Background: an optimization exercise with open tools, aiming at small area, a short achievable clock period and few clock cycles. Do not read the settings as production practice.
Only simulation tests tie the RTL to the original design; equivalence was not proved.

### Clock tree after CTS

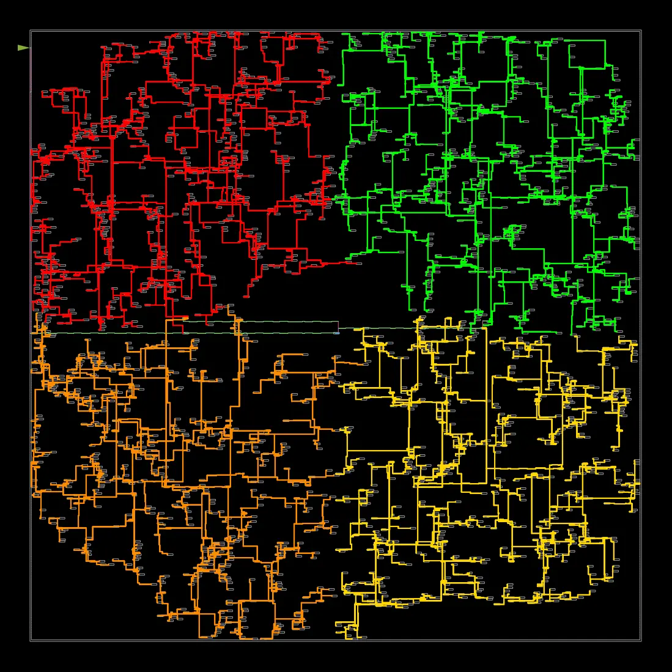
### Hierarchy map of the flops

Other sequential cells in the stronger grey, the rest of the logic in the fainter grey.
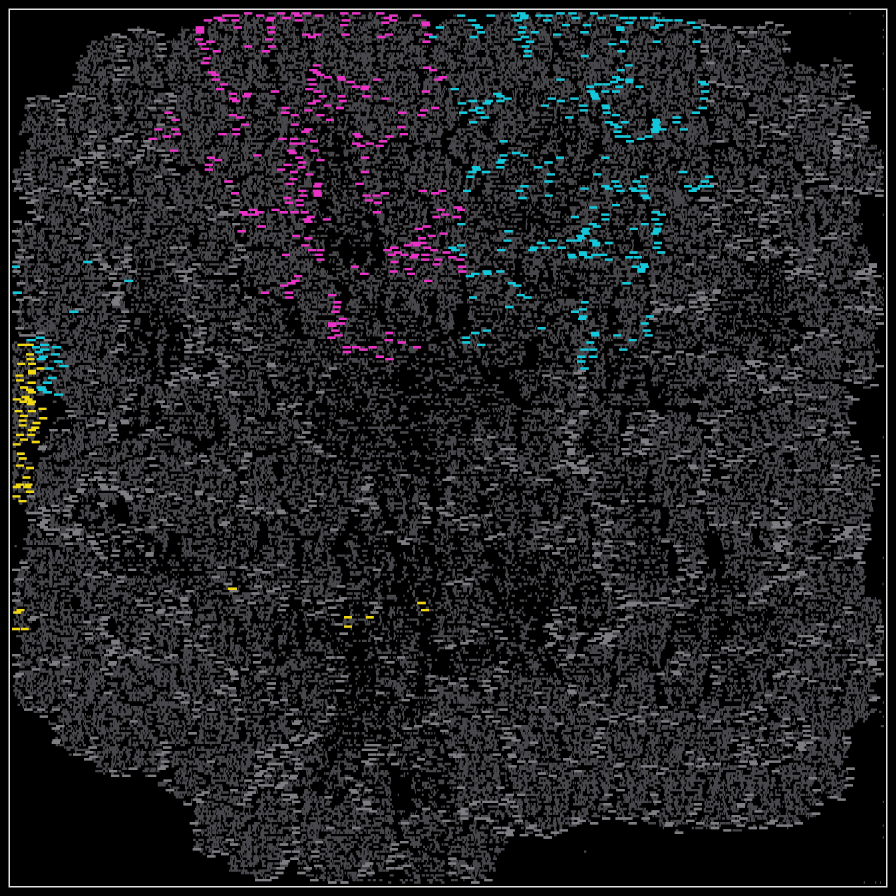
### M1 wires

Bar = 200 microns. Supply wires on this layer in grey.
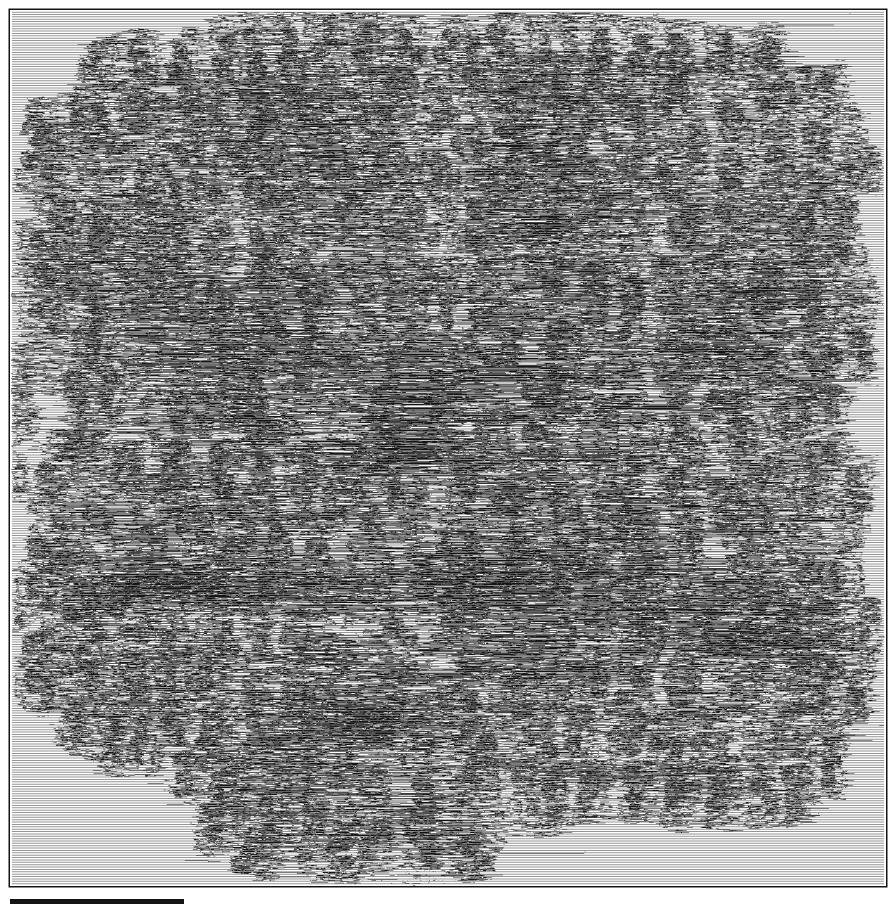
### Routed metal per tile

25 x 25 tiles, from dark purple (low) to yellow (high), scaled to the fullest tile. Values are wire area over tile area, all layers added.
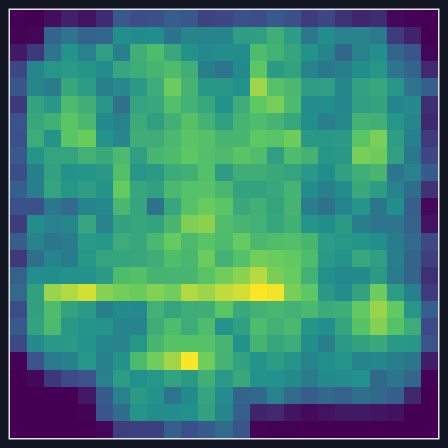
### The metal 2 layer

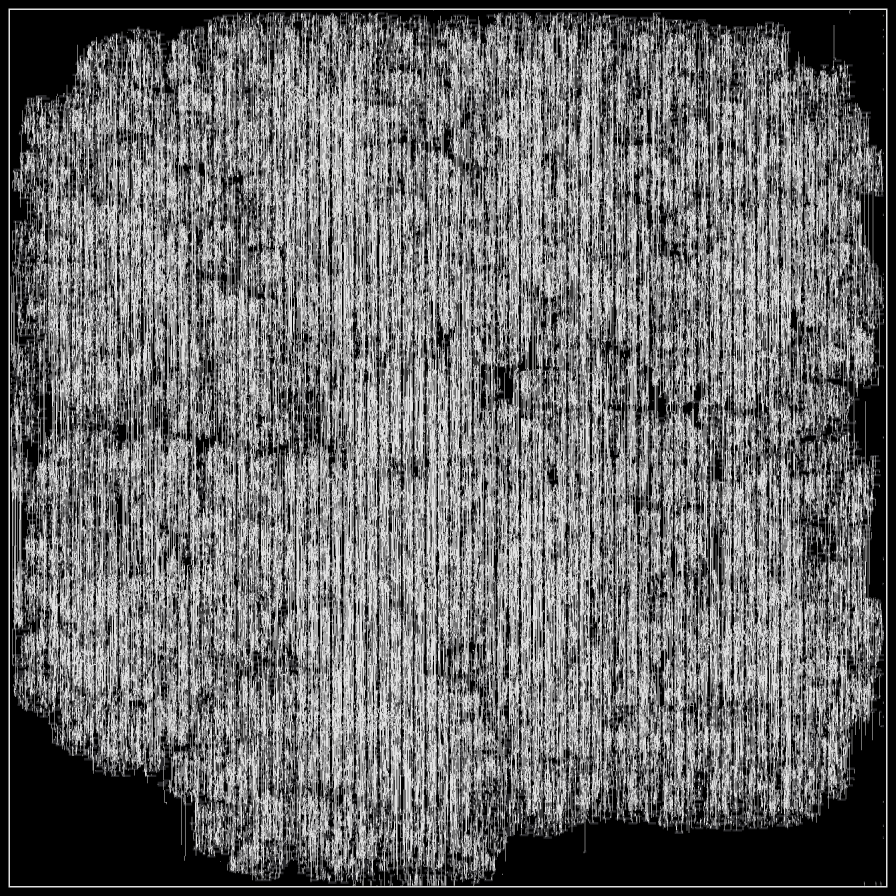
==> design/flow/design.v <==
module Controller(clk, rst, D_update, W_update, RAM_IF_A, RAM_IF_OE, RAM_W_A, RAM_W_WE, RAM_RESULT_A, RAM_RESULT_WE, done);
	input clk;
	input rst;
	output reg D_update;
	output reg W_update;
	output reg [17:0] RAM_IF_A;
	output reg RAM_IF_OE;
	output reg [17:0] RAM_W_A;
	output reg RAM_W_WE;
	output reg [17:0] RAM_RESULT_A;
	output reg RAM_RESULT_WE;
	output reg done;
reg [3:0] st,st_ns;
parameter [3:0] INI=4'd0,READ=4'd1,SEL=4'd2,UPDATE=4'd3,W_WEIGHT=4'd4,W_PIC=4'd5,delay1=4'd6,delay2=4'd7,delay3=4'd8,DONE=4'd9;
always@(posedge clk or posedge rst)begin
   if(rst)begin
      RAM_IF_A<=18'd0;
   end
   else begin
        if(RAM_IF_OE)begin
           RAM_IF_A<=RAM_IF_A+18'd1;
        end
        else begin
        end
   end
end
always@(posedge clk or posedge rst)begin
   if(rst)begin
      RAM_W_A<=18'd0;
   end
   else begin
        if(RAM_W_WE)begin
           RAM_W_A<=RAM_W_A+18'd1;
        end
        else begin
        end
   end
end
always@(posedge clk or posedge rst)begin
   if(rst)begin
      RAM_RESULT_A<=18'd0;
   end
   else begin
        if(RAM_RESULT_WE)begin
           RAM_RESULT_A<=RAM_RESULT_A+18'd1;
        end
        else begin
        end
   end
end
always@(posedge clk or posedge rst)begin
      if(rst)begin
      st<=INI;
   end
   else begin
      st<=st_ns;
   end
end
always@(*)begin
   case(st)
        INI:begin
           st_ns=READ;
        end
        READ:begin
           st_ns=SEL;
        end
        SEL:begin
           st_ns=UPDATE;
        end  
        UPDATE:begin
           if(RAM_IF_A<18'd40960)begin
              st_ns=READ;
           end
           else begin
              st_ns=W_WEIGHT;
           end
        end
        W_WEIGHT:begin  
            if(RAM_W_A<18'd63)begin   
               st_ns=W_WEIGHT;  
            end
            else begin
               st_ns=delay1;   
            end
        end
        delay1:begin
            st_ns=delay2;   
        end
        delay2:begin
            st_ns=delay3;   
        end
        delay3:begin
            st_ns=W_PIC;   
        end
        W_PIC:begin
           if(RAM_RESULT_A<18'd20480)begin
              st_ns=W_PIC;
           end
           else begin
              st_ns=DONE;   
           end 
        end 
        DONE:begin
           st_ns=DONE;   
        end
        default:begin
           st_ns=INI;
        end
   endcase
end
always@(*)begin
   case(st)
        INI:begin
           RAM_IF_OE=1'b0;
           D_update =1'b0;
           RAM_RESULT_WE=1'b0;
           W_update =1'b0;
           RAM_W_WE=1'b0;
           done=1'b0;
        end
        READ:begin
           RAM_IF_OE=1'b1;
           D_update =1'b1;
           RAM_RESULT_WE=1'b0; 
           W_update =1'b0;
           RAM_W_WE=1'b0;   
           done=1'b0;      
        end
        SEL:begin
           RAM_IF_OE=1'b0;
           D_update =1'b0;
           RAM_RESULT_WE=1'b0;
           W_update =1'b0;
           RAM_W_WE=1'b0; 
           done=1'b0;
        end  
        UPDATE:begin
           RAM_IF_OE=1'b0;
           D_update =1'b0;
           RAM_RESULT_WE=1'b0;
           W_update =1'b1;
           RAM_W_WE=1'b0; 
           done=1'b0;
        end
        W_WEIGHT:begin
           RAM_IF_OE=1'b0;
           D_update =1'b0;
           RAM_RESULT_WE=1'b0;
           W_update =1'b0;
           RAM_W_WE=1'b1; 
           done=1'b0;
        end
        delay1:begin
           RAM_IF_OE=1'b1;
           D_update =1'b1;
           RAM_RESULT_WE=1'b0;
           W_update =1'b0;
           RAM_W_WE=1'b0; 
           done=1'b0;          
        end
        delay2:begin
           RAM_IF_OE=1'b1;
           D_update =1'b1;
           RAM_RESULT_WE=1'b0;
           W_update =1'b0;
           RAM_W_WE=1'b0; 
           done=1'b0;          
        end
        delay3:begin
           RAM_IF_OE=1'b1;
           D_update =1'b1;
           RAM_RESULT_WE=1'b0;
           W_update =1'b0;
           RAM_W_WE=1'b0; 
           done=1'b0;          
        end
        W_PIC:begin
           RAM_IF_OE=1'b1;
           D_update =1'b1;
           RAM_RESULT_WE=1'b1;
           W_update =1'b0;
           RAM_W_WE=1'b0; 
           done=1'b0;
        end 
        DONE:begin
           RAM_IF_OE=1'b0;
           D_update =1'b0;
           RAM_RESULT_WE=1'b0;
           W_update =1'b0;
           RAM_W_WE=1'b0; 
           done=1'b1;
        end
        default:begin
           RAM_IF_OE=1'b0;
           D_update =1'b0;
           RAM_RESULT_WE=1'b0;
           W_update =1'b0;
           RAM_W_WE=1'b0; 
           done=1'b0;
        end
   endcase
end
endmodule 
module VEP(clk, rst, W_update, D_update, neighbor_sel, pixel,
				d0, d1, d2, d3, d4, d5, d6, d7, w0, w1, w2, w3, w4, w5, w6, w7);
	input clk; 
	input rst; 
	input W_update;
	input D_update;
	input [15:0] neighbor_sel; 
	input [23:0] pixel; 
	output reg [10:0] d0;
	output reg [10:0] d1;
	output reg [10:0] d2;
	output reg [10:0] d3;
	output reg [10:0] d4;
	output reg [10:0] d5;
	output reg [10:0] d6;
	output reg [10:0] d7;
	output reg [23:0] w0;
	output reg [23:0] w1;
	output reg [23:0] w2;
	output reg [23:0] w3;
	output reg [23:0] w4;
	output reg [23:0] w5;
	output reg [23:0] w6;
	output reg [23:0] w7;
reg [23:0]RAM_IF_Q_LATCH;
reg [10:0] C_store[7:0];
reg [7:0] R1[7:0];
reg [7:0] G1[7:0];
reg [7:0] B1[7:0];
always@(posedge clk or posedge rst)begin
   if(rst)begin
      RAM_IF_Q_LATCH<=24'd0;
   end
   else begin
     if(D_update)begin
          RAM_IF_Q_LATCH<=pixel;
     end 
     else begin
     end
  end 
end
always@(*)begin
      R1[0] = (w0[23:16]>RAM_IF_Q_LATCH[23:16])?(w0[23:16]-RAM_IF_Q_LATCH[23:16]):(RAM_IF_Q_LATCH[23:16]-w0[23:16]);
      R1[1] = (w1[23:16]>RAM_IF_Q_LATCH[23:16])?(w1[23:16]-RAM_IF_Q_LATCH[23:16]):(RAM_IF_Q_LATCH[23:16]-w1[23:16]);
      R1[2] = (w2[23:16]>RAM_IF_Q_LATCH[23:16])?(w2[23:16]-RAM_IF_Q_LATCH[23:16]):(RAM_IF_Q_LATCH[23:16]-w2[23:16]);
      R1[3] = (w3[23:16]>RAM_IF_Q_LATCH[23:16])?(w3[23:16]-RAM_IF_Q_LATCH[23:16]):(RAM_IF_Q_LATCH[23:16]-w3[23:16]);
      R1[4] = (w4[23:16]>RAM_IF_Q_LATCH[23:16])?(w4[23:16]-RAM_IF_Q_LATCH[23:16]):(RAM_IF_Q_LATCH[23:16]-w4[23:16]);
      R1[5] = (w5[23:16]>RAM_IF_Q_LATCH[23:16])?(w5[23:16]-RAM_IF_Q_LATCH[23:16]):(RAM_IF_Q_LATCH[23:16]-w5[23:16]);
      R1[6] = (w6[23:16]>RAM_IF_Q_LATCH[23:16])?(w6[23:16]-RAM_IF_Q_LATCH[23:16]):(RAM_IF_Q_LATCH[23:16]-w6[23:16]);
      R1[7] = (w7[23:16]>RAM_IF_Q_LATCH[23:16])?(w7[23:16]-RAM_IF_Q_LATCH[23:16]):(RAM_IF_Q_LATCH[23:16]-w7[23:16]);
end
always@(*)begin
      G1[0] = (w0[15:8]>RAM_IF_Q_LATCH[15:8])?(w0[15:8]-RAM_IF_Q_LATCH[15:8]):(RAM_IF_Q_LATCH[15:8]-w0[15:8]);      
      G1[1] = (w1[15:8]>RAM_IF_Q_LATCH[15:8])?(w1[15:8]-RAM_IF_Q_LATCH[15:8]):(RAM_IF_Q_LATCH[15:8]-w1[15:8]);
      G1[2] = (w2[15:8]>RAM_IF_Q_LATCH[15:8])?(w2[15:8]-RAM_IF_Q_LATCH[15:8]):(RAM_IF_Q_LATCH[15:8]-w2[15:8]);
      G1[3] = (w3[15:8]>RAM_IF_Q_LATCH[15:8])?(w3[15:8]-RAM_IF_Q_LATCH[15:8]):(RAM_IF_Q_LATCH[15:8]-w3[15:8]);
      G1[4] = (w4[15:8]>RAM_IF_Q_LATCH[15:8])?(w4[15:8]-RAM_IF_Q_LATCH[15:8]):(RAM_IF_Q_LATCH[15:8]-w4[15:8]);
      G1[5] = (w5[15:8]>RAM_IF_Q_LATCH[15:8])?(w5[15:8]-RAM_IF_Q_LATCH[15:8]):(RAM_IF_Q_LATCH[15:8]-w5[15:8]);
      G1[6] = (w6[15:8]>RAM_IF_Q_LATCH[15:8])?(w6[15:8]-RAM_IF_Q_LATCH[15:8]):(RAM_IF_Q_LATCH[15:8]-w6[15:8]);
      G1[7] = (w7[15:8]>RAM_IF_Q_LATCH[15:8])?(w7[15:8]-RAM_IF_Q_LATCH[15:8]):(RAM_IF_Q_LATCH[15:8]-w7[15:8]);
end
always@(*)begin
      B1[0] = (w0[7:0]>RAM_IF_Q_LATCH[7:0])?(w0[7:0]-RAM_IF_Q_LATCH[7:0]):(RAM_IF_Q_LATCH[7:0]-w0[7:0]);      
      B1[1] = (w1[7:0]>RAM_IF_Q_LATCH[7:0])?(w1[7:0]-RAM_IF_Q_LATCH[7:0]):(RAM_IF_Q_LATCH[7:0]-w1[7:0]);
      B1[2] = (w2[7:0]>RAM_IF_Q_LATCH[7:0])?(w2[7:0]-RAM_IF_Q_LATCH[7:0]):(RAM_IF_Q_LATCH[7:0]-w2[7:0]);
      B1[3] = (w3[7:0]>RAM_IF_Q_LATCH[7:0])?(w3[7:0]-RAM_IF_Q_LATCH[7:0]):(RAM_IF_Q_LATCH[7:0]-w3[7:0]);
      B1[4] = (w4[7:0]>RAM_IF_Q_LATCH[7:0])?(w4[7:0]-RAM_IF_Q_LATCH[7:0]):(RAM_IF_Q_LATCH[7:0]-w4[7:0]);
      B1[5] = (w5[7:0]>RAM_IF_Q_LATCH[7:0])?(w5[7:0]-RAM_IF_Q_LATCH[7:0]):(RAM_IF_Q_LATCH[7:0]-w5[7:0]);
      B1[6] = (w6[7:0]>RAM_IF_Q_LATCH[7:0])?(w6[7:0]-RAM_IF_Q_LATCH[7:0]):(RAM_IF_Q_LATCH[7:0]-w6[7:0]);
      B1[7] = (w7[7:0]>RAM_IF_Q_LATCH[7:0])?(w7[7:0]-RAM_IF_Q_LATCH[7:0]):(RAM_IF_Q_LATCH[7:0]-w7[7:0]);  
end
always@(*)begin
      C_store[0] ={3'd0,R1[0]}+{3'd0,G1[0]}+{3'd0,B1[0]};
      C_store[1] ={3'd0,R1[1]}+{3'd0,G1[1]}+{3'd0,B1[1]};
      C_store[2] ={3'd0,R1[2]}+{3'd0,G1[2]}+{3'd0,B1[2]};
      C_store[3] ={3'd0,R1[3]}+{3'd0,G1[3]}+{3'd0,B1[3]};
      C_store[4] ={3'd0,R1[4]}+{3'd0,G1[4]}+{3'd0,B1[4]};
      C_store[5] ={3'd0,R1[5]}+{3'd0,G1[5]}+{3'd0,B1[5]};
      C_store[6] ={3'd0,R1[6]}+{3'd0,G1[6]}+{3'd0,B1[6]};
      C_store[7] ={3'd0,R1[7]}+{3'd0,G1[7]}+{3'd0,B1[7]};
end
always@(posedge clk or posedge rst)begin
   if(rst)begin
     d0<=11'd0;
	 d1<=11'd0;
	 d2<=11'd0;
	 d3<=11'd0;
	 d4<=11'd0;
	 d5<=11'd0;
	 d6<=11'd0;
	 d7<=11'd0;
   end
   else begin
	   d0<= C_store[0];
	   d1<= C_store[1];
	   d2<= C_store[2];
	   d3<= C_store[3];
	   d4<= C_store[4];
	   d5<= C_store[5];
	   d6<= C_store[6];
	   d7<= C_store[7];	 
   end
end
always@(posedge clk or posedge rst)begin
   if(rst)begin
      w0<=24'b01111101_01111101_01111101;
   end
   else begin
       if(W_update)begin
           if(neighbor_sel[1:0]==2'b00)begin
              w0[23:16] <= (w0[23:16]>RAM_IF_Q_LATCH[23:16])?(w0[23:16]-((w0[23:16]-RAM_IF_Q_LATCH[23:16])>>2)):(w0[23:16]+((RAM_IF_Q_LATCH[23:16]-w0[23:16])>>2));
              w0[15: 8] <= (w0[15: 8]>RAM_IF_Q_LATCH[15: 8])?(w0[15: 8]-((w0[15: 8]-RAM_IF_Q_LATCH[15: 8])>>2)):(w0[15: 8]+((RAM_IF_Q_LATCH[15: 8]-w0[15: 8])>>2));
              w0[ 7: 0] <= (w0[ 7: 0]>RAM_IF_Q_LATCH[ 7: 0])?(w0[ 7: 0]-((w0[ 7: 0]-RAM_IF_Q_LATCH[ 7: 0])>>2)):(w0[ 7: 0]+((RAM_IF_Q_LATCH[ 7: 0]-w0[ 7: 0])>>2));
           end
           else if(neighbor_sel[1:0]==2'b01)begin
              w0[23:16] <= (w0[23:16]>RAM_IF_Q_LATCH[23:16])?(w0[23:16]-((w0[23:16]-RAM_IF_Q_LATCH[23:16])>>4)):(w0[23:16]+((RAM_IF_Q_LATCH[23:16]-w0[23:16])>>4));
              w0[15: 8] <= (w0[15: 8]>RAM_IF_Q_LATCH[15: 8])?(w0[15: 8]-((w0[15: 8]-RAM_IF_Q_LATCH[15: 8])>>4)):(w0[15: 8]+((RAM_IF_Q_LATCH[15: 8]-w0[15: 8])>>4));
              w0[ 7: 0] <= (w0[ 7: 0]>RAM_IF_Q_LATCH[ 7: 0])?(w0[ 7: 0]-((w0[ 7: 0]-RAM_IF_Q_LATCH[ 7: 0])>>4)):(w0[ 7: 0]+((RAM_IF_Q_LATCH[ 7: 0]-w0[ 7: 0])>>4));
           end
           else if(neighbor_sel[1:0]==2'b10)begin
              w0[23:16] <= (w0[23:16]>RAM_IF_Q_LATCH[23:16])?(w0[23:16]-((w0[23:16]-RAM_IF_Q_LATCH[23:16])>>5)):(w0[23:16]+((RAM_IF_Q_LATCH[23:16]-w0[23:16])>>5));
              w0[15: 8] <= (w0[15: 8]>RAM_IF_Q_LATCH[15: 8])?(w0[15: 8]-((w0[15: 8]-RAM_IF_Q_LATCH[15: 8])>>5)):(w0[15: 8]+((RAM_IF_Q_LATCH[15: 8]-w0[15: 8])>>5));
              w0[ 7: 0] <= (w0[ 7: 0]>RAM_IF_Q_LATCH[ 7: 0])?(w0[ 7: 0]-((w0[ 7: 0]-RAM_IF_Q_LATCH[ 7: 0])>>5)):(w0[ 7: 0]+((RAM_IF_Q_LATCH[ 7: 0]-w0[ 7: 0])>>5));
           end
           else begin
              w0<=w0;
           end
       end
       else begin
       end
   end 
end
always@(posedge clk or posedge rst)begin
   if(rst)begin
      w1<=24'b01111101_01111101_01111101;
   end
   else begin
       if(W_update)begin
           if(neighbor_sel[3:2]==2'b00)begin
              w1[23:16] <= (w1[23:16]>RAM_IF_Q_LATCH[23:16])?(w1[23:16]-((w1[23:16]-RAM_IF_Q_LATCH[23:16])>>2)):(w1[23:16]+((RAM_IF_Q_LATCH[23:16]-w1[23:16])>>2));
              w1[15: 8] <= (w1[15: 8]>RAM_IF_Q_LATCH[15: 8])?(w1[15: 8]-((w1[15: 8]-RAM_IF_Q_LATCH[15: 8])>>2)):(w1[15: 8]+((RAM_IF_Q_LATCH[15: 8]-w1[15: 8])>>2));
              w1[ 7: 0] <= (w1[ 7: 0]>RAM_IF_Q_LATCH[ 7: 0])?(w1[ 7: 0]-((w1[ 7: 0]-RAM_IF_Q_LATCH[ 7: 0])>>2)):(w1[ 7: 0]+((RAM_IF_Q_LATCH[ 7: 0]-w1[ 7: 0])>>2));
           end
           else if(neighbor_sel[3:2]==2'b01)begin
              w1[23:16] <= (w1[23:16]>RAM_IF_Q_LATCH[23:16])?(w1[23:16]-((w1[23:16]-RAM_IF_Q_LATCH[23:16])>>4)):(w1[23:16]+((RAM_IF_Q_LATCH[23:16]-w1[23:16])>>4));
              w1[15: 8] <= (w1[15: 8]>RAM_IF_Q_LATCH[15: 8])?(w1[15: 8]-((w1[15: 8]-RAM_IF_Q_LATCH[15: 8])>>4)):(w1[15: 8]+((RAM_IF_Q_LATCH[15: 8]-w1[15: 8])>>4));
              w1[ 7: 0] <= (w1[ 7: 0]>RAM_IF_Q_LATCH[ 7: 0])?(w1[ 7: 0]-((w1[ 7: 0]-RAM_IF_Q_LATCH[ 7: 0])>>4)):(w1[ 7: 0]+((RAM_IF_Q_LATCH[ 7: 0]-w1[ 7: 0])>>4));
           end
           else if(neighbor_sel[3:2]==2'b10)begin
              w1[23:16] <= (w1[23:16]>RAM_IF_Q_LATCH[23:16])?(w1[23:16]-((w1[23:16]-RAM_IF_Q_LATCH[23:16])>>5)):(w1[23:16]+((RAM_IF_Q_LATCH[23:16]-w1[23:16])>>5));
              w1[15: 8] <= (w1[15: 8]>RAM_IF_Q_LATCH[15: 8])?(w1[15: 8]-((w1[15: 8]-RAM_IF_Q_LATCH[15: 8])>>5)):(w1[15: 8]+((RAM_IF_Q_LATCH[15: 8]-w1[15: 8])>>5));
              w1[ 7: 0] <= (w1[ 7: 0]>RAM_IF_Q_LATCH[ 7: 0])?(w1[ 7: 0]-((w1[ 7: 0]-RAM_IF_Q_LATCH[ 7: 0])>>5)):(w1[ 7: 0]+((RAM_IF_Q_LATCH[ 7: 0]-w1[ 7: 0])>>5));
           end
           else begin
              w1<=w1;
           end
       end
       else begin
       end
   end 
end
always@(posedge clk or posedge rst)begin
   if(rst)begin
      w2<=24'b01111101_01111101_01111101;
   end
   else begin
        if(W_update)begin
           if(neighbor_sel[5:4]==2'b00)begin
              w2[23:16] <= (w2[23:16]>RAM_IF_Q_LATCH[23:16])?(w2[23:16]-((w2[23:16]-RAM_IF_Q_LATCH[23:16])>>2)):(w2[23:16]+((RAM_IF_Q_LATCH[23:16]-w2[23:16])>>2));
              w2[15: 8] <= (w2[15: 8]>RAM_IF_Q_LATCH[15: 8])?(w2[15: 8]-((w2[15: 8]-RAM_IF_Q_LATCH[15: 8])>>2)):(w2[15: 8]+((RAM_IF_Q_LATCH[15: 8]-w2[15: 8])>>2));
              w2[ 7: 0] <= (w2[ 7: 0]>RAM_IF_Q_LATCH[ 7: 0])?(w2[ 7: 0]-((w2[ 7: 0]-RAM_IF_Q_LATCH[ 7: 0])>>2)):(w2[ 7: 0]+((RAM_IF_Q_LATCH[ 7: 0]-w2[ 7: 0])>>2));
           end
           else if(neighbor_sel[5:4]==2'b01)begin
              w2[23:16] <= (w2[23:16]>RAM_IF_Q_LATCH[23:16])?(w2[23:16]-((w2[23:16]-RAM_IF_Q_LATCH[23:16])>>4)):(w2[23:16]+((RAM_IF_Q_LATCH[23:16]-w2[23:16])>>4));
              w2[15: 8] <= (w2[15: 8]>RAM_IF_Q_LATCH[15: 8])?(w2[15: 8]-((w2[15: 8]-RAM_IF_Q_LATCH[15: 8])>>4)):(w2[15: 8]+((RAM_IF_Q_LATCH[15: 8]-w2[15: 8])>>4));
              w2[ 7: 0] <= (w2[ 7: 0]>RAM_IF_Q_LATCH[ 7: 0])?(w2[ 7: 0]-((w2[ 7: 0]-RAM_IF_Q_LATCH[ 7: 0])>>4)):(w2[ 7: 0]+((RAM_IF_Q_LATCH[ 7: 0]-w2[ 7: 0])>>4));
           end
           else if(neighbor_sel[5:4]==2'b10)begin
              w2[23:16] <= (w2[23:16]>RAM_IF_Q_LATCH[23:16])?(w2[23:16]-((w2[23:16]-RAM_IF_Q_LATCH[23:16])>>5)):(w2[23:16]+((RAM_IF_Q_LATCH[23:16]-w2[23:16])>>5));
              w2[15: 8] <= (w2[15: 8]>RAM_IF_Q_LATCH[15: 8])?(w2[15: 8]-((w2[15: 8]-RAM_IF_Q_LATCH[15: 8])>>5)):(w2[15: 8]+((RAM_IF_Q_LATCH[15: 8]-w2[15: 8])>>5));
              w2[ 7: 0] <= (w2[ 7: 0]>RAM_IF_Q_LATCH[ 7: 0])?(w2[ 7: 0]-((w2[ 7: 0]-RAM_IF_Q_LATCH[ 7: 0])>>5)):(w2[ 7: 0]+((RAM_IF_Q_LATCH[ 7: 0]-w2[ 7: 0])>>5));
           end
           else begin
              w2<=w2;
           end
       end
       else begin
       end
   end 
end
always@(posedge clk or posedge rst)begin
   if(rst)begin
      w3<=24'b01111101_01111101_01111101;
   end
   else begin
       if(W_update)begin
           if(neighbor_sel[7:6]==2'b00)begin
              w3[23:16] <= (w3[23:16]>RAM_IF_Q_LATCH[23:16])?(w3[23:16]-((w3[23:16]-RAM_IF_Q_LATCH[23:16])>>2)):(w3[23:16]+((RAM_IF_Q_LATCH[23:16]-w3[23:16])>>2));
              w3[15: 8] <= (w3[15: 8]>RAM_IF_Q_LATCH[15: 8])?(w3[15: 8]-((w3[15: 8]-RAM_IF_Q_LATCH[15: 8])>>2)):(w3[15: 8]+((RAM_IF_Q_LATCH[15: 8]-w3[15: 8])>>2));
              w3[ 7: 0] <= (w3[ 7: 0]>RAM_IF_Q_LATCH[ 7: 0])?(w3[ 7: 0]-((w3[ 7: 0]-RAM_IF_Q_LATCH[ 7: 0])>>2)):(w3[ 7: 0]+((RAM_IF_Q_LATCH[ 7: 0]-w3[ 7: 0])>>2));
           end
           else if(neighbor_sel[7:6]==2'b01)begin
              w3[23:16] <= (w3[23:16]>RAM_IF_Q_LATCH[23:16])?(w3[23:16]-((w3[23:16]-RAM_IF_Q_LATCH[23:16])>>4)):(w3[23:16]+((RAM_IF_Q_LATCH[23:16]-w3[23:16])>>4));
              w3[15: 8] <= (w3[15: 8]>RAM_IF_Q_LATCH[15: 8])?(w3[15: 8]-((w3[15: 8]-RAM_IF_Q_LATCH[15: 8])>>4)):(w3[15: 8]+((RAM_IF_Q_LATCH[15: 8]-w3[15: 8])>>4));
              w3[ 7: 0] <= (w3[ 7: 0]>RAM_IF_Q_LATCH[ 7: 0])?(w3[ 7: 0]-((w3[ 7: 0]-RAM_IF_Q_LATCH[ 7: 0])>>4)):(w3[ 7: 0]+((RAM_IF_Q_LATCH[ 7: 0]-w3[ 7: 0])>>4));
           end
           else if(neighbor_sel[7:6]==2'b10)begin
              w3[23:16] <= (w3[23:16]>RAM_IF_Q_LATCH[23:16])?(w3[23:16]-((w3[23:16]-RAM_IF_Q_LATCH[23:16])>>5)):(w3[23:16]+((RAM_IF_Q_LATCH[23:16]-w3[23:16])>>5));
              w3[15: 8] <= (w3[15: 8]>RAM_IF_Q_LATCH[15: 8])?(w3[15: 8]-((w3[15: 8]-RAM_IF_Q_LATCH[15: 8])>>5)):(w3[15: 8]+((RAM_IF_Q_LATCH[15: 8]-w3[15: 8])>>5));
              w3[ 7: 0] <= (w3[ 7: 0]>RAM_IF_Q_LATCH[ 7: 0])?(w3[ 7: 0]-((w3[ 7: 0]-RAM_IF_Q_LATCH[ 7: 0])>>5)):(w3[ 7: 0]+((RAM_IF_Q_LATCH[ 7: 0]-w3[ 7: 0])>>5));
           end
           else begin
              w3<=w3;
           end
       end
       else begin
       end
   end 
end
always@(posedge clk or posedge rst)begin
   if(rst)begin
      w4<=24'b01111101_01111101_01111101;
   end
   else begin
       if(W_update)begin
           if(neighbor_sel[9:8]==2'b00)begin
              w4[23:16] <= (w4[23:16]>RAM_IF_Q_LATCH[23:16])?(w4[23:16]-((w4[23:16]-RAM_IF_Q_LATCH[23:16])>>2)):(w4[23:16]+((RAM_IF_Q_LATCH[23:16]-w4[23:16])>>2));
              w4[15: 8] <= (w4[15: 8]>RAM_IF_Q_LATCH[15: 8])?(w4[15: 8]-((w4[15: 8]-RAM_IF_Q_LATCH[15: 8])>>2)):(w4[15: 8]+((RAM_IF_Q_LATCH[15: 8]-w4[15: 8])>>2));
              w4[ 7: 0] <= (w4[ 7: 0]>RAM_IF_Q_LATCH[ 7: 0])?(w4[ 7: 0]-((w4[ 7: 0]-RAM_IF_Q_LATCH[ 7: 0])>>2)):(w4[ 7: 0]+((RAM_IF_Q_LATCH[ 7: 0]-w4[ 7: 0])>>2));
           end
           else if(neighbor_sel[9:8]==2'b01)begin
              w4[23:16] <= (w4[23:16]>RAM_IF_Q_LATCH[23:16])?(w4[23:16]-((w4[23:16]-RAM_IF_Q_LATCH[23:16])>>4)):(w4[23:16]+((RAM_IF_Q_LATCH[23:16]-w4[23:16])>>4));
              w4[15: 8] <= (w4[15: 8]>RAM_IF_Q_LATCH[15: 8])?(w4[15: 8]-((w4[15: 8]-RAM_IF_Q_LATCH[15: 8])>>4)):(w4[15: 8]+((RAM_IF_Q_LATCH[15: 8]-w4[15: 8])>>4));
              w4[ 7: 0] <= (w4[ 7: 0]>RAM_IF_Q_LATCH[ 7: 0])?(w4[ 7: 0]-((w4[ 7: 0]-RAM_IF_Q_LATCH[ 7: 0])>>4)):(w4[ 7: 0]+((RAM_IF_Q_LATCH[ 7: 0]-w4[ 7: 0])>>4));
           end
           else if(neighbor_sel[9:8]==2'b10)begin
              w4[23:16] <= (w4[23:16]>RAM_IF_Q_LATCH[23:16])?(w4[23:16]-((w4[23:16]-RAM_IF_Q_LATCH[23:16])>>5)):(w4[23:16]+((RAM_IF_Q_LATCH[23:16]-w4[23:16])>>5));
              w4[15: 8] <= (w4[15: 8]>RAM_IF_Q_LATCH[15: 8])?(w4[15: 8]-((w4[15: 8]-RAM_IF_Q_LATCH[15: 8])>>5)):(w4[15: 8]+((RAM_IF_Q_LATCH[15: 8]-w4[15: 8])>>5));
              w4[ 7: 0] <= (w4[ 7: 0]>RAM_IF_Q_LATCH[ 7: 0])?(w4[ 7: 0]-((w4[ 7: 0]-RAM_IF_Q_LATCH[ 7: 0])>>5)):(w4[ 7: 0]+((RAM_IF_Q_LATCH[ 7: 0]-w4[ 7: 0])>>5));
           end
           else begin
              w4<=w4;
           end
       end
       else begin
       end
   end 
end
always@(posedge clk or posedge rst)begin
   if(rst)begin
      w5<=24'b01111101_01111101_01111101;
   end
   else begin
       if(W_update)begin
           if(neighbor_sel[11:10]==2'b00)begin
              w5[23:16] <= (w5[23:16]>RAM_IF_Q_LATCH[23:16])?(w5[23:16]-((w5[23:16]-RAM_IF_Q_LATCH[23:16])>>2)):(w5[23:16]+((RAM_IF_Q_LATCH[23:16]-w5[23:16])>>2));
              w5[15: 8] <= (w5[15: 8]>RAM_IF_Q_LATCH[15: 8])?(w5[15: 8]-((w5[15: 8]-RAM_IF_Q_LATCH[15: 8])>>2)):(w5[15: 8]+((RAM_IF_Q_LATCH[15: 8]-w5[15: 8])>>2));
              w5[ 7: 0] <= (w5[ 7: 0]>RAM_IF_Q_LATCH[ 7: 0])?(w5[ 7: 0]-((w5[ 7: 0]-RAM_IF_Q_LATCH[ 7: 0])>>2)):(w5[ 7: 0]+((RAM_IF_Q_LATCH[ 7: 0]-w5[ 7: 0])>>2));
           end
           else if(neighbor_sel[11:10]==2'b01)begin
              w5[23:16] <= (w5[23:16]>RAM_IF_Q_LATCH[23:16])?(w5[23:16]-((w5[23:16]-RAM_IF_Q_LATCH[23:16])>>4)):(w5[23:16]+((RAM_IF_Q_LATCH[23:16]-w5[23:16])>>4));
              w5[15: 8] <= (w5[15: 8]>RAM_IF_Q_LATCH[15: 8])?(w5[15: 8]-((w5[15: 8]-RAM_IF_Q_LATCH[15: 8])>>4)):(w5[15: 8]+((RAM_IF_Q_LATCH[15: 8]-w5[15: 8])>>4));
              w5[ 7: 0] <= (w5[ 7: 0]>RAM_IF_Q_LATCH[ 7: 0])?(w5[ 7: 0]-((w5[ 7: 0]-RAM_IF_Q_LATCH[ 7: 0])>>4)):(w5[ 7: 0]+((RAM_IF_Q_LATCH[ 7: 0]-w5[ 7: 0])>>4));
           end
           else if(neighbor_sel[11:10]==2'b10)begin
              w5[23:16] <= (w5[23:16]>RAM_IF_Q_LATCH[23:16])?(w5[23:16]-((w5[23:16]-RAM_IF_Q_LATCH[23:16])>>5)):(w5[23:16]+((RAM_IF_Q_LATCH[23:16]-w5[23:16])>>5));
              w5[15: 8] <= (w5[15: 8]>RAM_IF_Q_LATCH[15: 8])?(w5[15: 8]-((w5[15: 8]-RAM_IF_Q_LATCH[15: 8])>>5)):(w5[15: 8]+((RAM_IF_Q_LATCH[15: 8]-w5[15: 8])>>5));
              w5[ 7: 0] <= (w5[ 7: 0]>RAM_IF_Q_LATCH[ 7: 0])?(w5[ 7: 0]-((w5[ 7: 0]-RAM_IF_Q_LATCH[ 7: 0])>>5)):(w5[ 7: 0]+((RAM_IF_Q_LATCH[ 7: 0]-w5[ 7: 0])>>5));
           end
           else begin
              w5<=w5;
           end
       end
       else begin
       end
   end 
end
always@(posedge clk or posedge rst)begin
   if(rst)begin
      w6<=24'b01111101_01111101_01111101;
   end
   else begin
       if(W_update)begin
           if(neighbor_sel[13:12]==2'b00)begin
              w6[23:16] <= (w6[23:16]>RAM_IF_Q_LATCH[23:16])?(w6[23:16]-((w6[23:16]-RAM_IF_Q_LATCH[23:16])>>2)):(w6[23:16]+((RAM_IF_Q_LATCH[23:16]-w6[23:16])>>2));
              w6[15: 8] <= (w6[15: 8]>RAM_IF_Q_LATCH[15: 8])?(w6[15: 8]-((w6[15: 8]-RAM_IF_Q_LATCH[15: 8])>>2)):(w6[15: 8]+((RAM_IF_Q_LATCH[15: 8]-w6[15: 8])>>2));
              w6[ 7: 0] <= (w6[ 7: 0]>RAM_IF_Q_LATCH[ 7: 0])?(w6[ 7: 0]-((w6[ 7: 0]-RAM_IF_Q_LATCH[ 7: 0])>>2)):(w6[ 7: 0]+((RAM_IF_Q_LATCH[ 7: 0]-w6[ 7: 0])>>2));
           end
           else if(neighbor_sel[13:12]==2'b01)begin
              w6[23:16] <= (w6[23:16]>RAM_IF_Q_LATCH[23:16])?(w6[23:16]-((w6[23:16]-RAM_IF_Q_LATCH[23:16])>>4)):(w6[23:16]+((RAM_IF_Q_LATCH[23:16]-w6[23:16])>>4));
              w6[15: 8] <= (w6[15: 8]>RAM_IF_Q_LATCH[15: 8])?(w6[15: 8]-((w6[15: 8]-RAM_IF_Q_LATCH[15: 8])>>4)):(w6[15: 8]+((RAM_IF_Q_LATCH[15: 8]-w6[15: 8])>>4));
              w6[ 7: 0] <= (w6[ 7: 0]>RAM_IF_Q_LATCH[ 7: 0])?(w6[ 7: 0]-((w6[ 7: 0]-RAM_IF_Q_LATCH[ 7: 0])>>4)):(w6[ 7: 0]+((RAM_IF_Q_LATCH[ 7: 0]-w6[ 7: 0])>>4));
           end
           else if(neighbor_sel[13:12]==2'b10)begin
              w6[23:16] <= (w6[23:16]>RAM_IF_Q_LATCH[23:16])?(w6[23:16]-((w6[23:16]-RAM_IF_Q_LATCH[23:16])>>5)):(w6[23:16]+((RAM_IF_Q_LATCH[23:16]-w6[23:16])>>5));
              w6[15: 8] <= (w6[15: 8]>RAM_IF_Q_LATCH[15: 8])?(w6[15: 8]-((w6[15: 8]-RAM_IF_Q_LATCH[15: 8])>>5)):(w6[15: 8]+((RAM_IF_Q_LATCH[15: 8]-w6[15: 8])>>5));
              w6[ 7: 0] <= (w6[ 7: 0]>RAM_IF_Q_LATCH[ 7: 0])?(w6[ 7: 0]-((w6[ 7: 0]-RAM_IF_Q_LATCH[ 7: 0])>>5)):(w6[ 7: 0]+((RAM_IF_Q_LATCH[ 7: 0]-w6[ 7: 0])>>5));
           end
           else begin
              w6<=w6;
           end
       end
       else begin
       end
   end 
end
always@(posedge clk or posedge rst)begin
   if(rst)begin
      w7<=24'b01111101_01111101_01111101;
   end
   else begin
       if(W_update)begin
           if(neighbor_sel[15:14]==2'b00)begin
              w7[23:16] <= (w7[23:16]>RAM_IF_Q_LATCH[23:16])?(w7[23:16]-((w7[23:16]-RAM_IF_Q_LATCH[23:16])>>2)):(w7[23:16]+((RAM_IF_Q_LATCH[23:16]-w7[23:16])>>2));
              w7[15: 8] <= (w7[15: 8]>RAM_IF_Q_LATCH[15: 8])?(w7[15: 8]-((w7[15: 8]-RAM_IF_Q_LATCH[15: 8])>>2)):(w7[15: 8]+((RAM_IF_Q_LATCH[15: 8]-w7[15: 8])>>2));
              w7[ 7: 0] <= (w7[ 7: 0]>RAM_IF_Q_LATCH[ 7: 0])?(w7[ 7: 0]-((w7[ 7: 0]-RAM_IF_Q_LATCH[ 7: 0])>>2)):(w7[ 7: 0]+((RAM_IF_Q_LATCH[ 7: 0]-w7[ 7: 0])>>2));
           end
           else if(neighbor_sel[15:14]==2'b01)begin
              w7[23:16] <= (w7[23:16]>RAM_IF_Q_LATCH[23:16])?(w7[23:16]-((w7[23:16]-RAM_IF_Q_LATCH[23:16])>>4)):(w7[23:16]+((RAM_IF_Q_LATCH[23:16]-w7[23:16])>>4));
              w7[15: 8] <= (w7[15: 8]>RAM_IF_Q_LATCH[15: 8])?(w7[15: 8]-((w7[15: 8]-RAM_IF_Q_LATCH[15: 8])>>4)):(w7[15: 8]+((RAM_IF_Q_LATCH[15: 8]-w7[15: 8])>>4));
              w7[ 7: 0] <= (w7[ 7: 0]>RAM_IF_Q_LATCH[ 7: 0])?(w7[ 7: 0]-((w7[ 7: 0]-RAM_IF_Q_LATCH[ 7: 0])>>4)):(w7[ 7: 0]+((RAM_IF_Q_LATCH[ 7: 0]-w7[ 7: 0])>>4));
           end
           else if(neighbor_sel[15:14]==2'b10)begin
              w7[23:16] <= (w7[23:16]>RAM_IF_Q_LATCH[23:16])?(w7[23:16]-((w7[23:16]-RAM_IF_Q_LATCH[23:16])>>5)):(w7[23:16]+((RAM_IF_Q_LATCH[23:16]-w7[23:16])>>5));
              w7[15: 8] <= (w7[15: 8]>RAM_IF_Q_LATCH[15: 8])?(w7[15: 8]-((w7[15: 8]-RAM_IF_Q_LATCH[15: 8])>>5)):(w7[15: 8]+((RAM_IF_Q_LATCH[15: 8]-w7[15: 8])>>5));
              w7[ 7: 0] <= (w7[ 7: 0]>RAM_IF_Q_LATCH[ 7: 0])?(w7[ 7: 0]-((w7[ 7: 0]-RAM_IF_Q_LATCH[ 7: 0])>>5)):(w7[ 7: 0]+((RAM_IF_Q_LATCH[ 7: 0]-w7[ 7: 0])>>5));
           end
           else begin
              w7<=w7;
           end
       end
       else begin
       end
   end 
end
endmodule
module MIN_1(clk,rst,d0,d1,d2,d3,d4,d5,d6,d7,w0,w1,w2,w3,w4,w5,w6,w7,d_min,d_min_index,w_min);
	input clk;
	input rst;
	input [10:0] d0;
	input [10:0] d1;
	input [10:0] d2;
	input [10:0] d3;
	input [10:0] d4;
	input [10:0] d5;
	input [10:0] d6;
	input [10:0] d7;
	input [23:0] w0;
	input [23:0] w1;
	input [23:0] w2;
	input [23:0] w3;
	input [23:0] w4;
	input [23:0] w5;
	input [23:0] w6;
	input [23:0] w7;
	output reg [10:0] d_min;
	output reg [2:0]  d_min_index;
	output reg [23:0] w_min;
parameter [2:0] id_0=3'd0,id_1=3'd1,id_2=3'd2,id_3=3'd3,id_4=3'd4,id_5=3'd5,id_6=3'd6,id_7=3'd7;
reg [10:0] min1,min2,min3,min4,min11,min22,min33;
reg [2:0] id1,id2,id3,id4,id11,id22,id33;
    always@(*)begin
       if(d0<d1)begin
          min1=d0;
          id1=id_0;
       end
       else begin
          min1=d1;
          id1=id_1;     
       end
    end
    always@(*)begin
       if(d2<d3)begin
          min2=d2;
          id2=id_2;
       end
       else begin
          min2=d3;
          id2=id_3;
       end
    end
    always@(*)begin
       if(d4<d5)begin
          min3=d4;
          id3=id_4;
       end
       else begin
          min3=d5;
          id3=id_5;
       end
    end
    always@(*)begin
       if(d6<d7)begin
          min4=d6;
          id4=id_6;
       end
       else begin
          min4=d7;
          id4=id_7;
       end
    end
    always@(*)begin
       if(min1<min2)begin
          min11=min1;
          id11=id1;
       end
       else begin
          min11=min2;
          id11=id2;
       end
    end
    always@(*)begin
       if(min3<min4)begin
          min22=min3;
          id22=id3;
       end
       else begin
          min22=min4;
          id22=id4;
       end
    end
    always@(*)begin
       if(min11<min22)begin
          min33=min11;
          id33=id11;
       end
       else begin
          min33=min22;
          id33=id22;
       end
    end
   always@(*)begin
         d_min= min33;
    end
    always@(*)begin            
       d_min_index=id33;       
    end
    always@(*)begin
       case(d_min_index)
          3'd0:w_min=w0;
          3'd1:w_min=w1;
          3'd2:w_min=w2;
          3'd3:w_min=w3;
          3'd4:w_min=w4;
          3'd5:w_min=w5;
          3'd6:w_min=w6;
          3'd7:w_min=w7;       
       endcase
    end
endmodule
module MIN_2(clk,rst,d0,d1,d2,d3,d4,d5,d6,d7,w0,w1,w2,w3,w4,w5,w6,w7,index0,index1,index2,index3,index4,index5,index6,index7,X_c,Y_c,weight_c);
	input clk;
	input rst;
	input [10:0] d0;
	input [10:0] d1;
	input [10:0] d2;
	input [10:0] d3;
	input [10:0] d4;
	input [10:0] d5;
	input [10:0] d6;
	input [10:0] d7;
	input [23:0] w0;
	input [23:0] w1;
	input [23:0] w2;
	input [23:0] w3;
	input [23:0] w4;
	input [23:0] w5;
	input [23:0] w6;
	input [23:0] w7;
	input [2:0] index0;
	input [2:0] index1;
	input [2:0] index2;
	input [2:0] index3;
	input [2:0] index4;
	input [2:0] index5;
	input [2:0] index6;
	input [2:0] index7;
	output reg [2:0] X_c;
	output reg [2:0] Y_c;
	output reg [23:0] weight_c;
parameter [2:0] id_0=3'd0,id_1=3'd1,id_2=3'd2,id_3=3'd3,id_4=3'd4,id_5=3'd5,id_6=3'd6,id_7=3'd7;
reg [10:0] min1,min2,min3,min4,min11,min22,min33;
reg [2:0] id1,id2,id3,id4,id11,id22,id33;
    always@(*)begin
       if(d0<d1)begin
          min1=d0;
          id1=id_0;
       end
       else begin
          min1=d1;
          id1=id_1;     
       end
    end
    always@(*)begin
       if(d2<d3)begin
          min2=d2;
          id2=id_2;
       end
       else begin
          min2=d3;
          id2=id_3;
       end
    end
    always@(*)begin
       if(d4<d5)begin
          min3=d4;
          id3=id_4;
       end
       else begin
          min3=d5;
          id3=id_5;
       end
    end
    always@(*)begin
       if(d6<d7)begin
          min4=d6;
          id4=id_6;
       end
       else begin
          min4=d7;
          id4=id_7;
       end
    end
    always@(*)begin
       if(min1<min2)begin
          min11=min1;
          id11=id1;
       end
       else begin
          min11=min2;
          id11=id2;
       end
    end
    always@(*)begin
       if(min3<min4)begin
          min22=min3;
          id22=id3;
       end
       else begin
          min22=min4;
          id22=id4;
       end
    end
    always@(*)begin
       if(min11<min22)begin
          min33=min11;
          id33=id11;
       end
       else begin
          min33=min22;
          id33=id22;
       end
    end
always@(*)begin
    X_c=id33;
end
    always@(*)begin
       case(X_c)
          3'd0:weight_c=w0;
          3'd1:weight_c=w1;
          3'd2:weight_c=w2;
          3'd3:weight_c=w3;
          3'd4:weight_c=w4;
          3'd5:weight_c=w5;
          3'd6:weight_c=w6;
          3'd7:weight_c=w7;        
       endcase
    end
    always@(*)begin
       case(X_c)
          3'd0:Y_c=index0;
          3'd1:Y_c=index1;
          3'd2:Y_c=index2;
          3'd3:Y_c=index3;
          3'd4:Y_c=index4;
          3'd5:Y_c=index5;
          3'd6:Y_c=index6;
          3'd7:Y_c=index7;        
       endcase
    end
endmodule
module USS(clk, rst, X_in, X_c, Y_c, neighbor_sel);
	input clk;
	input rst;
	input [2:0] X_in;
	input [2:0] X_c;
	input [2:0] Y_c;
	output reg [15:0] neighbor_sel;
parameter [1:0] s0=2'b00  
               ,s1=2'b01  
               ,s2=2'b10  
               ,s3=2'b11; 
reg [15:0] neighbor_sel1;
always@(*)begin 
 if(X_c>=3'd2 && X_c<=3'd5)begin
    if(X_in==X_c)begin
          if(Y_c==3'd0)begin
             neighbor_sel1=16'b11_11_11_11_11_10_01_00;
          end
          else if(Y_c==3'd1)begin
             neighbor_sel1=16'b11_11_11_11_10_01_00_01;    
          end
          else if(Y_c==3'd2)begin
             neighbor_sel1=16'b11_11_11_10_01_00_01_10;    
          end
          else if(Y_c==3'd3)begin
             neighbor_sel1=16'b11_11_10_01_00_01_10_11;
          end 
          else if(Y_c==3'd4)begin
             neighbor_sel1=16'b11_10_01_00_01_10_11_11;
          end 
          else if(Y_c==3'd5)begin
             neighbor_sel1=16'b10_01_00_01_10_11_11_11;
          end 
          else if(Y_c==3'd6)begin
             neighbor_sel1=16'b01_00_01_10_11_11_11_11;
          end         
          else begin
             neighbor_sel1=16'b00_01_10_11_11_11_11_11;
          end  
   end
   else if(X_in-3'd1==X_c)begin
          if(Y_c==3'd0)begin
             neighbor_sel1=16'b11_11_11_11_11_10_01_01;
          end
          else if(Y_c==3'd1)begin
             neighbor_sel1=16'b11_11_11_11_10_01_01_01;    
          end
          else if(Y_c==3'd2)begin
             neighbor_sel1=16'b11_11_11_10_01_01_01_10;    
          end
          else if(Y_c==3'd3)begin
             neighbor_sel1=16'b11_11_10_01_01_01_10_11;
          end 
          else if(Y_c==3'd4)begin
             neighbor_sel1=16'b11_10_01_01_01_10_11_11;
          end 
          else if(Y_c==3'd5)begin
             neighbor_sel1=16'b10_01_01_01_10_11_11_11;
          end 
          else if(Y_c==3'd6)begin
             neighbor_sel1=16'b01_01_01_10_11_11_11_11;
          end         
          else begin
             neighbor_sel1=16'b01_01_10_11_11_11_11_11;
          end  
   end
   else if(X_in+3'd1==X_c)begin
          if(Y_c==3'd0)begin
             neighbor_sel1=16'b11_11_11_11_11_10_01_01;
          end
          else if(Y_c==3'd1)begin
             neighbor_sel1=16'b11_11_11_11_10_01_01_01;    
          end
          else if(Y_c==3'd2)begin
             neighbor_sel1=16'b11_11_11_10_01_01_01_10;    
          end
          else if(Y_c==3'd3)begin
             neighbor_sel1=16'b11_11_10_01_01_01_10_11;
          end 
          else if(Y_c==3'd4)begin
             neighbor_sel1=16'b11_10_01_01_01_10_11_11;
          end 
          else if(Y_c==3'd5)begin
             neighbor_sel1=16'b10_01_01_01_10_11_11_11;
          end 
          else if(Y_c==3'd6)begin
             neighbor_sel1=16'b01_01_01_10_11_11_11_11;
          end         
          else begin
             neighbor_sel1=16'b01_01_10_11_11_11_11_11;
          end  
   end
   else if(X_in+3'd2==X_c)begin
          if(Y_c==3'd0)begin
             neighbor_sel1=16'b11_11_11_11_11_10_10_10;
          end
          else if(Y_c==3'd1)begin
             neighbor_sel1=16'b11_11_11_11_10_10_10_10;    
          end
          else if(Y_c==3'd2)begin
             neighbor_sel1=16'b11_11_11_10_10_10_10_10;    
          end
          else if(Y_c==3'd3)begin
             neighbor_sel1=16'b11_11_10_10_10_10_10_11;
          end 
          else if(Y_c==3'd4)begin
             neighbor_sel1=16'b11_10_10_10_10_10_11_11;
          end 
          else if(Y_c==3'd5)begin
             neighbor_sel1=16'b10_10_10_10_10_11_11_11;
          end 
          else if(Y_c==3'd6)begin
             neighbor_sel1=16'b10_10_10_10_11_11_11_11;
          end         
          else begin
             neighbor_sel1=16'b10_10_10_11_11_11_11_11;
          end  
   end
   else if(X_in-3'd2==X_c)begin
          if(Y_c==3'd0)begin
             neighbor_sel1=16'b11_11_11_11_11_10_10_10;
          end
          else if(Y_c==3'd1)begin
             neighbor_sel1=16'b11_11_11_11_10_10_10_10;    
          end
          else if(Y_c==3'd2)begin
             neighbor_sel1=16'b11_11_11_10_10_10_10_10;    
          end
          else if(Y_c==3'd3)begin
             neighbor_sel1=16'b11_11_10_10_10_10_10_11;
          end 
          else if(Y_c==3'd4)begin
             neighbor_sel1=16'b11_10_10_10_10_10_11_11;
          end 
          else if(Y_c==3'd5)begin
             neighbor_sel1=16'b10_10_10_10_10_11_11_11;
          end 
          else if(Y_c==3'd6)begin
             neighbor_sel1=16'b10_10_10_10_11_11_11_11;
          end         
          else begin
             neighbor_sel1=16'b10_10_10_11_11_11_11_11;
          end  
   end
   else begin
        neighbor_sel1=16'b11_11_11_11_11_11_11_11;
   end
 end    
 else if(X_c==3'd1)begin
    if(X_in==X_c)begin
          if(Y_c==3'd0)begin
             neighbor_sel1=16'b11_11_11_11_11_10_01_00;
          end
          else if(Y_c==3'd1)begin
             neighbor_sel1=16'b11_11_11_11_10_01_00_01;    
          end
          else if(Y_c==3'd2)begin
             neighbor_sel1=16'b11_11_11_10_01_00_01_10;    
          end
          else if(Y_c==3'd3)begin
             neighbor_sel1=16'b11_11_10_01_00_01_10_11;
          end 
          else if(Y_c==3'd4)begin
             neighbor_sel1=16'b11_10_01_00_01_10_11_11;
          end 
          else if(Y_c==3'd5)begin
             neighbor_sel1=16'b10_01_00_01_10_11_11_11;
          end 
          else if(Y_c==3'd6)begin
             neighbor_sel1=16'b01_00_01_10_11_11_11_11;
          end         
          else begin
             neighbor_sel1=16'b00_01_10_11_11_11_11_11;
          end  
   end
   else if(X_in-3'd1==X_c)begin
          if(Y_c==3'd0)begin
             neighbor_sel1=16'b11_11_11_11_11_10_01_01;
          end
          else if(Y_c==3'd1)begin
             neighbor_sel1=16'b11_11_11_11_10_01_01_01;    
          end
          else if(Y_c==3'd2)begin
             neighbor_sel1=16'b11_11_11_10_01_01_01_10;    
          end
          else if(Y_c==3'd3)begin
             neighbor_sel1=16'b11_11_10_01_01_01_10_11;
          end 
          else if(Y_c==3'd4)begin
             neighbor_sel1=16'b11_10_01_01_01_10_11_11;
          end 
          else if(Y_c==3'd5)begin
             neighbor_sel1=16'b10_01_01_01_10_11_11_11;
          end 
          else if(Y_c==3'd6)begin
             neighbor_sel1=16'b01_01_01_10_11_11_11_11;
          end         
          else begin
             neighbor_sel1=16'b01_01_10_11_11_11_11_11;
          end  
   end
   else if(X_in+3'd1==X_c)begin
          if(Y_c==3'd0)begin
             neighbor_sel1=16'b11_11_11_11_11_10_01_01;
          end
          else if(Y_c==3'd1)begin
             neighbor_sel1=16'b11_11_11_11_10_01_01_01;    
          end
          else if(Y_c==3'd2)begin
             neighbor_sel1=16'b11_11_11_10_01_01_01_10;    
          end
          else if(Y_c==3'd3)begin
             neighbor_sel1=16'b11_11_10_01_01_01_10_11;
          end 
          else if(Y_c==3'd4)begin
             neighbor_sel1=16'b11_10_01_01_01_10_11_11;
          end 
          else if(Y_c==3'd5)begin
             neighbor_sel1=16'b10_01_01_01_10_11_11_11;
          end 
          else if(Y_c==3'd6)begin
             neighbor_sel1=16'b01_01_01_10_11_11_11_11;
          end         
          else begin
             neighbor_sel1=16'b01_01_10_11_11_11_11_11;
          end  
   end
   else if(X_in-3'd2==X_c)begin
          if(Y_c==3'd0)begin
             neighbor_sel1=16'b11_11_11_11_11_10_10_10;
          end
          else if(Y_c==3'd1)begin
             neighbor_sel1=16'b11_11_11_11_10_10_10_10;    
          end
          else if(Y_c==3'd2)begin
             neighbor_sel1=16'b11_11_11_10_10_10_10_10;    
          end
          else if(Y_c==3'd3)begin
             neighbor_sel1=16'b11_11_10_10_10_10_10_11;
          end 
          else if(Y_c==3'd4)begin
             neighbor_sel1=16'b11_10_10_10_10_10_11_11;
          end 
          else if(Y_c==3'd5)begin
             neighbor_sel1=16'b10_10_10_10_10_11_11_11;
          end 
          else if(Y_c==3'd6)begin
             neighbor_sel1=16'b10_10_10_10_11_11_11_11;
          end         
          else begin
             neighbor_sel1=16'b10_10_10_11_11_11_11_11;
          end  
   end
   else begin
        neighbor_sel1=16'b11_11_11_11_11_11_11_11;
   end
 end 
 else if(X_c==3'd0)begin
    if(X_in==X_c)begin
          if(Y_c==3'd0)begin
             neighbor_sel1=16'b11_11_11_11_11_10_01_00;
          end
          else if(Y_c==3'd1)begin
             neighbor_sel1=16'b11_11_11_11_10_01_00_01;    
          end
          else if(Y_c==3'd2)begin
             neighbor_sel1=16'b11_11_11_10_01_00_01_10;    
          end
          else if(Y_c==3'd3)begin
             neighbor_sel1=16'b11_11_10_01_00_01_10_11;
          end 
          else if(Y_c==3'd4)begin
             neighbor_sel1=16'b11_10_01_00_01_10_11_11;
          end 
          else if(Y_c==3'd5)begin
             neighbor_sel1=16'b10_01_00_01_10_11_11_11;
          end 
          else if(Y_c==3'd6)begin
             neighbor_sel1=16'b01_00_01_10_11_11_11_11;
          end         
          else begin
             neighbor_sel1=16'b00_01_10_11_11_11_11_11;
          end  
   end
   else if(X_in-3'd1==X_c)begin
          if(Y_c==3'd0)begin
             neighbor_sel1=16'b11_11_11_11_11_10_01_01;
          end
          else if(Y_c==3'd1)begin
             neighbor_sel1=16'b11_11_11_11_10_01_01_01;    
          end
          else if(Y_c==3'd2)begin
             neighbor_sel1=16'b11_11_11_10_01_01_01_10;    
          end
          else if(Y_c==3'd3)begin
             neighbor_sel1=16'b11_11_10_01_01_01_10_11;
          end 
          else if(Y_c==3'd4)begin
             neighbor_sel1=16'b11_10_01_01_01_10_11_11;
          end 
          else if(Y_c==3'd5)begin
             neighbor_sel1=16'b10_01_01_01_10_11_11_11;
          end 
          else if(Y_c==3'd6)begin
             neighbor_sel1=16'b01_01_01_10_11_11_11_11;
          end         
          else begin
             neighbor_sel1=16'b01_01_10_11_11_11_11_11;
          end  
   end
   else if(X_in-3'd2==X_c)begin
          if(Y_c==3'd0)begin
             neighbor_sel1=16'b11_11_11_11_11_10_10_10;
          end
          else if(Y_c==3'd1)begin
             neighbor_sel1=16'b11_11_11_11_10_10_10_10;    
          end
          else if(Y_c==3'd2)begin
             neighbor_sel1=16'b11_11_11_10_10_10_10_10;    
          end
          else if(Y_c==3'd3)begin
             neighbor_sel1=16'b11_11_10_10_10_10_10_11;
          end 
          else if(Y_c==3'd4)begin
             neighbor_sel1=16'b11_10_10_10_10_10_11_11;
          end 
          else if(Y_c==3'd5)begin
             neighbor_sel1=16'b10_10_10_10_10_11_11_11;
          end 
          else if(Y_c==3'd6)begin
             neighbor_sel1=16'b10_10_10_10_11_11_11_11;
          end         
          else begin
             neighbor_sel1=16'b10_10_10_11_11_11_11_11;
          end  
   end
   else begin
        neighbor_sel1=16'b11_11_11_11_11_11_11_11;
   end
 end
 else if(X_c==3'd6)begin
    if(X_in==X_c)begin
          if(Y_c==3'd0)begin
             neighbor_sel1=16'b11_11_11_11_11_10_01_00;
          end
          else if(Y_c==3'd1)begin
             neighbor_sel1=16'b11_11_11_11_10_01_00_01;    
          end
          else if(Y_c==3'd2)begin
             neighbor_sel1=16'b11_11_11_10_01_00_01_10;    
          end
          else if(Y_c==3'd3)begin
             neighbor_sel1=16'b11_11_10_01_00_01_10_11;
          end 
          else if(Y_c==3'd4)begin
             neighbor_sel1=16'b11_10_01_00_01_10_11_11;
          end 
          else if(Y_c==3'd5)begin
             neighbor_sel1=16'b10_01_00_01_10_11_11_11;
          end 
          else if(Y_c==3'd6)begin
             neighbor_sel1=16'b01_00_01_10_11_11_11_11;
          end         
          else begin
             neighbor_sel1=16'b00_01_10_11_11_11_11_11;
          end  
   end
   else if(X_in-3'd1==X_c)begin
          if(Y_c==3'd0)begin
             neighbor_sel1=16'b11_11_11_11_11_10_01_01;
          end
          else if(Y_c==3'd1)begin
             neighbor_sel1=16'b11_11_11_11_10_01_01_01;    
          end
          else if(Y_c==3'd2)begin
             neighbor_sel1=16'b11_11_11_10_01_01_01_10;    
          end
          else if(Y_c==3'd3)begin
             neighbor_sel1=16'b11_11_10_01_01_01_10_11;
          end 
          else if(Y_c==3'd4)begin
             neighbor_sel1=16'b11_10_01_01_01_10_11_11;
          end 
          else if(Y_c==3'd5)begin
             neighbor_sel1=16'b10_01_01_01_10_11_11_11;
          end 
          else if(Y_c==3'd6)begin
             neighbor_sel1=16'b01_01_01_10_11_11_11_11;
          end         
          else begin
             neighbor_sel1=16'b01_01_10_11_11_11_11_11;
          end  
   end
   else if(X_in+3'd1==X_c)begin
          if(Y_c==3'd0)begin
             neighbor_sel1=16'b11_11_11_11_11_10_01_01;
          end
          else if(Y_c==3'd1)begin
             neighbor_sel1=16'b11_11_11_11_10_01_01_01;    
          end
          else if(Y_c==3'd2)begin
             neighbor_sel1=16'b11_11_11_10_01_01_01_10;    
          end
          else if(Y_c==3'd3)begin
             neighbor_sel1=16'b11_11_10_01_01_01_10_11;
          end 
          else if(Y_c==3'd4)begin
             neighbor_sel1=16'b11_10_01_01_01_10_11_11;
          end 
          else if(Y_c==3'd5)begin
             neighbor_sel1=16'b10_01_01_01_10_11_11_11;
          end 
          else if(Y_c==3'd6)begin
             neighbor_sel1=16'b01_01_01_10_11_11_11_11;
          end         
          else begin
             neighbor_sel1=16'b01_01_10_11_11_11_11_11;
          end  
   end
   else if(X_in+3'd2==X_c)begin
          if(Y_c==3'd0)begin
             neighbor_sel1=16'b11_11_11_11_11_10_10_10;
          end
          else if(Y_c==3'd1)begin
             neighbor_sel1=16'b11_11_11_11_10_10_10_10;    
          end
          else if(Y_c==3'd2)begin
             neighbor_sel1=16'b11_11_11_10_10_10_10_10;    
          end
          else if(Y_c==3'd3)begin
             neighbor_sel1=16'b11_11_10_10_10_10_10_11;
          end 
          else if(Y_c==3'd4)begin
             neighbor_sel1=16'b11_10_10_10_10_10_11_11;
          end 
          else if(Y_c==3'd5)begin
             neighbor_sel1=16'b10_10_10_10_10_11_11_11;
          end 
          else if(Y_c==3'd6)begin
             neighbor_sel1=16'b10_10_10_10_11_11_11_11;
          end         
          else begin
             neighbor_sel1=16'b10_10_10_11_11_11_11_11;
          end  
   end
   else begin
        neighbor_sel1=16'b11_11_11_11_11_11_11_11;
   end
 end 
 else begin
    if(X_in==X_c)begin
          if(Y_c==3'd0)begin
             neighbor_sel1=16'b11_11_11_11_11_10_01_00;
          end
          else if(Y_c==3'd1)begin
             neighbor_sel1=16'b11_11_11_11_10_01_00_01;    
          end
          else if(Y_c==3'd2)begin
             neighbor_sel1=16'b11_11_11_10_01_00_01_10;    
          end
          else if(Y_c==3'd3)begin
             neighbor_sel1=16'b11_11_10_01_00_01_10_11;
          end 
          else if(Y_c==3'd4)begin
             neighbor_sel1=16'b11_10_01_00_01_10_11_11;
          end 
          else if(Y_c==3'd5)begin
             neighbor_sel1=16'b10_01_00_01_10_11_11_11;
          end 
          else if(Y_c==3'd6)begin
             neighbor_sel1=16'b01_00_01_10_11_11_11_11;
          end         
          else begin
             neighbor_sel1=16'b00_01_10_11_11_11_11_11;
          end  
   end  
   else if(X_in+3'd1==X_c)begin
          if(Y_c==3'd0)begin
             neighbor_sel1=16'b11_11_11_11_11_10_01_01;
          end
          else if(Y_c==3'd1)begin
             neighbor_sel1=16'b11_11_11_11_10_01_01_01;    
          end
          else if(Y_c==3'd2)begin
             neighbor_sel1=16'b11_11_11_10_01_01_01_10;    
          end
          else if(Y_c==3'd3)begin
             neighbor_sel1=16'b11_11_10_01_01_01_10_11;
          end 
          else if(Y_c==3'd4)begin
             neighbor_sel1=16'b11_10_01_01_01_10_11_11;
          end 
          else if(Y_c==3'd5)begin
             neighbor_sel1=16'b10_01_01_01_10_11_11_11;
          end 
          else if(Y_c==3'd6)begin
             neighbor_sel1=16'b01_01_01_10_11_11_11_11;
          end         
          else begin
             neighbor_sel1=16'b01_01_10_11_11_11_11_11;
          end  
   end
   else if(X_in+3'd2==X_c)begin
          if(Y_c==3'd0)begin
             neighbor_sel1=16'b11_11_11_11_11_10_10_10;
          end
          else if(Y_c==3'd1)begin
             neighbor_sel1=16'b11_11_11_11_10_10_10_10;    
          end
          else if(Y_c==3'd2)begin
             neighbor_sel1=16'b11_11_11_10_10_10_10_10;    
          end
          else if(Y_c==3'd3)begin
             neighbor_sel1=16'b11_11_10_10_10_10_10_11;
          end 
          else if(Y_c==3'd4)begin
             neighbor_sel1=16'b11_10_10_10_10_10_11_11;
          end 
          else if(Y_c==3'd5)begin
             neighbor_sel1=16'b10_10_10_10_10_11_11_11;
          end 
          else if(Y_c==3'd6)begin
             neighbor_sel1=16'b10_10_10_10_11_11_11_11;
          end         
          else begin
             neighbor_sel1=16'b10_10_10_11_11_11_11_11;
          end  
   end  
   else begin
        neighbor_sel1=16'b11_11_11_11_11_11_11_11;
   end
 end  
end    
always@(*)begin
      neighbor_sel=neighbor_sel1;
end
endmodule
module SOM_TOP(clk, rst, RAM_IF_Q, RAM_W_Q, RAM_RESULT_Q, RAM_IF_OE, RAM_IF_WE, RAM_IF_A, RAM_IF_D,
		RAM_W_OE, RAM_W_WE, RAM_W_A, RAM_W_D, RAM_RESULT_OE, RAM_RESULT_WE, RAM_RESULT_A, RAM_RESULT_D, done);
	input clk;
	input rst;
	input [23:0] RAM_IF_Q;
	input [23:0] RAM_W_Q;
	input [23:0] RAM_RESULT_Q;
	output RAM_IF_OE;
	output RAM_IF_WE;
	output [17:0] RAM_IF_A;
	output [23:0] RAM_IF_D;
	output RAM_W_OE;
	output RAM_W_WE;
	output [17:0] RAM_W_A;
	output reg [23:0] RAM_W_D;
	output RAM_RESULT_OE;
	output RAM_RESULT_WE;
	output [17:0] RAM_RESULT_A;
	output [23:0] RAM_RESULT_D;
	output done;
assign RAM_IF_WE = 1'b0;
assign RAM_IF_D = 24'd0;
assign RAM_W_OE = 1'b0;
assign RAM_RESULT_OE = 1'b0;
wire [2:0] id_0,id_1,id_2,id_3,id_4,id_5,id_6,id_7;
wire D_update;
wire W_update;
wire [15:0] sel0,sel1,sel2,sel3,sel4,sel5,sel6,sel7;
wire [10:0] d0_out,d1_out, d2_out, d3_out, d4_out, d5_out, d6_out, d7_out;		
wire [10:0] d8_out,d9_out, d10_out, d11_out, d12_out, d13_out, d14_out, d15_out;
wire [10:0] d16_out,d17_out, d18_out, d19_out, d20_out, d21_out, d22_out, d23_out;
wire [10:0] d24_out,d25_out, d26_out, d27_out, d28_out, d29_out, d30_out, d31_out;
wire [10:0] d32_out,d33_out, d34_out, d35_out, d36_out, d37_out, d38_out, d39_out;
wire [10:0] d40_out,d41_out, d42_out, d43_out, d44_out, d45_out, d46_out, d47_out;
wire [10:0] d48_out,d49_out, d50_out, d51_out, d52_out, d53_out, d54_out, d55_out;
wire [10:0] d56_out,d57_out, d58_out, d59_out, d60_out, d61_out, d62_out, d63_out;
wire [23:0] weight0,weight1, weight2, weight3, weight4, weight5, weight6, weight7;
wire [23:0] weight8,weight9, weight10, weight11, weight12, weight13, weight14, weight15;
wire [23:0] weight16,weight17, weight18, weight19, weight20, weight21, weight22, weight23;
wire [23:0] weight24,weight25, weight26, weight27, weight28, weight29, weight30, weight31;
wire [23:0] weight32,weight33, weight34, weight35, weight36, weight37, weight38, weight39;
wire [23:0] weight40,weight41, weight42, weight43, weight44, weight45, weight46, weight47;
wire [23:0] weight48,weight49, weight50, weight51, weight52, weight53, weight54, weight55;
wire [23:0] weight56,weight57, weight58, weight59, weight60, weight61, weight62, weight63;
wire [2:0]  d_min_pos_0,d_min_pos_1,d_min_pos_2,d_min_pos_3,d_min_pos_4,d_min_pos_5,d_min_pos_6,d_min_pos_7;
wire [10:0] d_min_0, d_min_1, d_min_2, d_min_3, d_min_4, d_min_5, d_min_6, d_min_7;
wire [23:0] weight_min_0,weight_min_1, weight_min_2, weight_min_3, weight_min_4, weight_min_5, weight_min_6, weight_min_7;
wire [2:0]X_c,Y_c;
Controller  CNTR(.clk(clk), .rst(rst), .D_update(D_update), .W_update(W_update), .RAM_IF_A(RAM_IF_A), .RAM_IF_OE(RAM_IF_OE), .RAM_W_A(RAM_W_A), .RAM_W_WE(RAM_W_WE), .RAM_RESULT_A(RAM_RESULT_A), .RAM_RESULT_WE(RAM_RESULT_WE), .done(done));
VEP V0(.clk(clk), .rst(rst), .D_update(D_update), .W_update(W_update), .neighbor_sel(sel0), .pixel(RAM_IF_Q),.d0(d0_out ),.d1(d1_out ),.d2(d2_out ),.d3(d3_out ),.d4(d4_out ),.d5(d5_out ),.d6(d6_out ),.d7(d7_out ),.w0(weight0 ), .w1(weight1 ), .w2(weight2 ), .w3(weight3 ), .w4(weight4 ), .w5(weight5 ), .w6(weight6 ), .w7(weight7 ));
VEP V1(.clk(clk), .rst(rst), .D_update(D_update), .W_update(W_update), .neighbor_sel(sel1), .pixel(RAM_IF_Q),.d0(d8_out ),.d1(d9_out ),.d2(d10_out),.d3(d11_out),.d4(d12_out),.d5(d13_out),.d6(d14_out),.d7(d15_out),.w0(weight8 ), .w1(weight9 ), .w2(weight10), .w3(weight11), .w4(weight12), .w5(weight13), .w6(weight14), .w7(weight15));
VEP V2(.clk(clk), .rst(rst), .D_update(D_update), .W_update(W_update), .neighbor_sel(sel2), .pixel(RAM_IF_Q),.d0(d16_out),.d1(d17_out),.d2(d18_out),.d3(d19_out),.d4(d20_out),.d5(d21_out),.d6(d22_out),.d7(d23_out),.w0(weight16), .w1(weight17), .w2(weight18), .w3(weight19), .w4(weight20), .w5(weight21), .w6(weight22), .w7(weight23));
VEP V3(.clk(clk), .rst(rst), .D_update(D_update), .W_update(W_update), .neighbor_sel(sel3), .pixel(RAM_IF_Q),.d0(d24_out),.d1(d25_out),.d2(d26_out),.d3(d27_out),.d4(d28_out),.d5(d29_out),.d6(d30_out),.d7(d31_out),.w0(weight24), .w1(weight25), .w2(weight26), .w3(weight27), .w4(weight28), .w5(weight29), .w6(weight30), .w7(weight31));
VEP V4(.clk(clk), .rst(rst), .D_update(D_update), .W_update(W_update), .neighbor_sel(sel4), .pixel(RAM_IF_Q),.d0(d32_out),.d1(d33_out),.d2(d34_out),.d3(d35_out),.d4(d36_out),.d5(d37_out),.d6(d38_out),.d7(d39_out),.w0(weight32), .w1(weight33), .w2(weight34), .w3(weight35), .w4(weight36), .w5(weight37), .w6(weight38), .w7(weight39));
VEP V5(.clk(clk), .rst(rst), .D_update(D_update), .W_update(W_update), .neighbor_sel(sel5), .pixel(RAM_IF_Q),.d0(d40_out),.d1(d41_out),.d2(d42_out),.d3(d43_out),.d4(d44_out),.d5(d45_out),.d6(d46_out),.d7(d47_out),.w0(weight40), .w1(weight41), .w2(weight42), .w3(weight43), .w4(weight44), .w5(weight45), .w6(weight46), .w7(weight47));
VEP V6(.clk(clk), .rst(rst), .D_update(D_update), .W_update(W_update), .neighbor_sel(sel6), .pixel(RAM_IF_Q),.d0(d48_out),.d1(d49_out),.d2(d50_out),.d3(d51_out),.d4(d52_out),.d5(d53_out),.d6(d54_out),.d7(d55_out),.w0(weight48), .w1(weight49), .w2(weight50), .w3(weight51), .w4(weight52), .w5(weight53), .w6(weight54), .w7(weight55));
VEP V7(.clk(clk), .rst(rst), .D_update(D_update), .W_update(W_update), .neighbor_sel(sel7), .pixel(RAM_IF_Q),.d0(d56_out),.d1(d57_out),.d2(d58_out),.d3(d59_out),.d4(d60_out),.d5(d61_out),.d6(d62_out),.d7(d63_out),.w0(weight56), .w1(weight57), .w2(weight58), .w3(weight59), .w4(weight60), .w5(weight61), .w6(weight62), .w7(weight63));
MIN_1 min0(.clk(clk), .rst(rst),.d0( d0_out),.d1( d1_out),.d2( d2_out),.d3( d3_out),.d4( d4_out),.d5( d5_out),.d6( d6_out),.d7( d7_out),.w0(weight0 ), .w1(weight1 ), .w2(weight2 ), .w3(weight3 ), .w4(weight4 ), .w5(weight5 ), .w6(weight6 ), .w7(weight7 ),.d_min(d_min_0),.d_min_index(d_min_pos_0),.w_min(weight_min_0));
MIN_1 min1(.clk(clk), .rst(rst),.d0( d8_out),.d1( d9_out),.d2(d10_out),.d3(d11_out),.d4(d12_out),.d5(d13_out),.d6(d14_out),.d7(d15_out),.w0(weight8 ), .w1(weight9 ), .w2(weight10), .w3(weight11), .w4(weight12), .w5(weight13), .w6(weight14), .w7(weight15),.d_min(d_min_1),.d_min_index(d_min_pos_1),.w_min(weight_min_1));
MIN_1 min2(.clk(clk), .rst(rst),.d0(d16_out),.d1(d17_out),.d2(d18_out),.d3(d19_out),.d4(d20_out),.d5(d21_out),.d6(d22_out),.d7(d23_out),.w0(weight16), .w1(weight17), .w2(weight18), .w3(weight19), .w4(weight20), .w5(weight21), .w6(weight22), .w7(weight23),.d_min(d_min_2),.d_min_index(d_min_pos_2),.w_min(weight_min_2));
MIN_1 min3(.clk(clk), .rst(rst),.d0(d24_out),.d1(d25_out),.d2(d26_out),.d3(d27_out),.d4(d28_out),.d5(d29_out),.d6(d30_out),.d7(d31_out),.w0(weight24), .w1(weight25), .w2(weight26), .w3(weight27), .w4(weight28), .w5(weight29), .w6(weight30), .w7(weight31),.d_min(d_min_3),.d_min_index(d_min_pos_3),.w_min(weight_min_3));
MIN_1 min4(.clk(clk), .rst(rst),.d0(d32_out),.d1(d33_out),.d2(d34_out),.d3(d35_out),.d4(d36_out),.d5(d37_out),.d6(d38_out),.d7(d39_out),.w0(weight32), .w1(weight33), .w2(weight34), .w3(weight35), .w4(weight36), .w5(weight37), .w6(weight38), .w7(weight39),.d_min(d_min_4),.d_min_index(d_min_pos_4),.w_min(weight_min_4));
MIN_1 min5(.clk(clk), .rst(rst),.d0(d40_out),.d1(d41_out),.d2(d42_out),.d3(d43_out),.d4(d44_out),.d5(d45_out),.d6(d46_out),.d7(d47_out),.w0(weight40), .w1(weight41), .w2(weight42), .w3(weight43), .w4(weight44), .w5(weight45), .w6(weight46), .w7(weight47),.d_min(d_min_5),.d_min_index(d_min_pos_5),.w_min(weight_min_5));
MIN_1 min6(.clk(clk), .rst(rst),.d0(d48_out),.d1(d49_out),.d2(d50_out),.d3(d51_out),.d4(d52_out),.d5(d53_out),.d6(d54_out),.d7(d55_out),.w0(weight48), .w1(weight49), .w2(weight50), .w3(weight51), .w4(weight52), .w5(weight53), .w6(weight54), .w7(weight55),.d_min(d_min_6),.d_min_index(d_min_pos_6),.w_min(weight_min_6));
MIN_1 min7(.clk(clk), .rst(rst),.d0(d56_out),.d1(d57_out),.d2(d58_out),.d3(d59_out),.d4(d60_out),.d5(d61_out),.d6(d62_out),.d7(d63_out),.w0(weight56), .w1(weight57), .w2(weight58), .w3(weight59), .w4(weight60), .w5(weight61), .w6(weight62), .w7(weight63),.d_min(d_min_7),.d_min_index(d_min_pos_7),.w_min(weight_min_7));
MIN_2 min8(.clk(clk),.rst(rst),.d0(d_min_0),.d1(d_min_1),.d2(d_min_2),.d3(d_min_3),.d4(d_min_4),.d5(d_min_5),.d6(d_min_6),.d7(d_min_7),.w0(weight_min_0),.w1(weight_min_1),.w2(weight_min_2),.w3(weight_min_3),.w4(weight_min_4),.w5(weight_min_5),.w6(weight_min_6),.w7(weight_min_7)
,.index0(d_min_pos_0),.index1(d_min_pos_1),.index2(d_min_pos_2),.index3(d_min_pos_3),.index4(d_min_pos_4),.index5(d_min_pos_5),.index6(d_min_pos_6),.index7(d_min_pos_7),.X_c(X_c),.Y_c(Y_c),.weight_c(RAM_RESULT_D));
USS u0(.clk(clk),.rst(rst), .X_in(id_0), .X_c(X_c), .Y_c(Y_c), .neighbor_sel(sel0));
USS u1(.clk(clk),.rst(rst), .X_in(id_1), .X_c(X_c), .Y_c(Y_c), .neighbor_sel(sel1));
USS u2(.clk(clk),.rst(rst), .X_in(id_2), .X_c(X_c), .Y_c(Y_c), .neighbor_sel(sel2));
USS u3(.clk(clk),.rst(rst), .X_in(id_3), .X_c(X_c), .Y_c(Y_c), .neighbor_sel(sel3));
USS u4(.clk(clk),.rst(rst), .X_in(id_4), .X_c(X_c), .Y_c(Y_c), .neighbor_sel(sel4));
USS u5(.clk(clk),.rst(rst), .X_in(id_5), .X_c(X_c), .Y_c(Y_c), .neighbor_sel(sel5));
USS u6(.clk(clk),.rst(rst), .X_in(id_6), .X_c(X_c), .Y_c(Y_c), .neighbor_sel(sel6));
USS u7(.clk(clk),.rst(rst), .X_in(id_7), .X_c(X_c), .Y_c(Y_c), .neighbor_sel(sel7));
assign id_0=3'd0;
assign id_1=3'd1;
assign id_2=3'd2;
assign id_3=3'd3;
assign id_4=3'd4;
assign id_5=3'd5;
assign id_6=3'd6;
assign id_7=3'd7;
always@(*)begin
       case(RAM_W_A[5:3])
           3'd0:begin
                case(RAM_W_A[2:0])
                       3'd0:RAM_W_D=weight0;
                       3'd1:RAM_W_D=weight1;
                       3'd2:RAM_W_D=weight2;
                       3'd3:RAM_W_D=weight3;
                       3'd4:RAM_W_D=weight4;
                       3'd5:RAM_W_D=weight5;
                       3'd6:RAM_W_D=weight6;
                       3'd7:RAM_W_D=weight7;                       
                endcase
           end
           3'd1:begin
                case(RAM_W_A[2:0])
                       3'd0:RAM_W_D=weight8;
                       3'd1:RAM_W_D=weight9;
                       3'd2:RAM_W_D=weight10;
                       3'd3:RAM_W_D=weight11;
                       3'd4:RAM_W_D=weight12;
                       3'd5:RAM_W_D=weight13;
                       3'd6:RAM_W_D=weight14;
                       3'd7:RAM_W_D=weight15;                       
                endcase
           end
           3'd2:begin
                case(RAM_W_A[2:0])
                       3'd0:RAM_W_D=weight16;
                       3'd1:RAM_W_D=weight17;
                       3'd2:RAM_W_D=weight18;
                       3'd3:RAM_W_D=weight19;
                       3'd4:RAM_W_D=weight20;
                       3'd5:RAM_W_D=weight21;
                       3'd6:RAM_W_D=weight22;
                       3'd7:RAM_W_D=weight23;                       
                endcase
           end
           3'd3:begin
                case(RAM_W_A[2:0])
                       3'd0:RAM_W_D=weight24;
                       3'd1:RAM_W_D=weight25;
                       3'd2:RAM_W_D=weight26;
                       3'd3:RAM_W_D=weight27;
                       3'd4:RAM_W_D=weight28;
                       3'd5:RAM_W_D=weight29;
                       3'd6:RAM_W_D=weight30;
                       3'd7:RAM_W_D=weight31;                       
                endcase
           end
           3'd4:begin
                case(RAM_W_A[2:0])
                       3'd0:RAM_W_D=weight32;
                       3'd1:RAM_W_D=weight33;
                       3'd2:RAM_W_D=weight34;
                       3'd3:RAM_W_D=weight35;
                       3'd4:RAM_W_D=weight36;
                       3'd5:RAM_W_D=weight37;
                       3'd6:RAM_W_D=weight38;
                       3'd7:RAM_W_D=weight39;                       
                endcase
           end
           3'd5:begin
                case(RAM_W_A[2:0])
                       3'd0:RAM_W_D=weight40;
                       3'd1:RAM_W_D=weight41;
                       3'd2:RAM_W_D=weight42;
                       3'd3:RAM_W_D=weight43;
                       3'd4:RAM_W_D=weight44;
                       3'd5:RAM_W_D=weight45;
                       3'd6:RAM_W_D=weight46;
                       3'd7:RAM_W_D=weight47;                       
                endcase
           end
           3'd6:begin
                case(RAM_W_A[2:0])
                       3'd0:RAM_W_D=weight48;
                       3'd1:RAM_W_D=weight49;
                       3'd2:RAM_W_D=weight50;
                       3'd3:RAM_W_D=weight51;
                       3'd4:RAM_W_D=weight52;
                       3'd5:RAM_W_D=weight53;
                       3'd6:RAM_W_D=weight54;
                       3'd7:RAM_W_D=weight55;                       
                endcase
           end
           3'd7:begin
                case(RAM_W_A[2:0])
                       3'd0:RAM_W_D=weight56;
                       3'd1:RAM_W_D=weight57;
                       3'd2:RAM_W_D=weight58;
                       3'd3:RAM_W_D=weight59;
                       3'd4:RAM_W_D=weight60;
                       3'd5:RAM_W_D=weight61;
                       3'd6:RAM_W_D=weight62;
                       3'd7:RAM_W_D=weight63;                       
                endcase
           end
      endcase
    end
endmodule
==> design/flow/run.sh <==
#!/bin/bash
# synth_recipe.tcl (not shown) runs the flow's synth.tcl, then flattens the netlist and writes it again
# the make line also repeats each setting of config.mk as NAME=value (left out here)
make -C /OpenROAD-flow-scripts/flow DESIGN_CONFIG=/design/flow/config.mk WORK_HOME=/design/flow/orfs CLKGATE_MAP_FILE= SYNTH_SCRIPT=/design/flow/synth_recipe.tcl finish
==> design/flow/config.mk <==
export PLATFORM = sky130hd
export DESIGN_NAME = SOM_TOP
export DESIGN_NICKNAME = SOM_TOP
export VERILOG_FILES = /design/flow/design.v
export SDC_FILE = /design/flow/constraint.sdc
export NUM_CORES = 8
export LEC_CHECK = 0
export CAP_MARGIN = 50
export CORE_MARGIN = 2
export CORE_UTILIZATION = 40
export SETUP_SLACK_MARGIN = 0.3
export SLEW_MARGIN = 50
==> design/flow/constraint.sdc <==
create_clock -name core_clock -period 20.0 [get_ports {clk}]
set_input_delay 4.0000 -clock core_clock [delete_from_list [all_inputs] [get_ports {clk}]]
set_output_delay 4.0000 -clock core_clock [all_outputs]
set_load 0.01 [all_outputs]
==> reports/metrics.cfg <==
[global_routing]
grt_usage_pct=39.84
antenna_found_initial=329
grt_pass1_vias=369885
grt_max_degree=104
overflow=0
grt_pass1_wl_microns=2881000

[layout]
final_cell_mix=ha_1, a21oi_1, nand2_1
fillCellCount=102117
drive_gt1_share_pct=9.366
syn_to_final_growth_pct=10.74
layout_commonest_cell=ha_1

[logic_synthesis]
synth_top_area_share_pct=21.13
synth_flop_cell=dfstp_2
yosysMostFrequentCell=ha_1
yosys.area.top_type=ha_1
synth_cells=52125
yosysWarnings=10
synthTopCellsByCount=ha_1, a21oi_1, nand2_1
synth_cell_type_count=115
ys_top_cells_by_area=ha_1, xnor2_1, dfstp_2, dfrtp_1, a21oi_1
synthesis.area_sq_mm=0.4017

[placement]
routabilityCongestion=1.093
dpl.hpwl_microns=1664000
dp_slack_ns=-0.01088

[sta]
setup_viol=0
fin_worst_skew_ns=0.1060
grt_setup_unrepaired=false
period_share_pct=97.21
max_freq_ghz=0.05144
finalHoldViolations=0
layout_min_cycle_time_ns=19.44
fin_ws_ns=0.5589

[clocking]
worstSkewPairLatency_ns=1.18
postCtsHoldBufs=0
cts_tree=done
clockBufferDepth=5
clkTransAtPathRegs_ns=0.06

[worst_hold_path]
hold_class=reg -> reg

[floorplan]
die_width_microns=1006
start_util_pct=40.08
die_y_microns=1006
io_pins=207

[critical_path]
critPathKind=reg -> out
slowest_stage=clkdlybuf4s50_1
cp_common_cell=ha_1
cp_slowest_stage_delay_ns=0.55
crit_fanout=21

[run_status]
status=complete, no violations

[drt]
drtIter0Drc=49343
first_pass_iters=12
ant_nets=0
avgRoutedWirePerCell_microns=31.94

Testbench counts, summed over its fixed seeds: cycles 1,147,432.
Notes on 'Clock tree after CTS' above:
flip-flop and latch count: 2258
CTS Buf Count: 358
Sink Count: 2258
CTS root buf: clkbuf_16
H-tree depth: 5

Notes on 'Hierarchy map of the flops' above:
| colour | scope | placed flops |
|---|---|---|
| yellow | CNTR | 58 |
| magenta | V1 | 272 |
| cyan | V5 | 296 |
Post-Layout Cell Count: 65863
die area: 1.012 sq mm
Final Util: 44.38%

Notes on 'M1 wires' above:
share of all routed wire: 39%
wire length on this layer: 826 mm
main direction: horizontal
longest straight run: 193 microns
M1 GR Usage: 49.51%
DRT Wirelength: 2104000 microns
Via Count: 401386

Notes on 'Routed metal per tile' above:
densest ninth of the die: middle
tiles over half the peak: 54%
nearly empty tiles: 6.4%

Notes on 'The metal 2 layer' above:
main direction: vertical
nets with wire on the layer: 46680
wire length on this layer: 870 mm
met2 usage: 58.39%

==> routing by layer <==
metal	vias to the layer above	GRT usage, %	share of wire (%)
met1	192169	49.51	39
met4	102	31.92	9.4
met5	-	0.1032	0.041
met3	5209	10.07	9.9
li1	183414	-	-
met2	20492	58.39	41
==> cells by family (layout without fill, tap and decap cells) <==
family                   count (synthesis)  count (layout)  share of synthesized area, %
AO/OA/AOI/OAI                        17392           17397                         27.03
AND/OR/NAND/NOR                      11222           11227                         12.06
adder cells (fa/ha/maj)               7487            7487                         24.64
buffers and inverters                 6990            7125                         6.583
XOR/XNOR                              5600            5600                         12.21
flip-flops                            2258            2258                         14.42
multiplexers                          1175            1175                         3.061
other                                    1             274                     0.0009335
==> path summary, 6_finish.rpt <==
path	startpoint	depth (start not counted)	end	slack [ns]
max reg2reg	V4.d1[8]	72	V3.w0[7]	2.07
max in group asynchronous	rst	6	V5.RAM_IF_Q_LATCH[0]	13.72
min reg2reg	V5.w3[15]	1	V5.w3[15]	0.47
min	V5.w3[15]	1	V5.w3[15]	0.47
max	V4.d1[8]	59	RAM_RESULT_D[5]	0.56
min in group asynchronous	rst	2	V4.w3[1]	3.33
==> cell type report <==
type                            instances  area (sq um)  area share, %
Clock inverter                        173          2272         0.5108
Tap cell                            13320         16670          3.746
Antenna cell                          247         618.1         0.1389
Inverter                             4677         17780          3.997
Sequential cell                      2258         58030          13.05
Clock buffer                          486         10070          2.263
Multi-Input combinational cell      42913        323400          72.70
Timing Repair Buffer                 1789         15990          3.594
==> timing repair <==
action	in CTS	in global routing
hold endpoints to repair	0	0
setup buffers	22	63
setup endpoints to repair	24	24
gates cloned	4	8
pin swaps	8	26
gates resized for setup	92	197
==> stage by stage <==
step | instance area, sq um | TNS (ns) | cells
floorplan | 401800 | - | 52151
global placement | 424600 | -0.6846 | 64700
detailed placement | 429100 | -0.01088 | 64830
CTS | 442100 | 0 | 65515
global route | 444400 | 0 | 65705
finish | 444800 | 0 | 65863

-- what the ideal ports hide --
The flow's constraints put no driver on any port. The routed layout listed below was extracted and timed again, unchanged, in two steps. Step 1 assumes that a clkbuf_16 drives the clock port and a buf_2 every other input. Step 2 also shifts input and output timing later by t, the mid clock arrival at the registers, as if the neighbouring blocks saw the same clock. Three values: no drivers, after step 1, after step 2; two values: the first two.
t, ns: 1.294
setup slack, ns: 0.559 / 0.394 / 1.688
worst setup path at the end: register to output
clock arrival spread, ns: 0.106 / 0.106
worst slew at a driven data input, ns: 0.08
After both steps this run still meets setup and hold. For this run, drivers alone change the setup slack by -0.165 ns; drivers and shift together by +1.129 ns.
